Background: an optimization exercise with open tools, aiming at a short achievable clock period and few clock cycles. Do not read the settings as production practice.
RTL that was checked went through simulation tests only; none was proved equivalent to the original.
Not every run is shown, and edits may drop behaviour that the tests do not exercise.
For run 2, only the layout was checked, not whether the RTL still works.
No activity file was given, so power comes from the tool's default toggle rates.

**design/flow/run.sh**
```bash
#!/bin/bash
# synth_recipe.tcl (not shown) runs the flow's synth.tcl, then flattens the netlist and writes it again
# the make line also repeats each setting of config.mk as NAME=value (left out here)
make -C /OpenROAD-flow-scripts/flow DESIGN_CONFIG=/design/flow/config.mk WORK_HOME=/design/flow/orfs CLKGATE_MAP_FILE= SYNTH_SCRIPT=/design/flow/synth_recipe.tcl finish
```
**design/flow/config.mk**
```make
export PLATFORM = sky130hd
export DESIGN_NAME = mips
export DESIGN_NICKNAME = mips
export VERILOG_FILES = /design/flow/design.v
export SDC_FILE = /design/flow/constraint.sdc
export NUM_CORES = 4
export LEC_CHECK = 0
export CAP_MARGIN = 20
export CORE_MARGIN = 2
export CORE_UTILIZATION = 40
export PLACE_DENSITY = 0.6
export SLEW_MARGIN = 20
```
**design/flow/constraint.sdc**
```tcl
create_clock -name core_clock -period 8.0 [get_ports {clk}]
set_input_delay 1.6000 -clock core_clock [delete_from_list [all_inputs] [get_ports {clk}]]
set_output_delay 1.6000 -clock core_clock [all_outputs]
set_load 0.01 [all_outputs]
```
**design/flow/design.v**
```verilog
`timescale 1ns / 1ps
module ctrl(
    input [5:0] OpCode,
    input [5:0] Funct,
	 output [1:0] NPC_Sel,
	 output NPCOp,
    output [1:0] ExtOp,
	 output ALUSrc,
    output [2:0] ALUOp,
	 output MemWrite,
	 output [1:0] RegDst,
	 output [1:0] DataSrc,
    output RegWrite
    );
	assign nop = (OpCode == 6'b000000 && Funct == 6'b000000) ? 1 : 0;
	assign jr = (OpCode == 6'b000000 && Funct == 6'b001000) ? 1 : 0;
	assign jalr = (OpCode == 6'b000000 && Funct == 6'b001001) ? 1 : 0;
	assign addu = (OpCode == 6'b000000 && Funct == 6'b100001) ? 1 : 0;
	assign subu = (OpCode == 6'b000000 && Funct == 6'b100011) ? 1 : 0;
	assign slt = (OpCode == 6'b000000 && Funct == 6'b101010) ? 1 : 0;
	assign beq = (OpCode == 6'b000100) ? 1 : 0;
	assign addiu = (OpCode == 6'b001001) ? 1 : 0;
	assign ori = (OpCode == 6'b001101) ? 1 : 0;
	assign lui = (OpCode == 6'b001111) ? 1 : 0;
	assign lw = (OpCode == 6'b100011) ? 1 : 0;
	assign sw = (OpCode == 6'b101011) ? 1 : 0;
	assign j = (OpCode == 6'b000010) ? 1 : 0;
	assign jal = (OpCode == 6'b000011) ? 1 : 0;
	assign NPC_Sel = (nop + addu + subu + slt + addiu + ori + lui + lw + sw) ? 2'b00 :
	                 (j + jal) ? 2'b01 :
						  (beq) ? 2'b10 :
						  (jr + jalr) ? 2'b11 :
						  2'b00;
	assign NPCOp = (j + jal) ? 1'b1 :
	               (beq) ? 1'b0 :
						1'b0;
	assign ExtOp = (ori) ? 2'b00 :
	               (addiu + lw + sw) ? 2'b01 :
						(lui) ? 2'b10 :
						2'b00;
	assign ALUSrc = (jr + jalr + addu + subu + slt + beq) ? 1'b0 :
	                (addiu + ori + lui + lw + sw) ? 1'b1 :
						 1'b0;
	assign ALUOp = (addu + addiu + lw + sw) ? 3'b001 :
	               (subu + beq) ? 3'b010 :
						(jr + jalr + ori) ? 3'b100 :
						(slt) ? 3'b110 :
						(lui) ? 3'b111 :
						3'b000;
	assign MemWrite = (nop + jr + jalr + addu + subu + slt + beq + addiu + ori + lui + lw + j + jal) ? 1'b0 :
	                  (sw) ? 1'b1 :
							1'b0;
	assign RegDst = (addu + subu + slt) ? 2'b00 :
	                (addiu + ori + lui + lw) ? 2'b01 :
						 (jalr + jal) ? 2'b10 :
						 2'b00;
	assign DataSrc = (addu + subu + slt + addiu + ori + lui) ? 2'b00 :
	                 (lw) ? 2'b01 :
						  (jalr + jal) ? 2'b10 :
						  2'b00;
	assign RegWrite = (nop + jr + beq + sw + j) ? 1'b0 :
	                  (jalr + addu + subu + slt + addiu + ori + lui + lw + jal) ? 1'b1 :
							1'b0;
endmodule
`timescale 1ns / 1ps
module ATDecoder(
    input [31:0] Instr,
    output [4:0] A1,
    output [4:0] A2,
    output [4:0] A3,
    output [3:0] ic
    );
	wire [5:0] OpCode, Funct;
	assign OpCode = Instr[31:26];
	assign Funct = Instr[5:0];
	assign nop = (OpCode == 6'b000000 && Funct == 6'b000000) ? 1 : 0;
	assign jr = (OpCode == 6'b000000 && Funct == 6'b001000) ? 1 : 0;
	assign jalr = (OpCode == 6'b000000 && Funct == 6'b001001) ? 1 : 0;
	assign addu = (OpCode == 6'b000000 && Funct == 6'b100001) ? 1 : 0;
	assign subu = (OpCode == 6'b000000 && Funct == 6'b100011) ? 1 : 0;
	assign slt = (OpCode == 6'b000000 && Funct == 6'b101010) ? 1 : 0;
	assign beq = (OpCode == 6'b000100) ? 1 : 0;
	assign addiu = (OpCode == 6'b001001) ? 1 : 0;
	assign ori = (OpCode == 6'b001101) ? 1 : 0;
	assign lui = (OpCode == 6'b001111) ? 1 : 0;
	assign lw = (OpCode == 6'b100011) ? 1 : 0;
	assign sw = (OpCode == 6'b101011) ? 1 : 0;
	assign j = (OpCode == 6'b000010) ? 1 : 0;
	assign jal = (OpCode == 6'b000011) ? 1 : 0;
	assign ic = (addu + subu + slt) ? 4'b0001 : 
	            (addiu + ori + lui) ? 4'b0010 :
					(lw) ? 4'b0011 :
					(sw) ? 4'b0100 :
					(beq) ? 4'b0101 :
					(j) ? 4'b0110 :
					(jr) ? 4'b0111 :
					(jal) ? 4'b1000 :
					(jalr) ? 4'b1001 :
					4'b0000;
	assign A1 = (ic == 4'b0001 || ic == 4'b0010 || ic == 4'b0011 || 
						ic == 4'b0100 || ic == 4'b0101 || ic ==4'b0111 || ic == 4'b1001) ? Instr[25:21] :
					5'b0;
	assign A2 = (ic == 4'b0001 || ic == 4'b0101 || ic == 4'b0100) ? Instr[20:16] :
					5'b0;
	assign A3 = (ic == 4'b0001 || ic == 4'b1001) ? 
						((Instr[15:11] == 5'b0) ? 5'b0 : Instr[15:11]) :
					(ic == 4'b0010 || ic == 4'b0011) ? 
						((Instr[20:16] == 5'b0) ? 5'b0 : Instr[20:16]) :
					(ic == 4'b1000) ? 5'b11111 :
					5'b0;
endmodule
`timescale 1ns / 1ps
module hazard(
    input [31:0] Instr,
    input Clk,
    input Reset,
    output StallF,
    output StallD,
    output FlushE,
    output [2:0] Forward_RS_D_Sel,
    output [2:0] Forward_RT_D_Sel,
    output [2:0] Forward_RS_E_Sel,
    output [2:0] Forward_RT_E_Sel,
    output [2:0] Forward_RT_M_Sel
    );
	wire [4:0] A1D, A2D, A3D;
	wire [3:0] icD;
	reg [4:0] A1E, A2E, A3E, A1M, A2M, A3M, A1W, A2W, A3W;
	reg [3:0] icE, icM, icW;
	wire stall;
	wire stall_E, stall_M, stall_E_cal_r, stall_E_cal_i, stall_E_load, stall_M_load;
	assign StallF = stall;
	assign StallD = stall;
	assign FlushE = stall;
	assign stall = stall_E || stall_M;
		assign stall_E = (A3E != 5'b0 && (
							  (icE == 4'b0001 && stall_E_cal_r) || 
							  (icE == 4'b0010 && stall_E_cal_i) || 
							  (icE == 4'b0011 && stall_E_load)));
			assign stall_E_cal_r = ((icD == 4'b0101 && 
												((A1D != 5'b0 && A1D == A3E) || (A2D != 5'b0 && A2D == A3E))) || 
										  (icD == 4'b0111 && 
												A1D != 5'b0 && A1D == A3E) || 
										  (icD == 4'b1001 && 
												A1D != 5'b0 && A1D == A3E));
			assign stall_E_cal_i = ((icD == 4'b0101 && 
												((A1D != 5'b0 && A1D == A3E) || (A2D != 5'b0 && A2D == A3E))) || 
										  (icD == 4'b0111 && 
												A1D != 5'b0 && A1D == A3E) || 
										  (icD == 4'b1001 && 
												A1D != 5'b0 && A1D == A3E));
			assign stall_E_load = ((icD == 4'b0101 && 
												((A1D != 5'b0 && A1D == A3E) || (A2D != 5'b0 && A2D == A3E))) ||
										 (icD == 4'b0001 && 
												(A1D == A3E || A2D == A3E)) ||
										 (icD == 4'b0010 && 
												A1D != 5'b0 && A1D == A3E) ||
										 (icD == 4'b0011 && 
												A1D != 5'b0 && A1D == A3E) ||
										 (icD == 4'b0100 && 
												A1D != 5'b0 && A1D == A3E) ||
										 (icD == 4'b0111 && 
												A1D != 5'b0 && A1D == A3E) || 
										 (icD == 4'b1001 && 
												A1D != 5'b0 && A1D == A3E));
		assign stall_M = (A3M != 5'b0 && 
							  icM == 4'b0011 && stall_M_load);
			assign stall_M_load = ((icD == 4'b0101 && 
												(A1D != 5'b0 && A1D == A3M || A2D != 5'b0 && A2D == A3M)) || 
										 (icD == 4'b0111 && 
												A1D != 5'b0 && A1D == A3M) || 
										 (icD == 4'b1001 && 
												A1D != 5'b0 && A1D == A3M));
	assign Forward_RS_D_Sel = ((A1D != 5'b0 && A3E != 5'b0 && A1D == A3E && 
												(icE == 4'b1000 || icE == 4'b1001)) ? 3'b100 :
										(A1D != 5'b0 && A3M != 5'b0 && A1D == A3M && 
												(icM == 4'b0001 || icM == 4'b0010)) ? 3'b011 :
										(A1D != 5'b0 && A3M != 5'b0 && A1D == A3M && 
												(icM == 4'b1000 || icM == 4'b1001)) ? 3'b010 :
										(A1D != 5'b0 && A3W != 5'b0 && A1D == A3W && 
												(icW == 4'b0001 || icW == 4'b0010 || icW == 4'b0011 || icW == 4'b1000 || icW == 4'b1001)) ? 3'b001 :
										3'b000);
	assign Forward_RT_D_Sel = ((A2D != 5'b0 && A3E != 5'b0 && A2D == A3E && 
												(icE == 4'b1000 || icE == 4'b1001)) ? 3'b100 :
										(A2D != 5'b0 && A3M != 5'b0 && A2D == A3M && 
												(icM == 4'b0001 || icM == 4'b0010)) ? 3'b011 :
										(A2D != 5'b0 && A3M != 5'b0 && A2D == A3M && 
												(icM == 4'b1000 || icM == 4'b1001)) ? 3'b010 :
										(A2D != 5'b0 && A3W != 5'b0 && A2D == A3W && 
												(icW == 4'b0001 || icW == 4'b0010 || icW == 4'b0011 || icW == 4'b1000 || icW == 4'b1001)) ? 3'b001 :
										3'b000);
	assign Forward_RS_E_Sel = ((A1E != 5'b0 && A3M != 5'b0 && A1E == A3M && 
												(icM == 4'b0001 || icM == 4'b0010)) ? 3'b011 :
										(A1E != 5'b0 && A3M != 5'b0 && A1E == A3M && 
												(icM == 4'b1000 || icM == 4'b1001)) ? 3'b010 :
										(A1E != 5'b0 && A3W != 5'b0 && A1E == A3W && 
												(icW == 4'b0001 || icW == 4'b0010 || icW == 4'b0011 || icW == 4'b1000 || icW == 4'b1001)) ? 3'b001 :
										3'b000);
	assign Forward_RT_E_Sel = ((A2E != 5'b0 && A3M != 5'b0 && A2E == A3M && 
												(icM == 4'b0001 || icM == 4'b0010)) ? 3'b011 :
										(A2E != 5'b0 && A3M != 5'b0 && A2E == A3M && 
												(icM == 4'b1000 || icM == 4'b1001)) ? 3'b010 :
										(A2E != 5'b0 && A3W != 5'b0 && A2E == A3W && 
												(icW == 4'b0001 || icW == 4'b0010 || icW == 4'b0011 || icW == 4'b1000 || icW == 4'b1001)) ? 3'b001 :
										3'b000);
	assign Forward_RT_M_Sel = ((A2M != 5'b0 && A3W != 5'b0 && A2M == A3W && 
												(icW == 4'b0001 || icW == 4'b0010 || icW == 4'b0011 || icW == 4'b1000 || icW == 4'b1001)) ? 3'b001 :
										3'b000);
	always @(posedge Clk) begin
		if (Reset) begin
			A1E <= 5'b0; A2E <= 5'b0; A3E <= 5'b0; 
			A1M <= 5'b0; A2M <= 5'b0; A3M <= 5'b0; 
			A1W <= 5'b0; A2W <= 5'b0; A3W <= 5'b0; 
			icE <= 4'b0; icM <= 4'b0; icW <= 4'b0;
		end else if (stall) begin
			A1E <= 5'b0; A2E <= 5'b0; A3E <= 5'b0; 
			A1M <= A1E; A2M <= A2E; A3M <= A3E; 
			A1W <= A1M; A2W <= A2M; A3W <= A3M; 
			icE <= icD; icM <= icE; icW <= icM;
		end else begin
			A1E <= A1D; A2E <= A2D; A3E <= A3D; 
			A1M <= A1E; A2M <= A2E; A3M <= A3E; 
			A1W <= A1M; A2W <= A2M; A3W <= A3M; 
			icE <= icD; icM <= icE; icW <= icM;
		end
	end
	ATDecoder at (
    .Instr(Instr), 
    .A1(A1D), 
    .A2(A2D), 
    .A3(A3D), 
    .ic(icD)
    );
endmodule
`timescale 1ns / 1ps
module mf(
    input [31:0] PC4E,
    input [31:0] AO,
    input [31:0] PC4M,
    input [31:0] Wd,
    input [31:0] Rd,
    input [2:0] Forward_Sel,
    output [31:0] MF_OUT
    );
	assign MF_OUT = (Forward_Sel == 3'b100) ? (PC4E+4) : 
	                (Forward_Sel == 3'b011) ? AO : 
						 (Forward_Sel == 3'b010) ? (PC4M+4) : 
						 (Forward_Sel == 3'b001) ? Wd : 
						 (Forward_Sel == 3'b000) ? Rd : 
						 32'b0; 
endmodule
`timescale 1ns / 1ps
module MUX_RF_A3(
    input [4:0] A3,
    input [4:0] A2,
    input [1:0] RegDst,
    output reg [4:0] RegDstOut
    );
	always @(*) begin
		case(RegDst)
			2'b00: begin
				RegDstOut = A3;
			end
			2'b01: begin
				RegDstOut = A2;
			end
			2'b10: begin
				RegDstOut = 31;
			end
			default: begin
				RegDstOut = A3;
			end
		endcase
	end
endmodule
module MUX_ALU_B(
    input [31:0] Rd2,
	 input [31:0] Ext,
	 input ALUSrc,
	 output [31:0] ALUSrcOut
	 );
	assign ALUSrcOut = (ALUSrc == 1) ? Ext : Rd2;
endmodule
module MUX_RF_WD(
    input [31:0] C,
	 input [31:0] Dout,
	 input [31:0] PC,
	 input [1:0] DataSrc,
	 output reg [31:0] DataSrcOut
	 );
	always @(*) begin
		case (DataSrc)
			2'b00: begin
				DataSrcOut = C;
			end
			2'b01: begin
				DataSrcOut = Dout;
			end
			2'b10: begin
				DataSrcOut = PC;
			end
			default: begin
				DataSrcOut = C;
			end
		endcase
	end
endmodule
module MUX_PC(
	 input [31:0] add4,
	 input [31:0] NPC,
	 input [31:0] mf,
	 input [1:0] NPC_Sel,
	 input Branch,
	 output reg [31:0] MUX_PC_OUT
	 );
	always @(*) begin
		case (NPC_Sel)
			2'b00: begin
				MUX_PC_OUT = add4;
			end
			2'b01: begin
				MUX_PC_OUT = NPC;
			end
			2'b10: begin
				MUX_PC_OUT = (Branch == 1) ? NPC : add4;
			end
			2'b11: begin
				MUX_PC_OUT = mf;
			end
		endcase
	end
endmodule
`timescale 1ns / 1ps
module pc(
    input [31:0] NPC,
    input Clk,
    input Reset,
    input En,
    output reg [31:0] PC
    );
	always @(posedge Clk) begin
		if (Reset) begin
			PC <= 32'h0000_3000;
		end else begin
			if (En) begin
				PC <= NPC;
			end
		end
	end
endmodule
`timescale 1ns / 1ps
module F(
    input [31:0] NPC,
    input [1:0] NPC_Sel,
	 input Branch,
	 input [31:0] MF_RS_D_OUT,
    input Clk,
    input Reset,
    input StallF,
    input StallD,
    output reg [31:0] IRD,
    output reg [31:0] PC4D,
    output [31:0] i_addr,
    input [31:0] i_data
    );
	wire [31:0] PCF_OUT, Instr, PC4, MUX_PC_OUT;
	assign PC4 = PCF_OUT + 4;
	always @(posedge Clk) begin
		if (Reset) begin
			IRD <= 32'b0;
			PC4D <= 32'b0;
		end else if (~StallD) begin
			IRD <= Instr;
			PC4D <= PC4;
		end
	end
	pc PCF (
    .NPC(MUX_PC_OUT), 
    .Clk(Clk), 
    .Reset(Reset), 
    .En(~StallF), 
    .PC(PCF_OUT)
    );
	assign i_addr = PCF_OUT;
	assign Instr = i_data;
	MUX_PC mux_pc_F (
    .add4(PC4), 
    .NPC(NPC), 
    .mf(MF_RS_D_OUT), 
    .NPC_Sel(NPC_Sel), 
    .Branch(Branch), 
    .MUX_PC_OUT(MUX_PC_OUT)
    );
endmodule
`timescale 1ns / 1ps
module cmp(
    input [31:0] Rd1,
    input [31:0] Rd2,
    input [5:0] OpCode,
    output Branch
    );
	assign Branch = ((OpCode == 6'b000100 && Rd1 == Rd2) 
	                ) ? 1 : 0;
endmodule
`timescale 1ns / 1ps
module ext(
    input [1:0] ExtOp,
    input [15:0] Imm,
    output reg [31:0] Ext
    );
	always @(*) begin
		case (ExtOp)
			2'b00: begin
				Ext = {16'b0, Imm};
			end
			2'b01: begin
				Ext = {{16{Imm[15]}}, Imm};
			end
			2'b10: begin
				Ext = {Imm, 16'b0};
			end
			2'b11: begin
				Ext = 32'b0;
			end
		endcase
	end
endmodule
`timescale 1ns / 1ps
module grf(
    input [4:0] A1,
    input [4:0] A2,
    input [4:0] A3,
    input [31:0] Wd,
    input We,
    input Clk,
    input Reset,
    output [31:0] Rd1,
    output [31:0] Rd2
    );
	reg [31:0] generalRegister[31:0];
	integer i;
	assign Rd1 = generalRegister[A1];
	assign Rd2 = generalRegister[A2];
	always @(posedge Clk) begin
		if (Reset) begin
			for(i=0; i<32; i=i+1) begin
				generalRegister[i] <= 0;
			end
		end else begin
			if (We == 1 && A3 != 0) begin
				generalRegister[A3] <= Wd;
			end
		end
	end
endmodule
`timescale 1ns / 1ps
module npc(
    input [31:0] PC4,
    input [25:0] I26,
    input NPCOp,
    output [31:0] NPC
    );
	assign NPC = (NPCOp == 1'b1) ? {PC4[31:28], I26[25:0], 2'b00} :
											 PC4 + {{14{I26[15]}}, I26[15:0], 2'b00};
endmodule
`timescale 1ns / 1ps
module D(
    input [31:0] IRD,
    input [31:0] PC4D,
    input Clk,
    input Reset,
    input FlushE,
    input [2:0] Forward_RS_D_Sel,
    input [2:0] Forward_RT_D_Sel,
    input [31:0] PC4fromE,
    input [31:0] AO,
    input [31:0] PC4fromM,
    input [31:0] MUX_RF_WD_OUT,
    output Branch,
    output [1:0] NPC_Sel,
    output [31:0] NPC,
	 output [31:0] MF_RS_D_OUT,
    output reg [31:0] IRE,
    output reg [31:0] PC4E,
    output reg [31:0] RSE,
    output reg [31:0] RTE,
    output reg [31:0] EXTE,
    input [4:0] MUX_RF_A3_OUT,
    input We
    );
	wire [31:0] Rd1, Rd2, Ext, MF_RT_D_OUT;
	wire [1:0] ExtOp;
	wire NPCOp;
	always @(posedge Clk) begin
		if (Reset == 1'b1 || FlushE == 1) begin
			IRE <= 32'b0;
			PC4E <= 32'b0;
			RSE <= 32'b0;
			RTE <= 32'b0;
			EXTE <= 32'b0;
		end else begin
			IRE <= IRD;
			PC4E <= PC4D;
			RSE <= MF_RS_D_OUT;
			RTE <= MF_RT_D_OUT;
			EXTE <= Ext;
		end
	end
	ctrl controllerD (
    .OpCode(IRD[31:26]), 
    .Funct(IRD[5:0]), 
    .NPC_Sel(NPC_Sel), 
	 .NPCOp(NPCOp),
    .ExtOp(ExtOp)
    );
	grf GRFD (
    .A1(IRD[25:21]), 
    .A2(IRD[20:16]), 
    .A3(MUX_RF_A3_OUT), 
    .Wd(MUX_RF_WD_OUT), 
    .We(We), 
    .Clk(Clk), 
    .Reset(Reset), 
    .Rd1(Rd1), 
    .Rd2(Rd2)
    );
	cmp CMPD (
    .Rd1(MF_RS_D_OUT), 
    .Rd2(MF_RT_D_OUT), 
    .OpCode(IRD[31:26]), 
    .Branch(Branch)
    );
	npc NPCD (
    .PC4(PC4D), 
    .I26(IRD[25:0]), 
    .NPCOp(NPCOp), 
    .NPC(NPC)
    );
	ext EXTD (
    .ExtOp(ExtOp), 
    .Imm(IRD[15:0]), 
    .Ext(Ext)
    );
	mf MF_RS_D (
    .PC4E(PC4fromE), 
    .AO(AO), 
    .PC4M(PC4fromM), 
    .Wd(MUX_RF_WD_OUT), 
    .Rd(Rd1), 
    .Forward_Sel(Forward_RS_D_Sel), 
    .MF_OUT(MF_RS_D_OUT)
    );
	mf MF_RT_D (
    .PC4E(PC4fromE), 
    .AO(AO), 
    .PC4M(PC4fromM), 
    .Wd(MUX_RF_WD_OUT), 
    .Rd(Rd2), 
    .Forward_Sel(Forward_RT_D_Sel), 
    .MF_OUT(MF_RT_D_OUT)
    );
endmodule
`timescale 1ns / 1ps
module alu(
    input [31:0] A,
    input [31:0] B,
    input [2:0] ALUOp,
    output reg [31:0] C,
    output N,
    output Z,
    output reg V,
    output reg Carry
    );
	assign N = C[31];
	assign Z = ~(|C);
	reg CS;
	always @(*) begin
		C = 32'b0;
		CS = 1'b0;
		V = 1'b0;
		Carry = 1'b0;
		case (ALUOp)
			3'b000: begin
				C = 32'b0;
			end
			3'b001: begin
				{CS, C[30:0]} = A[30:0] + B[30:0];
				{Carry, C[31]} = A[31] + B[31] + CS;
				V = CS ^ Carry;
			end
			3'b010: begin
				{CS, C[30:0]} = A[30:0] - B[30:0];
				{Carry, C[31]} = A[31] - B[31] - CS;
				V = CS ^ Carry;
			end
			3'b011: begin
				C = A & B;
			end
			3'b100: begin
				C = A | B;
			end
			3'b101: begin
				C = A ^ B;
			end
			3'b110: begin
				C = (A<B) ? 32'b1 : 32'b0;
			end
			3'b111: begin
				C = B;
			end
		endcase
	end
endmodule
`timescale 1ns / 1ps
module E(
    input [31:0] IRE,
    input [31:0] PC4E,
    input [31:0] RSE,
    input [31:0] RTE,
    input [31:0] EXTE,
    input Clk,
    input Reset,
    output reg [31:0] IRM,
    output reg [31:0] PC4M,
    output reg [31:0] AOM,
    output reg [31:0] RTM,
    input [2:0] Forward_RS_E_Sel,
    input [2:0] Forward_RT_E_Sel,
    input [31:0] AO,
    input [31:0] PC4fromM,
    input [31:0] MUX_RF_WD_OUT
    );
	wire [31:0] ALUSrcOut, C, MF_RS_E_OUT, MF_RT_E_OUT;
	wire [2:0] ALUOp;
	wire ALUSrc, N, Z, V, Carry;
	always @(posedge Clk) begin
		if (Reset) begin
			IRM <= 32'b0;
			PC4M <= 32'b0;
			AOM <= 32'b0;
			RTM <= 32'b0;
		end else begin
			IRM <= IRE;
			PC4M <= PC4E;
			AOM <= C;
			RTM <= MF_RT_E_OUT;
		end
	end
	ctrl controllerE (
    .OpCode(IRE[31:26]), 
    .Funct(IRE[5:0]), 
    .ALUSrc(ALUSrc), 
    .ALUOp(ALUOp)
    );
	alu ALUE (
    .A(MF_RS_E_OUT), 
    .B(ALUSrcOut), 
    .ALUOp(ALUOp), 
    .C(C), 
    .N(N), 
    .Z(Z), 
    .V(V), 
    .Carry(Carry)
    );
	MUX_ALU_B mux_alu_b_E (
    .Rd2(MF_RT_E_OUT), 
    .Ext(EXTE), 
    .ALUSrc(ALUSrc), 
    .ALUSrcOut(ALUSrcOut)
    );
	mf MF_RS_E (
    .PC4E(32'b0), 
    .AO(AO), 
    .PC4M(PC4fromM), 
    .Wd(MUX_RF_WD_OUT), 
    .Rd(RSE), 
    .Forward_Sel(Forward_RS_E_Sel), 
    .MF_OUT(MF_RS_E_OUT)
    );
	mf MF_RT_E (
    .PC4E(32'b0), 
    .AO(AO), 
    .PC4M(PC4fromM), 
    .Wd(MUX_RF_WD_OUT), 
    .Rd(RTE), 
    .Forward_Sel(Forward_RT_E_Sel), 
    .MF_OUT(MF_RT_E_OUT)
    );
endmodule
`timescale 1ns / 1ps
module M(
    input [31:0] IRM,
    input [31:0] PC4M,
    input [31:0] AOM,
    input [31:0] RTM,
    input Clk,
    input Reset,
    output reg [31:0] IRW,
    output reg [31:0] PC4W,
    output reg [31:0] AOW,
    output reg [31:0] DRW,
    input [2:0] Forward_RT_M_Sel,
    input [31:0] MUX_RF_WD_OUT,
    output [31:0] d_addr,
    output [31:0] d_wdata,
    output d_we,
    input [31:0] d_rdata
    );
	wire [31:0] MF_RT_M_OUT, Dout;
	wire MemWrite;
	always @(posedge Clk) begin
		if (Reset) begin
			IRW <= 32'b0;
			PC4W <= 32'b0;
			AOW <= 32'b0;
			DRW <= 32'b0;
		end else begin
			IRW <= IRM;
			PC4W <= PC4M;
			AOW <= AOM;
			DRW <= Dout;
		end
	end
	ctrl controllerM (
    .OpCode(IRM[31:26]), 
    .Funct(IRM[5:0]), 
    .MemWrite(MemWrite)
    );
	assign d_addr = AOM;
	assign d_wdata = MF_RT_M_OUT;
	assign d_we = MemWrite;
	assign Dout = d_rdata;
	mf MF_RT_M (
    .PC4E(32'b0), 
    .AO(32'b0), 
    .PC4M(32'b0), 
    .Wd(MUX_RF_WD_OUT), 
    .Rd(RTM), 
    .Forward_Sel(Forward_RT_M_Sel), 
    .MF_OUT(MF_RT_M_OUT)
    );
endmodule
`timescale 1ns / 1ps
module W(
    input [31:0] IRW,
    input [31:0] PC4W,
    input [31:0] AOW,
    input [31:0] DRW,
    output [4:0] MUX_RF_A3_OUT,
    output [31:0] MUX_RF_WD_OUT,
	 output RegWrite
    );
	wire [1:0] RegDst, DataSrc;
	ctrl contorllerW (
    .OpCode(IRW[31:26]), 
    .Funct(IRW[5:0]), 
    .RegDst(RegDst), 
    .DataSrc(DataSrc), 
    .RegWrite(RegWrite)
    );
	MUX_RF_A3 mux_rf_a3_W (
    .A3(IRW[15:11]), 
    .A2(IRW[20:16]), 
    .RegDst(RegDst), 
    .RegDstOut(MUX_RF_A3_OUT)
    );
	MUX_RF_WD mux_rf_wd_W (
    .C(AOW), 
    .Dout(DRW), 
    .PC(PC4W+4), 
    .DataSrc(DataSrc), 
    .DataSrcOut(MUX_RF_WD_OUT)
    );
endmodule
`timescale 1ns / 1ps
module datapath(
    input StallF,
    input StallD,
    input FlushE,
    input [2:0] Forward_RS_D_Sel,
    input [2:0] Forward_RT_D_Sel,
    input [2:0] Forward_RS_E_Sel,
    input [2:0] Forward_RT_E_Sel,
    input [2:0] Forward_RT_M_Sel,
    input Clk,
    input Reset,
    output [31:0] IRD,
    output [31:0] i_addr,
    input [31:0] i_data,
    output [31:0] d_addr,
    output [31:0] d_wdata,
    output d_we,
    input [31:0] d_rdata,
    output rf_we,
    output [4:0] rf_waddr,
    output [31:0] rf_wdata
    );
	wire [31:0] PC4D;
	wire [31:0] IRE, PC4E, RSE, RTE, EXTE;
	wire [31:0] IRM, PC4M, AOM, RTM;
	wire [31:0] IRW, PC4W, AOW, DRW;
	wire [31:0] NPC, MF_RS_D_OUT, MUX_RF_WD_OUT;
	wire [4:0] MUX_RF_A3_OUT;
	wire [1:0] NPC_Sel;
	wire Branch, RegWrite;
	assign rf_we = RegWrite && MUX_RF_A3_OUT != 5'b0;
	assign rf_waddr = MUX_RF_A3_OUT;
	assign rf_wdata = MUX_RF_WD_OUT;
	F f (
    .NPC(NPC), 
    .NPC_Sel(NPC_Sel), 
    .Branch(Branch), 
	 .MF_RS_D_OUT(MF_RS_D_OUT),
    .Clk(Clk), 
    .Reset(Reset), 
    .StallF(StallF), 
    .StallD(StallD), 
    .IRD(IRD), 
    .PC4D(PC4D),
    .i_addr(i_addr),
    .i_data(i_data)
    );
	D d (
    .IRD(IRD), 
    .PC4D(PC4D), 
    .Clk(Clk), 
    .Reset(Reset), 
    .FlushE(FlushE), 
    .Forward_RS_D_Sel(Forward_RS_D_Sel), 
    .Forward_RT_D_Sel(Forward_RT_D_Sel), 
    .PC4fromE(PC4E), 
    .AO(AOM), 
    .PC4fromM(PC4M), 
    .MUX_RF_WD_OUT(MUX_RF_WD_OUT), 
    .Branch(Branch), 
    .NPC_Sel(NPC_Sel), 
    .NPC(NPC), 
	 .MF_RS_D_OUT(MF_RS_D_OUT),
    .IRE(IRE), 
    .PC4E(PC4E), 
    .RSE(RSE), 
    .RTE(RTE), 
    .EXTE(EXTE), 
    .MUX_RF_A3_OUT(MUX_RF_A3_OUT), 
    .We(RegWrite)
    );
	E e (
    .IRE(IRE), 
    .PC4E(PC4E), 
    .RSE(RSE), 
    .RTE(RTE), 
    .EXTE(EXTE), 
    .Clk(Clk), 
    .Reset(Reset), 
    .IRM(IRM), 
    .PC4M(PC4M), 
    .AOM(AOM), 
    .RTM(RTM), 
    .Forward_RS_E_Sel(Forward_RS_E_Sel), 
    .Forward_RT_E_Sel(Forward_RT_E_Sel), 
    .AO(AOM), 
    .PC4fromM(PC4M), 
    .MUX_RF_WD_OUT(MUX_RF_WD_OUT)
    );
	M m (
    .IRM(IRM), 
    .PC4M(PC4M), 
    .AOM(AOM), 
    .RTM(RTM), 
    .Clk(Clk), 
    .Reset(Reset), 
    .IRW(IRW), 
    .PC4W(PC4W), 
    .AOW(AOW), 
    .DRW(DRW), 
    .Forward_RT_M_Sel(Forward_RT_M_Sel), 
    .MUX_RF_WD_OUT(MUX_RF_WD_OUT),
    .d_addr(d_addr),
    .d_wdata(d_wdata),
    .d_we(d_we),
    .d_rdata(d_rdata)
    );
	W w (
    .IRW(IRW), 
    .PC4W(PC4W), 
    .AOW(AOW), 
    .DRW(DRW), 
    .MUX_RF_A3_OUT(MUX_RF_A3_OUT), 
    .MUX_RF_WD_OUT(MUX_RF_WD_OUT), 
    .RegWrite(RegWrite)
    );
endmodule
`timescale 1ns / 1ps
module mips(
    input clk,
    input reset,
    output [31:0] i_addr,
    input [31:0] i_data,
    output [31:0] d_addr,
    output [31:0] d_wdata,
    output d_we,
    input [31:0] d_rdata,
    output rf_we,
    output [4:0] rf_waddr,
    output [31:0] rf_wdata
    );
	wire StallF, StallD, FlushE;
	wire [2:0] Forward_RS_D_Sel, Forward_RT_D_Sel, Forward_RS_E_Sel, Forward_RT_E_Sel, Forward_RT_M_Sel;
	wire [31:0] Instr;
	datapath pipeline_dp (
    .StallF(StallF), 
    .StallD(StallD), 
    .FlushE(FlushE), 
    .Forward_RS_D_Sel(Forward_RS_D_Sel), 
    .Forward_RT_D_Sel(Forward_RT_D_Sel), 
    .Forward_RS_E_Sel(Forward_RS_E_Sel), 
    .Forward_RT_E_Sel(Forward_RT_E_Sel), 
    .Forward_RT_M_Sel(Forward_RT_M_Sel), 
    .Clk(clk), 
    .Reset(reset), 
    .IRD(Instr),
    .i_addr(i_addr),
    .i_data(i_data),
    .d_addr(d_addr),
    .d_wdata(d_wdata),
    .d_we(d_we),
    .d_rdata(d_rdata),
    .rf_we(rf_we),
    .rf_waddr(rf_waddr),
    .rf_wdata(rf_wdata)
    );
	hazard pipeline_hzd (
    .Instr(Instr), 
    .Clk(clk), 
    .Reset(reset), 
    .StallF(StallF), 
    .StallD(StallD), 
    .FlushE(FlushE), 
    .Forward_RS_D_Sel(Forward_RS_D_Sel), 
    .Forward_RT_D_Sel(Forward_RT_D_Sel), 
    .Forward_RS_E_Sel(Forward_RS_E_Sel), 
    .Forward_RT_E_Sel(Forward_RT_E_Sel), 
    .Forward_RT_M_Sel(Forward_RT_M_Sel)
    );
endmodule
```
Fig. 1: run 1, register map, names as in the netlist
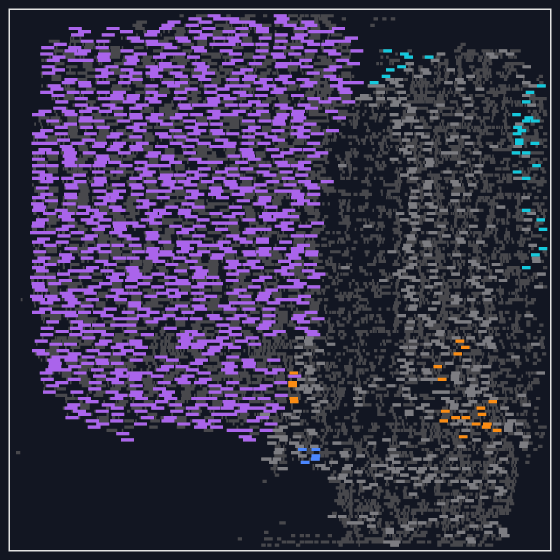
colour	signal	flops
orange	pipeline_dp.d.IRE	22
cyan	pipeline_dp.m.DRW	32
purple	pipeline_dp.d.GRFD.generalRegister	1024
blue	pipeline_hzd.A1E	5
not coloured	475

Fig. 2: run 1, metal 3
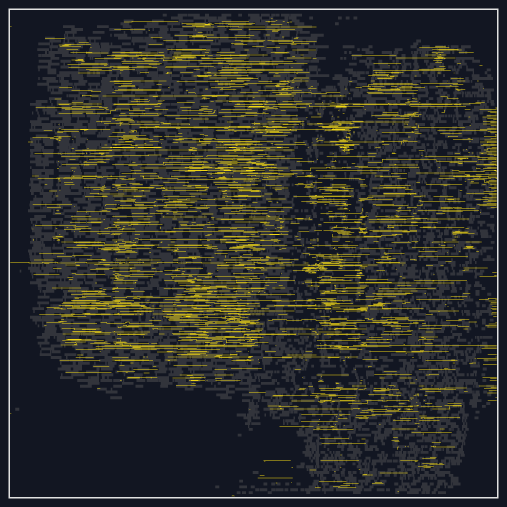
main direction	horizontal
share of all routed wire	10%
longest straight run	200 um
wire length on this layer	33.9 mm

==> summary.txt, run 1 <==
CP startpoint kind -> flop
Max Fclk -> 0.1359 GHz
Critical Path RT -> 8.75 ns
Top FF cell, synth -> edfxtp_1
Worst rel slew slack -> 16.29%
Worst path max stage delay -> 0.86 ns
P&R area growth vs syn -> 13.83%
Xor and xnor area share after synthesis -> 2.070%
DRC Markers -> 0
Period utilization -> 91.97%
Critical Path AT -> 8.11 ns
Synth cell types -> 97
Flops & latches, synth -> 1558
Fin. Hold Viols -> 0
Hold Path Stages -> 1
RSZ-0062 raised after global routing -> no
Antenna violations before repair -> 15
Min Tclk post-route -> 7.358 ns
GRT Overall Usage -> 31.68%
Total gr overflow -> 0
Status -> complete, no violations
Starting Density -> 40.25%
Fillers -> 18846
# clock sinks -> 1558
Synth Area in Compound Gates -> 8.328%
CP most frequent cell -> a21oi_1
Die ar. -> 212000 um2
H-tree Lvls -> 4
Synth Area in Simple Gates -> 14.13%
Max_cap viols -> 0
Mapped cell area -> 83350 um2
Reg2reg start -> pipeline_hzd.A3M[2]
Worst VDD drop -> 0.2068 mV
CP endpoint kind -> flop
Dpl ws -> 0.7979 ns
Most frequent cell after synthesis -> nor2_1
Fraction of layout cells with a size suffix above 1 -> 18.30%
Post-CTS Hold Buffers -> 0
Starting DRT DRC Count -> 8768
Testbench counts for the RTL of run 1, summed over its fixed seeds: cycles 48,407.
Fig. 3: run 1, finished layout with every layer on
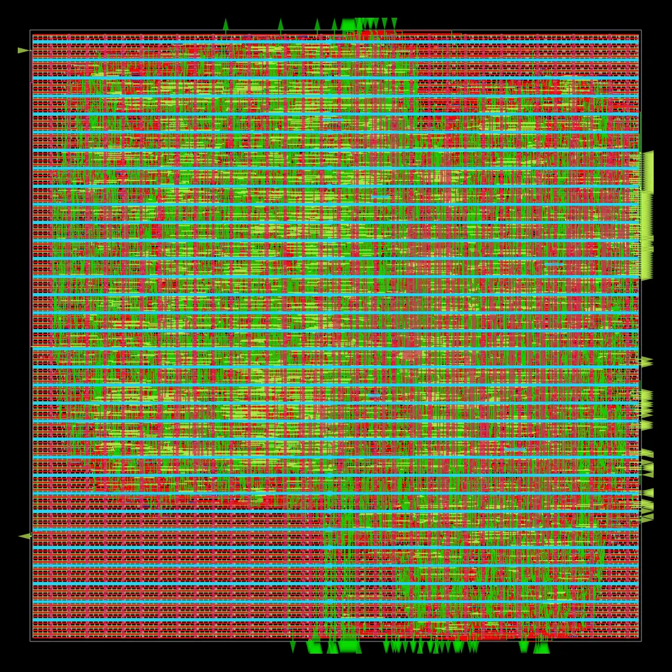
die span in y: 460.5 um
die width: 460.5 um
fin area: 94880 um2

==> run 1: metal layers <==
metal | wire length [um] | GRT usage, %
met1 | 125400 | 40.13
met2 | 156200 | 49.92
met3 | 33860 | 6.392
met4 | 24660 | 19.54
met5 | 57 | 0
==> run 1: state kept, by name, indices dropped and copies added, names as in the netlist, 22 cells and up, named ones only <==
| register | cells |
|---|---|
| pipeline_dp.m.AOW | 32 |
| pipeline_dp.d.RSE | 32 |
| pipeline_dp.m.PC4W | 32 |
| pipeline_dp.f.PC4D | 32 |
| pipeline_dp.d.PC4E | 32 |
| pipeline_dp.e.AOM | 32 |
| pipeline_dp.e.PC4M | 32 |
| pipeline_dp.d.GRFD.generalRegister | 1024 |
| pipeline_dp.d.RTE | 32 |
| pipeline_dp.d.EXTE | 32 |
| pipeline_dp.e.IRM | 22 |
| pipeline_dp.m.DRW | 32 |
| pipeline_dp.f.PCF.PC | 32 |
| pipeline_dp.m.IRW | 22 |
| pipeline_dp.d.IRE | 22 |
| pipeline_dp.f.IRD | 32 |
| pipeline_dp.e.RTM | 32 |
==> run 1: cells by family after synthesis <==
logic type	after synthesis
AO/OA/AOI/OAI	1024
XOR/XNOR	197
adder cells (fa/ha/maj)	133
buffers and inverters	822
flip-flops	1558
multiplexers	851
other	1
AND/OR/NAND/NOR	2633
==> run 1: layout by cell type (no fill, tap or decap), types with 45 or more instances in the layout <==
cell type        instances
nor2_1                1531
xnor2_1                103
o211ai_1                47
and2_1                  45
nor3_1                  99
mux2i_1                150
edfxtp_1              1024
mux4_2                 640
xor2_1                  93
clkdlybuf4s50_1        199
dfxtp_1                524
inv_1                  192
nand2_1                242
nand3_1                122
o21ai_0                163
buf_4                  220
mux2_2                  59
ha_1                   130
nor2b_1                197
clkbuf_16              178
and3_1                 129
a211oi_1               105
nand2_2                 58
a21oi_1                273
==> run 1: power by group through the flow <==
| stage | clock, mW | combinational (mW) | sequential (mW) |
|---|---|---|---|
| after floorplan | 0 | 1.64 | 9.13 |
| after CTS | 8.09 | 2.61 | 9.12 |
| after global placement | 0 | 2.60 | 9.28 |
| after detailed placement | 0 | 2.60 | 9.29 |
| after global routing | 8.41 | 2.79 | 9.16 |
| final | 8.04 | 2.67 | 9.13 |
==> run 1: stage by stage <==
step,cells,hold WS (ns),instance area [um2]
CTS,10169,0.4159,94860
global route,10171,0.4438,94880
floorplan,7250,0.4138,83470
global placement,9849,0.4205,89190
detailed placement,9849,0.4231,89190
finish,10172,0.4223,94880
==> run 1: worst max-delay path by stage <==
stage | end | slack [ns] | cells past startpoint
detailed placement | pipeline_dp.e.AOM[30] | 0.80 | 27
floorplan | pipeline_dp.e.AOM[30] | 1.84 | 27
global placement | pipeline_dp.e.AOM[30] | 0.67 | 27
global route | pipeline_dp.e.AOM[0] | 0.32 | 24
CTS | pipeline_dp.e.AOM[30] | 0.77 | 27
finish | pipeline_dp.e.AOM[30] | 0.64 | 27
==> run 1: worst max-delay path: cells and delay by family (launching register included) <==
family	cells	cell delay, ns
buf+inv	4	0.73
flops	1	0.59
fa+ha+maj	2	0.64
xor+xnor	1	0.17
compound gates	16	3.46
mux	1	0.22
simple gates	3	1.39
==> run 1: cell type report <==
type                    instances  area [um2]  share of cell area [%]
repair buffers                439        4039                   4.257
inverters                     194       730.7                  0.7701
well taps                    2788        3488                   3.677
clock buffers                 219        4698                   4.952
flip-flops and latches       1558       41470                   43.71
diodes                          3       7.507                0.007912
clock inverters               101       973.4                   1.026
multi-input cells            4870       39470                   41.60
Fig. 4: run 1, cell density map
The bar under the picture is 100 um long. The die is cut into 23 by 23 equal tiles; dark blue is low, red is high, 0 to 100% covered.
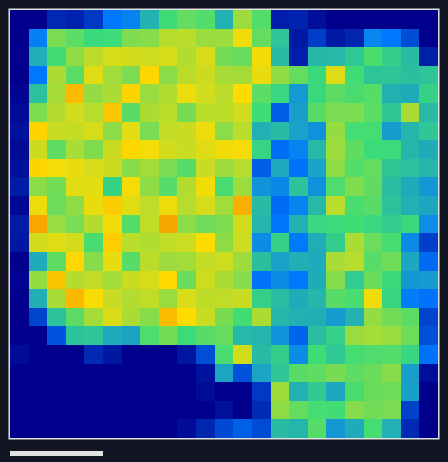

## Run 2: files that changed since run 1, shown whole
==> design/flow/design.v <==
module mips(
    input clk,
    input reset,
    output [31:0] i_addr,
    input [31:0] i_data,
    output [31:0] d_addr,
    output [31:0] d_wdata,
    output d_we,
    input [31:0] d_rdata,
    output rf_we,
    output [4:0] rf_waddr,
    output [31:0] rf_wdata
    );
	reg [31:0] pc;
	reg [31:0] ir_d, pc4_d;
	reg [31:0] a_e, b_e, st_e, bt_e;
	reg byp_a_e, byp_b_e, byp_st_e, ld_st_e;
	reg add_e, sub_e, slt_e, or_e, beq_e, jr_e, ld_e, sw_e, we_e;
	reg [4:0] dst_e;
	reg [31:0] ao_m, st_m;
	reg ld_m, sw_m, we_m;
	reg [4:0] dst_m;
	reg rf_we_w;
	reg [4:0] rf_waddr_w;
	reg [31:0] rf_wdata_w;
	reg [31:0] rf [1:31];
	wire [31:0] pc4 = pc + 32'd4;
	assign i_addr = pc;
	wire [5:0] op = ir_d[31:26];
	wire [5:0] fn = ir_d[5:0];
	wire [4:0] rs = ir_d[25:21];
	wire [4:0] rt = ir_d[20:16];
	wire [4:0] rd = ir_d[15:11];
	wire [15:0] imm = ir_d[15:0];
	wire is_r = op == 6'h00;
	wire d_addu = is_r && fn == 6'h21;
	wire d_subu = is_r && fn == 6'h23;
	wire d_slt = is_r && fn == 6'h2a;
	wire d_jr = is_r && fn == 6'h08;
	wire d_beq = op == 6'h04;
	wire d_addiu = op == 6'h09;
	wire d_ori = op == 6'h0d;
	wire d_lui = op == 6'h0f;
	wire d_lw = op == 6'h23;
	wire d_sw = op == 6'h2b;
	wire d_j = op == 6'h02;
	wire d_jal = op == 6'h03;
	wire d_beq_st = d_beq && rs == rt;    
	wire d_beq_dy = d_beq && rs != rt;
	wire d_rrr = d_addu || d_subu || d_slt;
	wire use_a = d_rrr || d_jr || d_beq_dy || d_addiu || d_ori || d_lw || d_sw;
	wire use_b = d_rrr || d_beq_dy;
	wire [4:0] d_dst = d_rrr ? rd :
	                   (d_addiu || d_ori || d_lui || d_lw) ? rt :
	                   d_jal ? 5'd31 : 5'd0;
	wire dec_we = d_dst != 5'd0;
	wire stall = ld_e && ((use_a && rs == dst_e) || (use_b && rt == dst_e));
	wire [31:0] m_val = ld_m ? d_rdata : ao_m;
	wire [31:0] rf_a = (rs == 5'd0) ? 32'd0 : rf[rs];
	wire [31:0] rf_b = (rt == 5'd0) ? 32'd0 : rf[rt];
	wire [31:0] va = (we_m && dst_m == rs) ? m_val : rf_a;
	wire [31:0] vb = (we_m && dst_m == rt) ? m_val : rf_b;
	wire [31:0] sext = {{16{imm[15]}}, imm};
	wire [31:0] bt_d = pc4_d + {sext[29:0], 2'b00};
	wire [31:0] imm_v = d_ori ? {16'd0, imm} :
	                    d_lui ? {imm, 16'd0} :
	                    d_jal ? pc4_d + 32'd4 : sext;
	wire redir_d = d_j || d_jal || d_beq_st;
	wire [31:0] tgt_d = d_beq ? bt_d : {pc4_d[31:28], ir_d[25:0], 2'b00};
	wire [31:0] A = byp_a_e ? ao_m : a_e;
	wire [31:0] B = byp_b_e ? ao_m : b_e;
	wire [31:0] sum = A + B;
	wire [32:0] dif = {1'b0, A} - {1'b0, B};
	wire [31:0] res = ({32{add_e}} & sum) |
	                  ({32{sub_e}} & dif[31:0]) |
	                  {31'd0, slt_e & dif[32]} |
	                  ({32{or_e}} & (A | B));
	wire redir_e = (beq_e && A == B) || jr_e;
	wire [31:0] tgt_e = jr_e ? A : bt_e;
	wire [31:0] st_v = ld_st_e ? d_rdata : byp_st_e ? ao_m : st_e;
	integer i;
	always @(posedge clk) begin
		if (reset) begin
			pc <= 32'h0000_3000;
			ir_d <= 32'd0;
			pc4_d <= 32'd0;
		end else if (redir_e) begin
			pc <= tgt_e;
			ir_d <= 32'd0;
		end else if (!stall) begin
			pc <= redir_d ? tgt_d : pc4;
			ir_d <= i_data;
			pc4_d <= pc4;
		end
	end
	always @(posedge clk) begin
		if (reset || stall) begin
			byp_a_e <= 1'b0; byp_b_e <= 1'b0; byp_st_e <= 1'b0; ld_st_e <= 1'b0;
			add_e <= 1'b0; sub_e <= 1'b0; slt_e <= 1'b0; or_e <= 1'b0;
			beq_e <= 1'b0; jr_e <= 1'b0; ld_e <= 1'b0; sw_e <= 1'b0; we_e <= 1'b0;
			dst_e <= 5'd0;
		end else begin
			byp_a_e <= use_a && we_e && dst_e == rs;
			byp_b_e <= use_b && we_e && dst_e == rt;
			byp_st_e <= we_e && !ld_e && dst_e == rt;
			ld_st_e <= ld_e && dst_e == rt;
			add_e <= d_addu || d_addiu || d_lw || d_sw;
			sub_e <= d_subu;
			slt_e <= d_slt;
			or_e <= d_ori || d_lui || d_jal;
			beq_e <= d_beq_dy;
			jr_e <= d_jr;
			ld_e <= d_lw && dec_we;
			sw_e <= d_sw;
			we_e <= dec_we;
			dst_e <= d_dst;
		end
		if (reset) begin
			a_e <= 32'd0; b_e <= 32'd0; st_e <= 32'd0; bt_e <= 32'd0;
		end else begin
			a_e <= (d_lui || d_jal) ? 32'd0 : va;
			b_e <= use_b ? vb : imm_v;
			st_e <= vb;
			bt_e <= bt_d;
		end
	end
	always @(posedge clk) begin
		if (reset) begin
			ao_m <= 32'd0; st_m <= 32'd0;
			ld_m <= 1'b0; sw_m <= 1'b0; we_m <= 1'b0; dst_m <= 5'd0;
			rf_we_w <= 1'b0; rf_waddr_w <= 5'd0; rf_wdata_w <= 32'd0;
		end else begin
			ao_m <= res; st_m <= st_v;
			ld_m <= ld_e; sw_m <= sw_e; we_m <= we_e; dst_m <= dst_e;
			rf_we_w <= we_m; rf_waddr_w <= dst_m; rf_wdata_w <= m_val;
		end
	end
	always @(posedge clk) begin
		if (reset) begin
			for (i = 1; i < 32; i = i + 1) rf[i] <= 32'd0;
		end else if (we_m) begin
			rf[dst_m] <= m_val;
		end
	end
	assign d_addr = ao_m;
	assign d_wdata = st_m;
	assign d_we = sw_m;
	assign rf_we = rf_we_w;
	assign rf_waddr = rf_waddr_w;
	assign rf_wdata = rf_wdata_w;
endmodule
==> design/flow/config.mk <==
export PLATFORM = sky130hd
export DESIGN_NAME = mips
export DESIGN_NICKNAME = mips
export VERILOG_FILES = /design/flow/design.v
export SDC_FILE = /design/flow/constraint.sdc
export NUM_CORES = 4
export LEC_CHECK = 0
export CAP_MARGIN = 20
export CORE_MARGIN = 2
export CORE_UTILIZATION = 40
export PLACE_DENSITY = 0.6
export SETUP_SLACK_MARGIN = 5
export SLEW_MARGIN = 20
export TNS_END_PERCENT = 100
Fig. 5: run 2, cell density map
The bar under the picture is 100 um long. The die is cut into 22 by 22 equal tiles; dark blue is low, red is high, 0 to 100% covered.
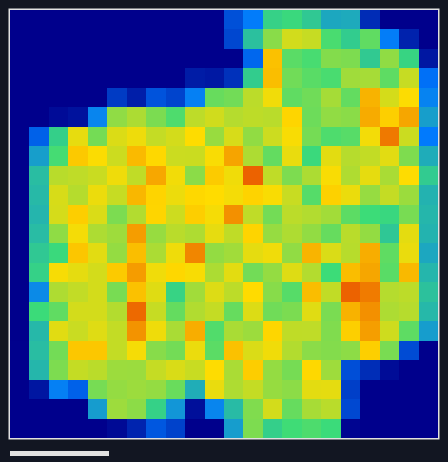
mean over tiles	47%
emptiest ninth of the die	top left
tiles over 75% full	12%
nearly empty tiles	20%
densest ninth of the die	middle

Fig. 6: run 2, finished layout with every layer on
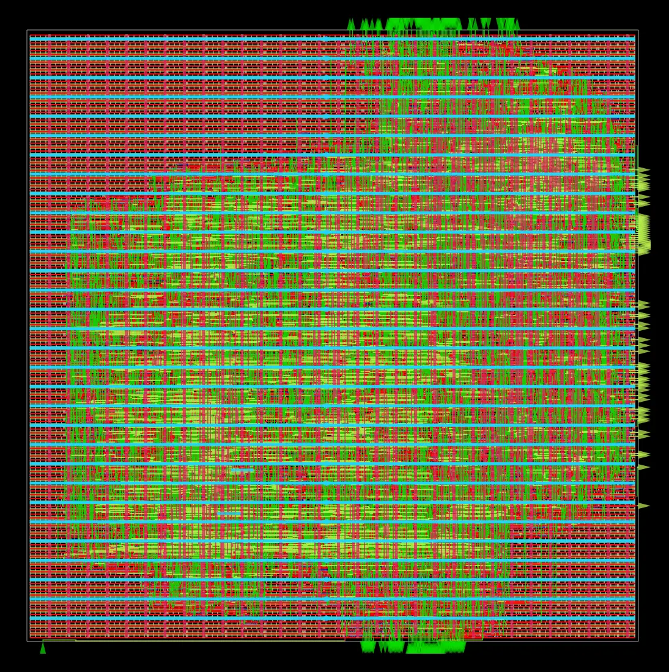
die width: 430.7 um
die span in y: 430.7 um

Fig. 7: run 2, metal 3
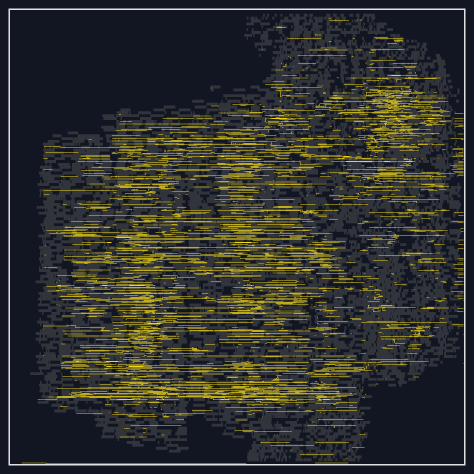
share of all routed wire	12%
longest straight run	190 um
wire length on this layer	33.4 mm

==> summary.txt, run 2 <==
Fillers -> 15158 (was 18846)
Reg area -> 38310 um2 (was 41470 um2)
Fin. Hold Viols -> 0 (unchanged)
Site row count -> 156 (was 167)
Status -> complete, no violations (unchanged)
Starting Density -> 40.29% (was 40.25%)
Starting DRT DRC Count -> 8089 (was 8768)
Synth cell types -> 85 (was 97)
Top FF cell, synth -> edfxtp_1 (unchanged)
Dpl ws -> 2.348 ns (was 0.7979 ns)
Max_cap viols -> 0 (unchanged)
Synth warn -> 1 (was 40)
CP startpoint kind -> flop (unchanged)
Setup ws final -> 4.324 ns (was 0.6422 ns)
Max Fclk -> 0.2721 GHz (was 0.1359 GHz)
Multi-input gate area -> 36920 um2 (was 39470 um2)
Worst VDD drop -> 0.2330 mV (was 0.2068 mV)
Min Tclk post-route -> 3.676 ns (was 7.358 ns)
Die ar. -> 185500 um2 (was 212000 um2)
Min Hold Slack -> 0.4642 ns (was 0.4223 ns)
Most frequent cell after synthesis -> nor2_1 (unchanged)
Critical Path AT -> 4.35 ns (was 8.11 ns)
Sequential area share after synthesis -> 52.17% (was 49.72%)
CP endpoint kind -> flop (unchanged)
Largest reg by FF count -> rf (was pipeline_dp.d.GRFD.generalRegister)
P&R area growth vs syn -> 24.80% (was 13.83%)
Longest Clk Path Bufs -> 3 (unchanged)
Largest cells by area after synthesis -> edfxtp_1, mux4_2, dfxtp_1, nor2_1, mux2i_1 (was edfxtp_1, mux4_2, dfxtp_1, nor2_1, clkbuf_1)
# clock sinks -> 1386 (was 1558)
Reg clk slew, reported paths -> 0.06 ns (about the same)
PortBufs -> 200 (unchanged)
H-tree Lvls -> 4 (unchanged)
Flops & latches, synth -> 1386 (was 1558)
Total gr overflow -> 0 (unchanged)
GRT Overall Usage -> 29.80% (was 31.68%)
DRC Markers -> 0 (unchanged)
Commonest non-fill, non-tap cell in the layout -> nor2_1 (unchanged)
Fraction of layout cells with a size suffix above 1 -> 33.39% (was 18.30%)
Setup TNS -> 0 ns (unchanged)
Period utilization -> 45.95% (was 91.97%)
RSZ-0062 raised after global routing -> yes (was no)
Worst Setup Path Type -> reg -> reg (unchanged)
Post-CTS Hold Buffers -> 0 (unchanged)
Routed WL -> 287900 um (was 340200 um)
Number of flip-flops in the largest register -> 1024 (unchanged)
Mapped cell area -> 72830 um2 (was 83350 um2)
Antenna violations before repair -> 7 (was 15)
Most frequent cells in the layout -> nor2_1, edfxtp_1, mux4_2 (unchanged)
Pin count of the biggest net entering global routing -> 83 (was 164)
Worst rel slew slack -> 21.78% (was 16.29%)
Critical Path RT -> 8.67 ns (was 8.75 ns)
-- run 2: changes by cell type in the layout (fill, tap and decap cells not counted), moves of 78 or more --
cell	delta
nand3_1	-81
o21ai_0	-104
clkdlybuf4s50_1	-135
buf_2	+78
nor2b_1	-166
dfxtp_1	-266
nor2_1	-184
and3_1	-88
-- run 2: worst max-delay path, cell delays in order, from the launching register on --
cell and delay [ns]:
dfxtp_4 0.36, buf_12 0.14, buf_12 0.15, mux2i_4 0.29, ha_4 0.25, or3_4 0.37
or4_4 0.48, nor2_4 0.12, nand4_1 0.12, buf_6 0.16, buf_12 0.15, a311oi_4 0.46
a21oi_4 0.13, a221oi_2 0.25, nor2_1 0.06
-- run 2: per-layer routing --
metal	part of all wire, %	GRT usage, %	vias up
li1	-	-	22531
met1	35	37.42	28160
met2	46	46.36	3940
met3	12	7.435	865
met4	7.9	18.46	4
met5	0.0097	0	-
-- run 2: timing repair --
item,in CTS,in global routing
gates cloned,62,29
endpoints found under the hold margin,0,0
pin swaps,132,84
endpoints found under the setup margin,2403,683
resized for setup,1213,234
buffers inserted,231,58
-- run 2: layout make-up --
type | instances | area share, %
repair inverters | 1 | 0.009637
diodes | 4 | 0.01101
flip-flops and latches | 1386 | 42.15
well taps | 2370 | 3.263
inverters | 147 | 0.6347
multi-input cells | 3843 | 40.62
repair buffers | 624 | 7.564
clock inverters | 79 | 0.9857
clock buffers | 207 | 4.762
-- run 2: path summary, 6_finish.rpt --
path,start,end,slack (ns),cells past startpoint
min,bt_e[31],pc[31],0.46,2
max reg2reg,byp_b_e,pc[9],4.32,14
min reg2reg,bt_e[31],pc[31],0.46,2
max,byp_b_e,pc[9],4.32,14
-- run 2: kinds of logic (layout without fill, tap and decap cells) --
family          Yosys count  count (layout)  share of synthesized area, %
fa+ha+maj               129             129                         2.247
other cells               0               4                             0
compound gates          708             710                         6.345
flops                  1386            1386                         52.17
simple gates           1970            2019                         11.26
mux                     842             843                         22.59
buf+inv                 680            1058                         3.670
xor+xnor                142             142                         1.708
-- run 2: where the power goes --
part	leakage, nW	switching, mW	internal [mW]
logic	15.6	1.54	1.13
clock network	2.55	3.18	4.21
registers	13.6	0.199	7.94
total	31.7	4.92	13.3
-- run 2: through the flow --
| step | std cells | cell area (um2) |
|---|---|---|
| 3_3_place_gp | 7987 | 77530 |
| 2_1_floorplan | 5857 | 73560 |
| 5_1_grt | 8657 | 90870 |
| 3_5_place_dp | 7989 | 77570 |
| 4_1_cts | 8568 | 88890 |
| 6_report | 8661 | 90880 |
## Run 3: files that changed since run 2, shown whole
==> design/flow/design.v <==
module mips(
    input clk,
    input reset,
    output [31:0] i_addr,
    input [31:0] i_data,
    output [31:0] d_addr,
    output [31:0] d_wdata,
    output d_we,
    input [31:0] d_rdata,
    output rf_we,
    output [4:0] rf_waddr,
    output [31:0] rf_wdata
    );
	reg [31:0] pc;
	reg [31:0] ir_d, pc4_d, tgt_d;
	reg redir_st_d;
	reg [31:0] a_e, b_e, st_e, bt_e;
	reg ld_st_e, byp_st_e;
	reg add_e, sub_e, slt_e, or_e, inv_e, beq_e, jr_e, ld_e, sw_e, we_e;
	reg [4:0] dst_e;
	reg [31:0] ao_m, st_m;
	reg ld_m, sw_m, we_m;
	reg [4:0] dst_m;
	reg rf_we_w;
	reg [4:0] rf_waddr_w;
	reg [31:0] rf_wdata_w;
	reg [31:0] rf [1:31];
	wire [29:0] pc4_hi;
	ks_add #(30) inc_f (.a(pc[31:2]), .b(30'd0), .cin(1'b1), .s(pc4_hi), .cout());
	wire [31:0] pc4 = {pc4_hi, pc[1:0]};
	assign i_addr = pc;
	wire [5:0] f_op = i_data[31:26];
	wire f_beq = f_op == 6'h04;
	wire f_redir = f_op == 6'h02 || f_op == 6'h03 || (f_beq && i_data[25:21] == i_data[20:16]);
	wire [29:0] f_bt;
	ks_add #(30) bt_f (.a(pc[31:2]), .b({{14{i_data[15]}}, i_data[15:0]}), .cin(1'b1), .s(f_bt), .cout());
	wire [31:0] f_tgt = f_beq ? {f_bt, pc[1:0]} : {pc4[31:28], i_data[25:0], 2'b00};
	wire [5:0] op = ir_d[31:26];
	wire [5:0] fn = ir_d[5:0];
	wire [4:0] rs = ir_d[25:21];
	wire [4:0] rt = ir_d[20:16];
	wire [4:0] rd = ir_d[15:11];
	wire [15:0] imm = ir_d[15:0];
	wire is_r = op == 6'h00;
	wire d_addu = is_r && fn == 6'h21;
	wire d_subu = is_r && fn == 6'h23;
	wire d_slt = is_r && fn == 6'h2a;
	wire d_jr = is_r && fn == 6'h08;
	wire d_beq = op == 6'h04;
	wire d_addiu = op == 6'h09;
	wire d_ori = op == 6'h0d;
	wire d_lui = op == 6'h0f;
	wire d_lw = op == 6'h23;
	wire d_sw = op == 6'h2b;
	wire d_j = op == 6'h02;
	wire d_jal = op == 6'h03;
	wire d_beq_dy = d_beq && rs != rt;    
	wire d_rrr = d_addu || d_subu || d_slt;
	wire use_a = d_rrr || d_jr || d_beq_dy || d_addiu || d_ori || d_lw || d_sw;
	wire use_b = d_rrr || d_beq_dy;
	wire [4:0] d_dst = d_rrr ? rd :
	                   (d_addiu || d_ori || d_lui || d_lw) ? rt :
	                   d_jal ? 5'd31 : 5'd0;
	wire dec_we = d_dst != 5'd0;
	wire stall = ld_e && ((use_a && rs == dst_e) || (use_b && rt == dst_e));
	wire [31:0] m_val = ld_m ? d_rdata : ao_m;
	wire [31:0] rf_a = (rs == 5'd0) ? 32'd0 : rf[rs];
	wire [31:0] rf_b = (rt == 5'd0) ? 32'd0 : rf[rt];
	wire [31:0] va = (we_m && dst_m == rs) ? m_val : rf_a;
	wire [31:0] vb = (we_m && dst_m == rt) ? m_val : rf_b;
	wire [31:0] sext = {{16{imm[15]}}, imm};
	wire [31:0] imm_v = d_ori ? {16'd0, imm} :
	                    d_lui ? {imm, 16'd0} :
	                    d_jal ? pc4_d + 32'd4 : sext;
	wire jr_late = d_jr && we_e && dst_e == rs;
	wire byp_a = use_a && we_e && dst_e == rs;
	wire byp_b = use_b && we_e && dst_e == rt;
	wire jr_d = d_jr && !jr_late;
	wire [31:0] A = a_e;
	wire [31:0] B = b_e;
	wire [31:0] sum;
	wire cout;
	ks_add #(32) alu_e (.a(A), .b(B ^ {32{inv_e}}), .cin(inv_e), .s(sum), .cout(cout));
	wire lt = !cout;
	wire [31:0] orv = A | B;
	wire [31:0] res = ({32{add_e || sub_e}} & sum) |
	                  {31'd0, slt_e & lt} |
	                  ({32{or_e}} & orv);
	wire [31:0] a_src = (d_lui || d_jal) ? 32'd0 : va;
	wire [31:0] b_src = use_b ? vb : imm_v;
	wire [31:0] a_nx = ({32{byp_a && (add_e || sub_e)}} & sum) |
	                   {31'd0, byp_a && slt_e && lt} |
	                   ({32{byp_a && or_e}} & orv) |
	                   ({32{!byp_a}} & a_src);
	wire [31:0] b_nx = ({32{byp_b && (add_e || sub_e)}} & sum) |
	                   {31'd0, byp_b && slt_e && lt} |
	                   ({32{byp_b && or_e}} & orv) |
	                   ({32{!byp_b}} & b_src);
	wire redir_e = (beq_e && A == B) || jr_e;
	wire [31:0] tgt_e = jr_e ? A : bt_e;
	wire [31:0] st_v = ld_st_e ? d_rdata : byp_st_e ? ao_m : st_e;
	integer i;
	always @(posedge clk) begin
		if (reset) begin
			pc <= 32'h0000_3000;
			ir_d <= 32'd0;
			pc4_d <= 32'd0;
			tgt_d <= 32'd0;
			redir_st_d <= 1'b0;
		end else if (redir_e) begin
			pc <= tgt_e;
			ir_d <= 32'd0;
			redir_st_d <= 1'b0;
		end else if (!stall) begin
			pc <= redir_st_d ? tgt_d : jr_d ? va : pc4;
			ir_d <= i_data;
			pc4_d <= pc4;
			tgt_d <= f_tgt;
			redir_st_d <= f_redir;
		end
	end
	always @(posedge clk) begin
		if (reset || stall) begin
			ld_st_e <= 1'b0; byp_st_e <= 1'b0;
			add_e <= 1'b0; sub_e <= 1'b0; slt_e <= 1'b0; or_e <= 1'b0; inv_e <= 1'b0;
			beq_e <= 1'b0; jr_e <= 1'b0; ld_e <= 1'b0; sw_e <= 1'b0; we_e <= 1'b0;
			dst_e <= 5'd0;
		end else begin
			ld_st_e <= ld_e && dst_e == rt;
			byp_st_e <= we_e && !ld_e && dst_e == rt;
			add_e <= d_addu || d_addiu || d_lw || d_sw;
			sub_e <= d_subu;
			slt_e <= d_slt;
			or_e <= d_ori || d_lui || d_jal;
			inv_e <= d_subu || d_slt;
			beq_e <= d_beq_dy;
			jr_e <= jr_late;
			ld_e <= d_lw && dec_we;
			sw_e <= d_sw;
			we_e <= dec_we;
			dst_e <= d_dst;
		end
		if (reset) begin
			a_e <= 32'd0; b_e <= 32'd0; st_e <= 32'd0; bt_e <= 32'd0;
		end else begin
			a_e <= a_nx;
			b_e <= b_nx;
			st_e <= vb;
			bt_e <= tgt_d;
		end
	end
	always @(posedge clk) begin
		if (reset) begin
			ao_m <= 32'd0; st_m <= 32'd0;
			ld_m <= 1'b0; sw_m <= 1'b0; we_m <= 1'b0; dst_m <= 5'd0;
			rf_we_w <= 1'b0; rf_waddr_w <= 5'd0; rf_wdata_w <= 32'd0;
		end else begin
			ao_m <= res; st_m <= st_v;
			ld_m <= ld_e; sw_m <= sw_e; we_m <= we_e; dst_m <= dst_e;
			rf_we_w <= we_m; rf_waddr_w <= dst_m; rf_wdata_w <= m_val;
		end
	end
	always @(posedge clk) begin
		if (reset) begin
			for (i = 1; i < 32; i = i + 1) rf[i] <= 32'd0;
		end else if (we_m) begin
			rf[dst_m] <= m_val;
		end
	end
	assign d_addr = ao_m;
	assign d_wdata = st_m;
	assign d_we = sw_m;
	assign rf_we = rf_we_w;
	assign rf_waddr = rf_waddr_w;
	assign rf_wdata = rf_wdata_w;
endmodule
module ks_add #(parameter W = 32) (
    input [W-1:0] a,
    input [W-1:0] b,
    input cin,
    output [W-1:0] s,
    output cout
    );
	localparam L = (W > 16) ? 5 : (W > 8) ? 4 : (W > 4) ? 3 : (W > 2) ? 2 : 1;
	wire [W-1:0] g [0:L];
	wire [W-1:0] p [0:L];
	wire [W-1:0] x = a ^ b;
	assign g[0] = (a & b) | {{(W-1){1'b0}}, x[0] & cin};
	assign p[0] = {x[W-1:1], 1'b0};
	genvar k, i;
	generate
		for (k = 0; k < L; k = k + 1) begin : lvl
			for (i = 0; i < W; i = i + 1) begin : bt
				if (i >= (1 << k)) begin : cmb
					assign g[k+1][i] = g[k][i] | (p[k][i] & g[k][i-(1<<k)]);
					assign p[k+1][i] = p[k][i] & p[k][i-(1<<k)];
				end else begin : pass
					assign g[k+1][i] = g[k][i];
					assign p[k+1][i] = p[k][i];
				end
			end
		end
	endgenerate
	assign s = x ^ {g[L][W-2:0], cin};
	assign cout = g[L][W-1];
endmodule
==> design/flow/config.mk <==
export PLATFORM = sky130hd
export DESIGN_NAME = mips
export DESIGN_NICKNAME = mips
export VERILOG_FILES = /design/flow/design.v
export SDC_FILE = /design/flow/constraint.sdc
export NUM_CORES = 4
export LEC_CHECK = 0
export CAP_MARGIN = 20
export CORE_MARGIN = 2
export CORE_UTILIZATION = 65
export PLACE_DENSITY = 0.75
export SETUP_SLACK_MARGIN = 5
export SLEW_MARGIN = 20
export TNS_END_PERCENT = 100
Fig. 8: run 3, cell density map
The bar under the picture is 100 um long. The die is cut into 34 by 34 equal tiles; dark blue is low, red is high, 0 to 100% covered.
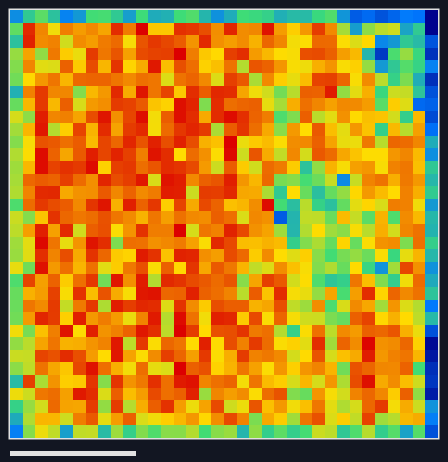
tiles over 75% full	64%
mean over tiles	76%
nearly empty tiles	0.30%
fullest tile	100%

Fig. 9: run 3, register map, names as in the netlist
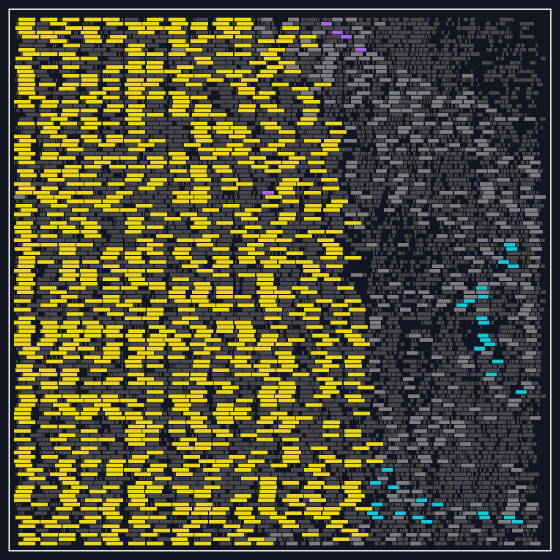
colour	signal	flops
yellow	rf	1024
cyan	st_e	32
purple	rf_waddr_w	5

Fig. 10: run 3, gate families picked out
The bar under the picture is 100 um long.
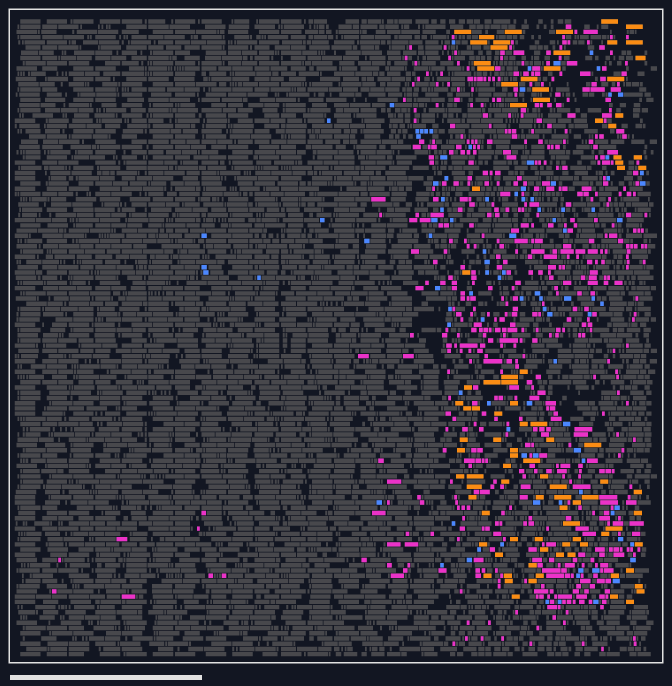
colour	family	cells
orange	adder and majority cells	96
blue	AND and OR gates	98
magenta	inverting AOI/OAI gates	622

==> summary.txt, run 3 <==
Worst rel slew slack -> 12.48% (was 21.78%)
Dpl ws -> 3.101 ns (was 2.348 ns)
Fraction of layout cells with a size suffix above 1 -> 31.93% (was 33.39%)
Number of flip-flops in the largest register -> 1024 (unchanged)
Reg clk slew, reported paths -> 0.07 ns (was 0.06 ns)
CP most frequent cell -> mux4_2 (was buf_12)
Synth cell types -> 89 (was 85)
Die ar. -> 115000 um2 (was 185500 um2)
Longest Clk Path Bufs -> 3 (unchanged)
Max Fclk -> 0.2961 GHz (was 0.2721 GHz)
Fin area -> 89400 um2 (was 90880 um2)
Status -> complete, no violations (unchanged)
CP Buf/Inv Count -> 2 (was 4)
H-tree Lvls -> 4 (unchanged)
Critical Path AT -> 4.05 ns (was 4.35 ns)
DRC Markers -> 0 (unchanged)
Reg area -> 38960 um2 (was 38310 um2)
Multi-input gate area -> 35690 um2 (was 36920 um2)
Pin count of the biggest net entering global routing -> 89 (was 83)
P&R area growth vs syn -> 22.44% (was 24.80%)
Most frequent cell after synthesis -> nor2_1 (unchanged)
Period utilization -> 42.22% (was 45.95%)
Setup TNS -> 0 ns (unchanged)
Commonest non-fill, non-tap cell in the layout -> nor2_1 (unchanged)
CP startpoint kind -> flop (unchanged)
Placed standard-cell area -> 76720 um2 (was 77570 um2)
Antenna violations before repair -> 8 (was 7)
Mapped cell area -> 73010 um2 (was 72830 um2)
Starting DRT DRC Count -> 11706 (was 8089)
Most frequent cells in the layout -> nor2_1, edfxtp_1, mux4_2 (unchanged)
# clock sinks -> 1418 (was 1386)
Testbench counts for the RTL of run 3, summed over its fixed seeds: cycles 46,510.
## run 3: cell count changes after synthesis, sizes merged, moves of 22 or more
| cell | delta |
|---|---|
| a221oi | -24 |
| buf | +22 |
| clkbuf | -30 |
| dfxtp | +32 |
| ha | -32 |
| mux4 | -27 |
| nand2 | +65 |
| nand3 | +26 |
| nor2 | -72 |
| nor2b | +33 |
| o22a | +29 |
| o22ai | +24 |
| xor2 | +32 |
## run 3: path summary, 6_finish.rpt
kind,start,slack [ns],endpoint
worst max-delay path,flop,4.62,b_e[26]
worst min-delay path,sw_e,0.44,sw_m
worst max register to register,flop,4.62,b_e[26]
worst min register to register,sw_e,0.44,sw_m
## run 3: timing repair
action / 4_1_cts / 5_1_grt
pin swaps: 137 / 161
resized for setup: 1015 / 298
gates cloned: 32 / 18
buffers inserted: 180 / 147
endpoints found under the setup margin: 2275 / 763
hold buffers: 0 / 0
## run 3: layout make-up
class / instances / area share [%]
inverters: 148 / 0.6480
clock buffers: 209 / 4.831
repair buffers: 685 / 8.372
diodes: 5 / 0.01400
multi-input cells: 3801 / 39.93
flip-flops and latches: 1418 / 43.58
well taps: 1488 / 2.083
clock inverters: 59 / 0.5444
## run 3: power groups by stage
| stage | Clock [mW] | Combinational, mW | Sequential [mW] |
|---|---|---|---|
| floorplan | 0 | 1.20 | 8.36 |
| global placement | 0 | 1.80 | 8.47 |
| detailed placement | 0 | 1.81 | 8.50 |
| CTS | 6.92 | 2.18 | 8.31 |
| global route | 7.25 | 2.54 | 8.35 |
| finish | 7.08 | 2.52 | 8.36 |
## run 3: kinds of logic after synthesis
kind of cell             after synthesis  share of synthesized area (%)
AO/OA/AOI/OAI                        756                          6.901
XOR/XNOR                             161                          1.931
adder cells (fa/ha/maj)               96                          1.666
buffers and inverters                673                          3.876
flip-flops                          1418                          52.92
multiplexers                         788                          21.31
AND/OR/NAND/NOR                     1991                          11.40
## run 3: metrics by stage
stage | cells | utilization [%] | hold WS [ns]
after floorplan | 5883 | - | 0.4138
after global placement | 7163 | 69.13 | 0.4310
after detailed placement | 7163 | 69.13 | 0.4305
after CTS | 7643 | 77.86 | 0.4556
after global routing | 7809 | 80.55 | 0.4754
final | 7813 | 80.56 | 0.4435
## run 3: layer usage
| layer | vias up | routed length [um] | global-route usage (%) |
|---|---|---|---|
| li1 | 22585 | - | - |
| met1 | 28759 | 87380 | 58.05 |
| met2 | 6812 | 131300 | 75.03 |
| met3 | 1806 | 45360 | 15.20 |
| met4 | 6 | 31960 | 37.19 |
| met5 | - | 38 | 0 |
--- run 4 (changed files replaced; the others as in run 3) ---
==> design/flow/design.v <==
module mips(
    input clk,
    input reset,
    output [31:0] i_addr,
    input [31:0] i_data,
    output [31:0] d_addr,
    output [31:0] d_wdata,
    output d_we,
    input [31:0] d_rdata,
    output rf_we,
    output [4:0] rf_waddr,
    output [31:0] rf_wdata
    );
	reg [31:0] pc;
	reg [31:0] ir_d, pc4_d, tgt_d;
	reg [13:0] pch_d;           
	reg bc_d, bs_d, beq_f_d;    
	reg redir_st_d, valid_d, stall;
	reg fa_ld, fa_alu, fb_ld, fb_alu, byp_a, byp_b;
	reg [31:0] rs_oh_d, rt_oh_d;    
	reg [31:0] a_e, b_e, st_e, bt_e;
	reg ld_st_e, byp_st_e;
	reg add_e, sub_e, slt_e, or_e, inv_e, beq_e, jr_e, ld_e, sw_e, we_e;
	reg [4:0] dst_e;
	wire [31:0] dst_oh_e = 32'd1 << dst_e;
	reg [31:0] ao_m, st_m;
	reg ld_m, sw_m, we_m;
	reg [31:1] we_oh_m;    
	reg [4:0] dst_m;
	reg rf_we_w;
	reg [4:0] rf_waddr_w;
	reg [31:0] rf_wdata_w;
	reg [31:0] rf [1:31];
	wire [29:0] pc4_hi;
	assign pc4_hi = pc[31:2] + 30'd1;
	wire [31:0] pc4 = {pc4_hi, pc[1:0]};
	assign i_addr = pc;
	wire [5:0] f_op = i_data[31:26];
	wire f_beq = f_op == 6'h04;
	wire f_redir = f_op == 6'h02 || f_op == 6'h03 || (f_beq && i_data[25:21] == i_data[20:16]);
	wire [16:0] f_bt_lo;
	ling_add #(16, 1) bt_f (.a(pc[17:2]), .b(i_data[15:0]), .s(f_bt_lo[15:0]), .cout(f_bt_lo[16]));
	wire [31:0] f_tgt = f_beq ? {14'd0, f_bt_lo[15:0], pc[1:0]} : {pc4[31:28], i_data[25:0], 2'b00};
	wire [4:0] f_rs = i_data[25:21];
	wire [4:0] f_rt = i_data[20:16];
	wire [5:0] f_fn = i_data[5:0];
	wire f_rrr = f_op == 6'h00 && (f_fn == 6'h21 || f_fn == 6'h23 || f_fn == 6'h2a);
	wire f_bdy = f_beq && f_rs != f_rt;
	wire f_use_a = f_rrr || f_bdy || (f_op == 6'h00 && f_fn == 6'h08) ||
	               f_op == 6'h09 || f_op == 6'h0d || f_op == 6'h23 || f_op == 6'h2b;
	wire f_use_b = f_rrr || f_bdy;
	wire [5:0] op = ir_d[31:26];
	wire [5:0] fn = ir_d[5:0];
	wire [13:0] pch_p1 = pch_d + 14'd1;
	wire [13:0] pch_m1 = pch_d - 14'd1;
	wire [13:0] bt_hi = (bc_d == bs_d) ? pch_d : bc_d ? pch_p1 : pch_m1;
	wire [31:0] tgt_full = beq_f_d ? {bt_hi, tgt_d[17:0]} : tgt_d;
	wire [4:0] rs = ir_d[25:21];
	wire [4:0] rt = ir_d[20:16];
	wire [4:0] rd = ir_d[15:11];
	wire [15:0] imm = ir_d[15:0];
	wire is_r = valid_d && op == 6'h00;
	wire d_addu = is_r && fn == 6'h21;
	wire d_subu = is_r && fn == 6'h23;
	wire d_slt = is_r && fn == 6'h2a;
	wire d_jr = is_r && fn == 6'h08;
	wire d_beq = valid_d && op == 6'h04;
	wire d_addiu = valid_d && op == 6'h09;
	wire d_ori = valid_d && op == 6'h0d;
	wire d_lui = valid_d && op == 6'h0f;
	wire d_lw = valid_d && op == 6'h23;
	wire d_sw = valid_d && op == 6'h2b;
	wire d_j = valid_d && op == 6'h02;
	wire d_jal = valid_d && op == 6'h03;
	wire d_beq_dy = d_beq && rs != rt;    
	wire d_rrr = d_addu || d_subu || d_slt;
	wire use_a = d_rrr || d_jr || d_beq_dy || d_addiu || d_ori || d_lw || d_sw;
	wire use_b = d_rrr || d_beq_dy;
	wire [4:0] d_dst = d_rrr ? rd :
	                   (d_addiu || d_ori || d_lui || d_lw) ? rt :
	                   d_jal ? 5'd31 : 5'd0;
	wire dec_we = d_dst != 5'd0;
	wire stall_nx = !stall && !redir_e && d_lw && dec_we &&
	                ((f_use_a && f_rs == d_dst) || (f_use_b && f_rt == d_dst));
	wire [31:0] m_val = ld_m ? d_rdata : ao_m;
	reg [31:0] rf_a, rf_b;
	integer r;
	always @(*) begin
		rf_a = 32'd0;
		rf_b = 32'd0;
		for (r = 1; r < 32; r = r + 1) begin
			rf_a = rf_a | ({32{rs_oh_d[r]}} & rf[r]);
			rf_b = rf_b | ({32{rt_oh_d[r]}} & rf[r]);
		end
	end
	wire [31:0] va = ({32{fa_ld}} & d_rdata) | ({32{fa_alu}} & ao_m) |
	                 ({32{!fa_ld && !fa_alu}} & rf_a);
	wire [31:0] vb = ({32{fb_ld}} & d_rdata) | ({32{fb_alu}} & ao_m) |
	                 ({32{!fb_ld && !fb_alu}} & rf_b);
	wire fm_a_nx = we_e && (stall ? rs == dst_e : f_rs == dst_e);
	wire fm_b_nx = we_e && (stall ? rt == dst_e : f_rt == dst_e);
	wire byp_a_nx = !stall && f_use_a && dec_we && f_rs == d_dst;
	wire byp_b_nx = !stall && f_use_b && dec_we && f_rt == d_dst;
	wire [31:0] sext = {{16{imm[15]}}, imm};
	wire [31:0] imm_v = d_ori ? {16'd0, imm} :
	                    d_lui ? {imm, 16'd0} :
	                    d_jal ? pc4_d + 32'd4 : sext;
	wire fwd_m_a = fa_ld || fa_alu;
	wire jr_fast = d_jr && !byp_a && (fwd_m_a || rs == 5'd31);
	wire jr_late = d_jr && !jr_fast;
	wire [31:0] jr_tgt = fwd_m_a ? m_val : rf[31];
	wire jr_d = jr_fast;
	wire [31:0] A = a_e;
	wire [31:0] B = b_e;
	wire [31:0] sum, sumn;
	wire cout;
	ling_addc add_e_u (.a(A), .b(B), .cin(inv_e), .s(sum), .sn(sumn), .cout(cout));
	wire lt = !cout;
	wire [31:0] orv = A | B;
	wire [31:0] res;
	res_sel sel_m (.p(sum), .pn(sumn), .orv(orv), .src(32'd0), .lt(lt),
	               .s_p(add_e || sub_e), .s_pn(1'b0), .s_or(or_e), .s_orn(1'b0),
	               .s_lt(slt_e), .s_ltn(1'b0), .s_src(1'b0), .y(res));
	wire inv_nx = d_subu || d_slt;
	wire [31:0] a_src = (d_lui || d_jal) ? 32'd0 : va;
	wire [31:0] b_src = use_b ? (inv_nx ? ~vb : vb) : imm_v;
	wire byp_b_p = byp_b && !inv_nx;
	wire byp_b_n = byp_b && inv_nx;
	wire [31:0] a_nx, b_nx;
	res_sel sel_a (.p(sum), .pn(sumn), .orv(orv), .src(a_src), .lt(lt),
	               .s_p(byp_a && (add_e || sub_e)), .s_pn(1'b0), .s_or(byp_a && or_e), .s_orn(1'b0),
	               .s_lt(byp_a && slt_e), .s_ltn(1'b0), .s_src(!byp_a), .y(a_nx));
	res_sel sel_b (.p(sum), .pn(sumn), .orv(orv), .src(b_src), .lt(lt),
	               .s_p(byp_b_p && (add_e || sub_e)), .s_pn(byp_b_n && (add_e || sub_e)),
	               .s_or(byp_b_p && or_e), .s_orn(byp_b_n && or_e),
	               .s_lt(byp_b_p && slt_e), .s_ltn(byp_b_n && slt_e), .s_src(!byp_b), .y(b_nx));
	wire ab_eq;
	eq32 cmp_e (.a(A), .b(B), .eq(ab_eq));
	wire redir_e = (beq_e && ab_eq) || jr_e;
	wire [31:0] tgt_e = jr_e ? A : bt_e;
	wire [31:0] st_v = ld_st_e ? d_rdata : byp_st_e ? ao_m : st_e;
	integer i;
	always @(posedge clk) begin
		if (reset) begin
			pc <= 32'h0000_3000;
			ir_d <= 32'd0;
			pc4_d <= 32'd0;
			tgt_d <= 32'd0;
			redir_st_d <= 1'b0;
			valid_d <= 1'b0;
			stall <= 1'b0;
			fa_ld <= 1'b0; fa_alu <= 1'b0; fb_ld <= 1'b0; fb_alu <= 1'b0;
			byp_a <= 1'b0; byp_b <= 1'b0;
			rs_oh_d <= 32'd1;
			rt_oh_d <= 32'd1;
		end else begin
			stall <= stall_nx;
			fa_ld <= fm_a_nx && ld_e; fa_alu <= fm_a_nx && !ld_e;
			fb_ld <= fm_b_nx && ld_e; fb_alu <= fm_b_nx && !ld_e;
			byp_a <= byp_a_nx; byp_b <= byp_b_nx;
			if (redir_e)
				pc <= tgt_e;
			else if (!stall)
				pc <= (redir_st_d && valid_d) ? tgt_full : jr_d ? jr_tgt : pc4;
		end
		if (!reset && !stall) begin
			valid_d <= !redir_e;
			ir_d <= i_data;
			pc4_d <= pc4;
			tgt_d <= f_tgt;
			pch_d <= pc[31:18];
			bc_d <= f_bt_lo[16];
			bs_d <= i_data[15];
			beq_f_d <= f_beq;
			redir_st_d <= f_redir;
			rs_oh_d <= 32'd1 << i_data[25:21];
			rt_oh_d <= 32'd1 << i_data[20:16];
		end
	end
	always @(posedge clk) begin
		if (reset || stall) begin
			ld_st_e <= 1'b0; byp_st_e <= 1'b0;
			add_e <= 1'b0; sub_e <= 1'b0; slt_e <= 1'b0; or_e <= 1'b0; inv_e <= 1'b0;
			beq_e <= 1'b0; jr_e <= 1'b0; ld_e <= 1'b0; sw_e <= 1'b0; we_e <= 1'b0;
			dst_e <= 5'd0;
		end else begin
			ld_st_e <= ld_e && dst_e == rt;
			byp_st_e <= we_e && !ld_e && dst_e == rt;
			add_e <= d_addu || d_addiu || d_lw || d_sw;
			sub_e <= d_subu;
			slt_e <= d_slt;
			inv_e <= inv_nx;
			or_e <= d_ori || d_lui || d_jal;
			beq_e <= d_beq_dy;
			jr_e <= jr_late;
			ld_e <= d_lw && dec_we;
			sw_e <= d_sw;
			we_e <= dec_we;
			dst_e <= d_dst;
		end
		a_e <= a_nx;
		b_e <= b_nx;
		st_e <= vb;
		bt_e <= tgt_full;
	end
	always @(posedge clk)
		ao_m <= res;
	always @(posedge clk) begin
		if (reset) begin
			st_m <= 32'd0;
			ld_m <= 1'b0; sw_m <= 1'b0; we_m <= 1'b0; dst_m <= 5'd0; we_oh_m <= 31'd0;
			rf_we_w <= 1'b0; rf_waddr_w <= 5'd0; rf_wdata_w <= 32'd0;
		end else begin
			st_m <= st_v;
			ld_m <= ld_e; sw_m <= sw_e; we_m <= we_e; dst_m <= dst_e;
			we_oh_m <= we_e ? dst_oh_e[31:1] : 31'd0;
			rf_we_w <= we_m; rf_waddr_w <= dst_m; rf_wdata_w <= m_val;
		end
	end
	always @(posedge clk) begin
		if (reset) begin
			for (i = 1; i < 32; i = i + 1) rf[i] <= 32'd0;
		end else begin
			for (i = 1; i < 32; i = i + 1)
				if (we_oh_m[i]) rf[i] <= m_val;
		end
	end
	assign d_addr = ao_m;
	assign d_wdata = st_m;
	assign d_we = sw_m;
	assign rf_we = rf_we_w;
	assign rf_waddr = rf_waddr_w;
	assign rf_wdata = rf_wdata_w;
endmodule
module ling_add #(parameter W = 32, parameter CIN = 0) (
    input [W-1:0] a,
    input [W-1:0] b,
    output [W-1:0] s,
    output cout
    );
	localparam L = (W > 16) ? 5 : (W > 8) ? 4 : (W > 4) ? 3 : (W > 2) ? 2 : 1;
	wire [W-1:0] x = a ^ b;
	wire [W-1:0] t = a | b;
	wire [W-1:0] g = a & b;
	wire [W-1:0] h [0:L];
	wire [W-1:0] q [0:L];
	assign h[0] = {g[W-1:1], (CIN != 0) ? t[0] : g[0]};
	assign q[0] = {t[W-2:0], 1'b0};
	genvar k, i;
	generate
		for (k = 0; k < L; k = k + 1) begin : lvl
			for (i = 0; i < W; i = i + 1) begin : bt
				if (i >= (1 << k)) begin : cmb
					assign h[k+1][i] = h[k][i] | (q[k][i] & h[k][i-(1<<k)]);
					assign q[k+1][i] = q[k][i] & q[k][i-(1<<k)];
				end else begin : pass
					assign h[k+1][i] = h[k][i];
					assign q[k+1][i] = q[k][i];
				end
			end
		end
		for (i = 1; i < W; i = i + 1) begin : sm
			assign s[i] = h[L][i-1] ? (x[i] ^ t[i-1]) : x[i];
		end
	endgenerate
	assign s[0] = (CIN != 0) ? !x[0] : x[0];
	assign cout = t[W-1] & h[L][W-1];
endmodule
module res_sel (
    input [31:0] p,
    input [31:0] pn,
    input [31:0] orv,
    input [31:0] src,
    input lt,
    input s_p,
    input s_pn,
    input s_or,
    input s_orn,
    input s_lt,
    input s_ltn,
    input s_src,
    output [31:0] y
    );
	assign y = ({32{s_p}} & p) | ({32{s_pn}} & pn) | ({32{s_or}} & orv) | ({32{s_orn}} & ~orv) |
	           ({32{s_src}} & src) | {{31{s_ltn}}, (s_lt & lt) | (s_ltn & !lt)};
endmodule
module ling_addc (
    input [31:0] a,
    input [31:0] b,
    input cin,
    output [31:0] s,
    output [31:0] sn,
    output cout
    );
	wire [31:0] x = a ^ b;
	wire [31:0] t = a | b;
	wire [31:0] g = a & b;
	wire [31:0] h [0:5];
	wire [31:0] q [0:5];
	assign h[0] = {g[31:1], cin ? t[0] : g[0]};
	assign q[0] = {t[30:0], 1'b0};
	genvar k, i;
	generate
		for (k = 0; k < 5; k = k + 1) begin : lvl
			for (i = 0; i < 32; i = i + 1) begin : bt
				if (i >= (1 << k)) begin : cmb
					assign h[k+1][i] = h[k][i] | (q[k][i] & h[k][i-(1<<k)]);
					assign q[k+1][i] = q[k][i] & q[k][i-(1<<k)];
				end else begin : pass
					assign h[k+1][i] = h[k][i];
					assign q[k+1][i] = q[k][i];
				end
			end
		end
		for (i = 1; i < 32; i = i + 1) begin : sm
			assign s[i] = h[5][i-1] ? (x[i] ^ t[i-1]) : x[i];
			assign sn[i] = h[5][i-1] ? !(x[i] ^ t[i-1]) : !x[i];
		end
	endgenerate
	assign s[0] = x[0] ^ cin;
	assign sn[0] = !(x[0] ^ cin);
	assign cout = t[31] & h[5][31];
endmodule
module eq32 (
    input [31:0] a,
    input [31:0] b,
    output eq
    );
	wire [31:0] d = a ^ b;
	wire [7:0] z4;
	genvar i;
	generate
		for (i = 0; i < 8; i = i + 1) begin : g4
			assign z4[i] = !(d[4*i] | d[4*i+1] | d[4*i+2] | d[4*i+3]);
		end
	endgenerate
	assign eq = &z4;
endmodule
==> design/flow/config.mk <==
export PLATFORM = sky130hd
export DESIGN_NAME = mips
export DESIGN_NICKNAME = mips
export VERILOG_FILES = /design/flow/design.v
export SDC_FILE = /design/flow/constraint.sdc
export NUM_CORES = 4
export LEC_CHECK = 0
export CAP_MARGIN = 20
export CORE_MARGIN = 2
export CORE_UTILIZATION = 40
export PLACE_DENSITY = 0.6
export SETUP_SLACK_MARGIN = 5
export SLEW_MARGIN = 20
export SYNTH_HIERARCHICAL = 1
export SYNTH_MINIMUM_KEEP_SIZE = 0
export TNS_END_PERCENT = 100
Fig. 11: run 4, cell density map
The bar under the picture is 100 um long. The die is cut into 21 by 21 equal tiles; dark blue is low, red is high, 0 to 100% covered.
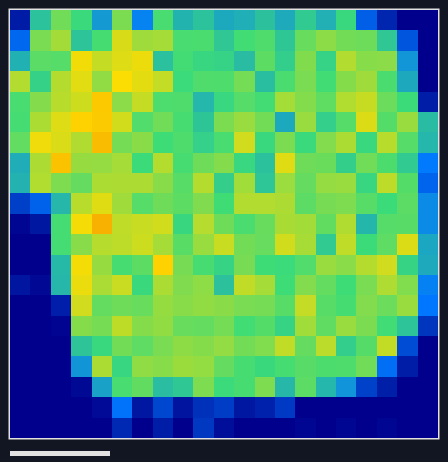
tiles over 75% full	1.6%
emptiest ninth of the die	bottom left
fullest tile	80%
mean over tiles	45%

Fig. 12: run 4, metal 3
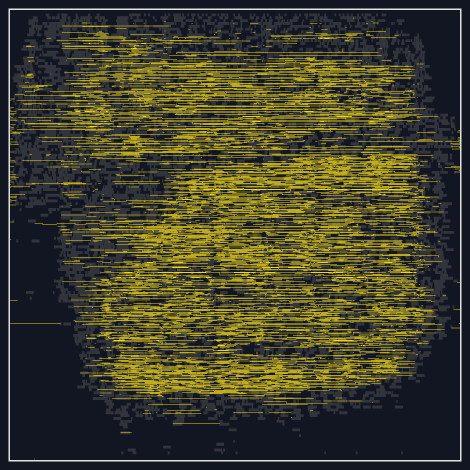
nets with wire on the layer	1417
share of all routed wire	17%
longest straight run	238 um

Fig. 13: run 4, gate families picked out
The bar under the picture is 100 um long.
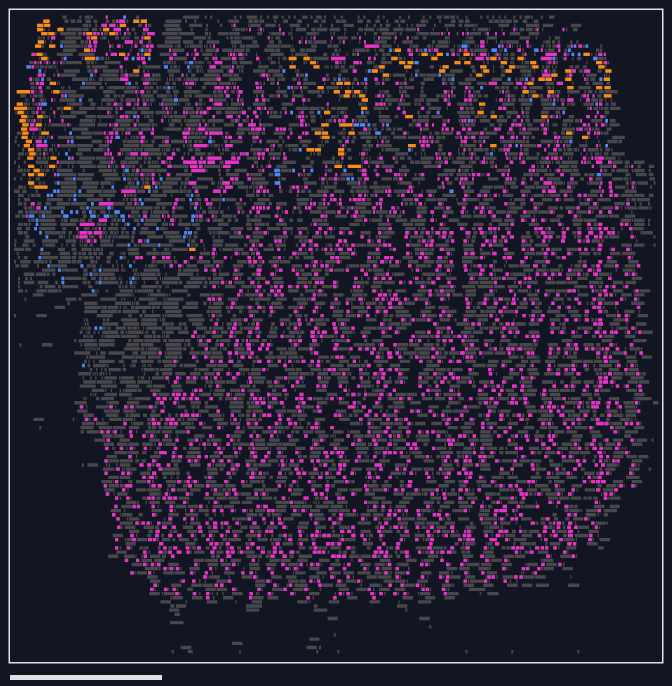
colour	family	cells
orange	adder and majority cells	137
magenta	inverting AOI/OAI gates	2353
blue	AND and OR gates	164

==> summary.txt, run 4 <==
Placed insts -> 10042 (was 7163)
Flops & latches, synth -> 1494 (was 1418)
Die span in y -> 427.6 um (was 339.2 um)
Die width -> 427.6 um (was 339.2 um)
Worst Setup Path Type -> reg -> reg (unchanged)
Synth warn -> 10 (was 3)
CP startpoint kind -> flop (unchanged)
RSZ-0062 raised after global routing -> yes (unchanged)
Starting DRT DRC Count -> 15456 (was 11706)
H-tree Lvls -> 4 (unchanged)
Setup TNS -> 0 ns (unchanged)
Min Tclk post-route -> 3.184 ns (was 3.377 ns)
Reg clk slew, reported paths -> 0.06 ns (was 0.07 ns)
Mapped cell area -> 71770 um2 (was 73010 um2)
Largest reg by FF count -> rf (unchanged)
Reg area -> 32130 um2 (was 38960 um2)
Most frequent cells in the layout -> nor2_1, dfxtp_1, a211oi_1 (was nor2_1, edfxtp_1, mux4_2)
Total gr overflow -> 0 (unchanged)
Fin cells -> 10584 (was 7813)
Sequential area share after synthesis -> 44.14% (was 52.92%)
Most frequent cell after synthesis -> nor2_1 (unchanged)
Status -> complete, no violations (unchanged)
Pin count of the biggest net entering global routing -> 198 (was 89)
Worst VDD drop -> 0.1588 mV (was 0.2798 mV)
Fraction of layout cells with a size suffix above 1 -> 16.15% (was 31.93%)
Worst rel slew slack -> 13.99% (was 12.48%)
Fillers -> 16772 (was 6069)
Die ar. -> 182800 um2 (was 115000 um2)
Critical Path RT -> 8.73 ns (was 8.67 ns)
Largest cells by area after synthesis -> dfxtp_1, a211oi_1, nor2_1, edfxtp_1, a221oi_1 (was edfxtp_1, mux4_2, dfxtp_1, nor2_1, mux2i_1)
Synth cell types -> 89 (unchanged)
Commonest non-fill, non-tap cell in the layout -> nor2_1 (unchanged)
Site row count -> 155 (was 122)
GRT Overall Usage -> 40.59% (was 48.84%)
Testbench counts for the RTL of run 4, summed over its fixed seeds: cycles 46,510.
run 4: cell count changes after synthesis, sizes merged, moves of 332 or more:
cell / change
a211oi: +949
dfxtp: +923
edfxtp: -847
mux4: -613
a221oi: +374
a22o: +345
clkbuf: +332
run 4: where the power goes:
group	switching [mW]	total, mW	internal (mW)
clock network	3.53	8.16	4.63
registers	0.218	7.95	7.74
logic	1.97	2.87	0.899
total	5.72	19.0	13.3
run 4: cell families (layout without fill, tap and decap cells):
family	count (synthesis)	after routing	synth area share (%)
AO/OA/AOI/OAI	2763	2763	29.19
AND/OR/NAND/NOR	2269	2273	13.91
adder cells (fa/ha/maj)	137	137	2.399
flip-flops	1494	1494	44.14
buffers and inverters	963	1078	5.191
XOR/XNOR	217	217	2.648
other	1	81	0.005225
multiplexers	180	186	2.517
run 4: worst max-delay path, stage by stage, from the launching register on:
cell	delay, ns
edfxtp_1	0.39
buf_6	0.26
buf_12	0.28
a22o_1	0.27
a221oi_2	0.30
nand4_1	0.23
nor3_4	0.41
o21ai_0	0.21
xor2_1	0.19
nor2_1	0.10
a21oi_1	0.09
a22oi_1	0.21
nand3_1	0.11
run 4: worst paths after layout:
| path | start | to | slack [ns] | depth (start not counted) |
|---|---|---|---|---|
| worst max register to register | rt_oh_d[16] | b_e[15] | 4.82 | 12 |
| worst max-delay path | rt_oh_d[16] | b_e[15] | 4.82 | 12 |
| worst min register to register | tgt_d[4] | bt_e[4] | 0.38 | 0 |
| worst min-delay path | tgt_d[4] | bt_e[4] | 0.38 | 0 |
run 4: through the flow:
stage | setup WS, ns | hold slack [ns] | total power, mW | area [um2] | util (%)
6_report | 4.816 | 0.3813 | 18.98 | 85580 | 47.97
5_1_grt | 4.754 | 0.3910 | 19.35 | 85560 | 47.95
4_1_cts | 4.732 | 0.3758 | 18.63 | 83840 | 46.99
3_5_place_dp | 3.378 | 0.3604 | 10.52 | 76170 | 42.69
3_3_place_gp | 3.448 | 0.3599 | 10.51 | 76130 | 42.67
2_1_floorplan | 4.414 | 0.3428 | 9.484 | 72140 | -
run 4: routing by layer:
layer	share of wire [%]	track usage (%)	vias up
met4	8.9	27.96	29
met2	38	53.80	7159
met5	0.067	0.1302	-
met1	36	52.27	35644
li1	-	-	30416
met3	17	17.79	1969
run 4: area by class of cell:
class / instances / share of cell area (%)
multi-input combinational: 5643 / 45.11
sequential: 1494 / 37.54
timing repair buffer: 629 / 6.532
clock buffer: 222 / 5.488
tap: 2355 / 3.443
clock inverter: 83 / 1.184
inverter: 144 / 0.6550
antenna: 14 / 0.04093
run 4: Yosys stat by module (local to each module, per instance), excerpt:
module	flops+latches	cells	times used
res_sel	0	147	3
mips	1494	6964	1
eq32	0	43	1
ling_addc	0	408	1
run 4: timing repair:
item                                    4_1_cts  5_1_grt
pin swaps                                    39      108
setup buffers                               142       56
cloned                                       12       10
resized for setup                           943      330
endpoints found under the setup margin      480      502

-- static timing again, ports no longer ideal --
In the flow no input, the clock included, has a driving cell. The finished layouts below were timed again as built, in two steps. Step 1 assumes that a clkbuf_16 drives the clock port and a buf_2 every other input. Step 2 also shifts input and output timing later by t, the mid clock arrival at the registers, as if the neighbouring blocks saw the same clock. Three values: ideal, step 1, step 2; two values: the first two.
| run | shift t [ns] | slack for setup (ns) | clock arrival spread, ns | worst data-port slew with drivers (ns) |
|---|---|---|---|---|
| run 1 | 0.932 | 0.642 / 0.642 / 0.642 | 0.075 / 0.075 | 0.10 |
| run 2 | 0.896 | 4.324 / 4.324 / 4.007 | 0.062 / 0.062 | 0.10 |
| run 3 | 0.885 | 4.623 / 4.623 / 3.846 | 0.040 / 0.041 | 0.09 |
| run 4 | 0.931 | 4.816 / 4.816 / 4.052 | 0.046 / 0.047 | 0.05 |
After both steps every run listed still meets setup and hold. For run 3, which loses most, drivers alone change the setup slack by 0.000 ns; drivers and shift together by -0.777 ns.
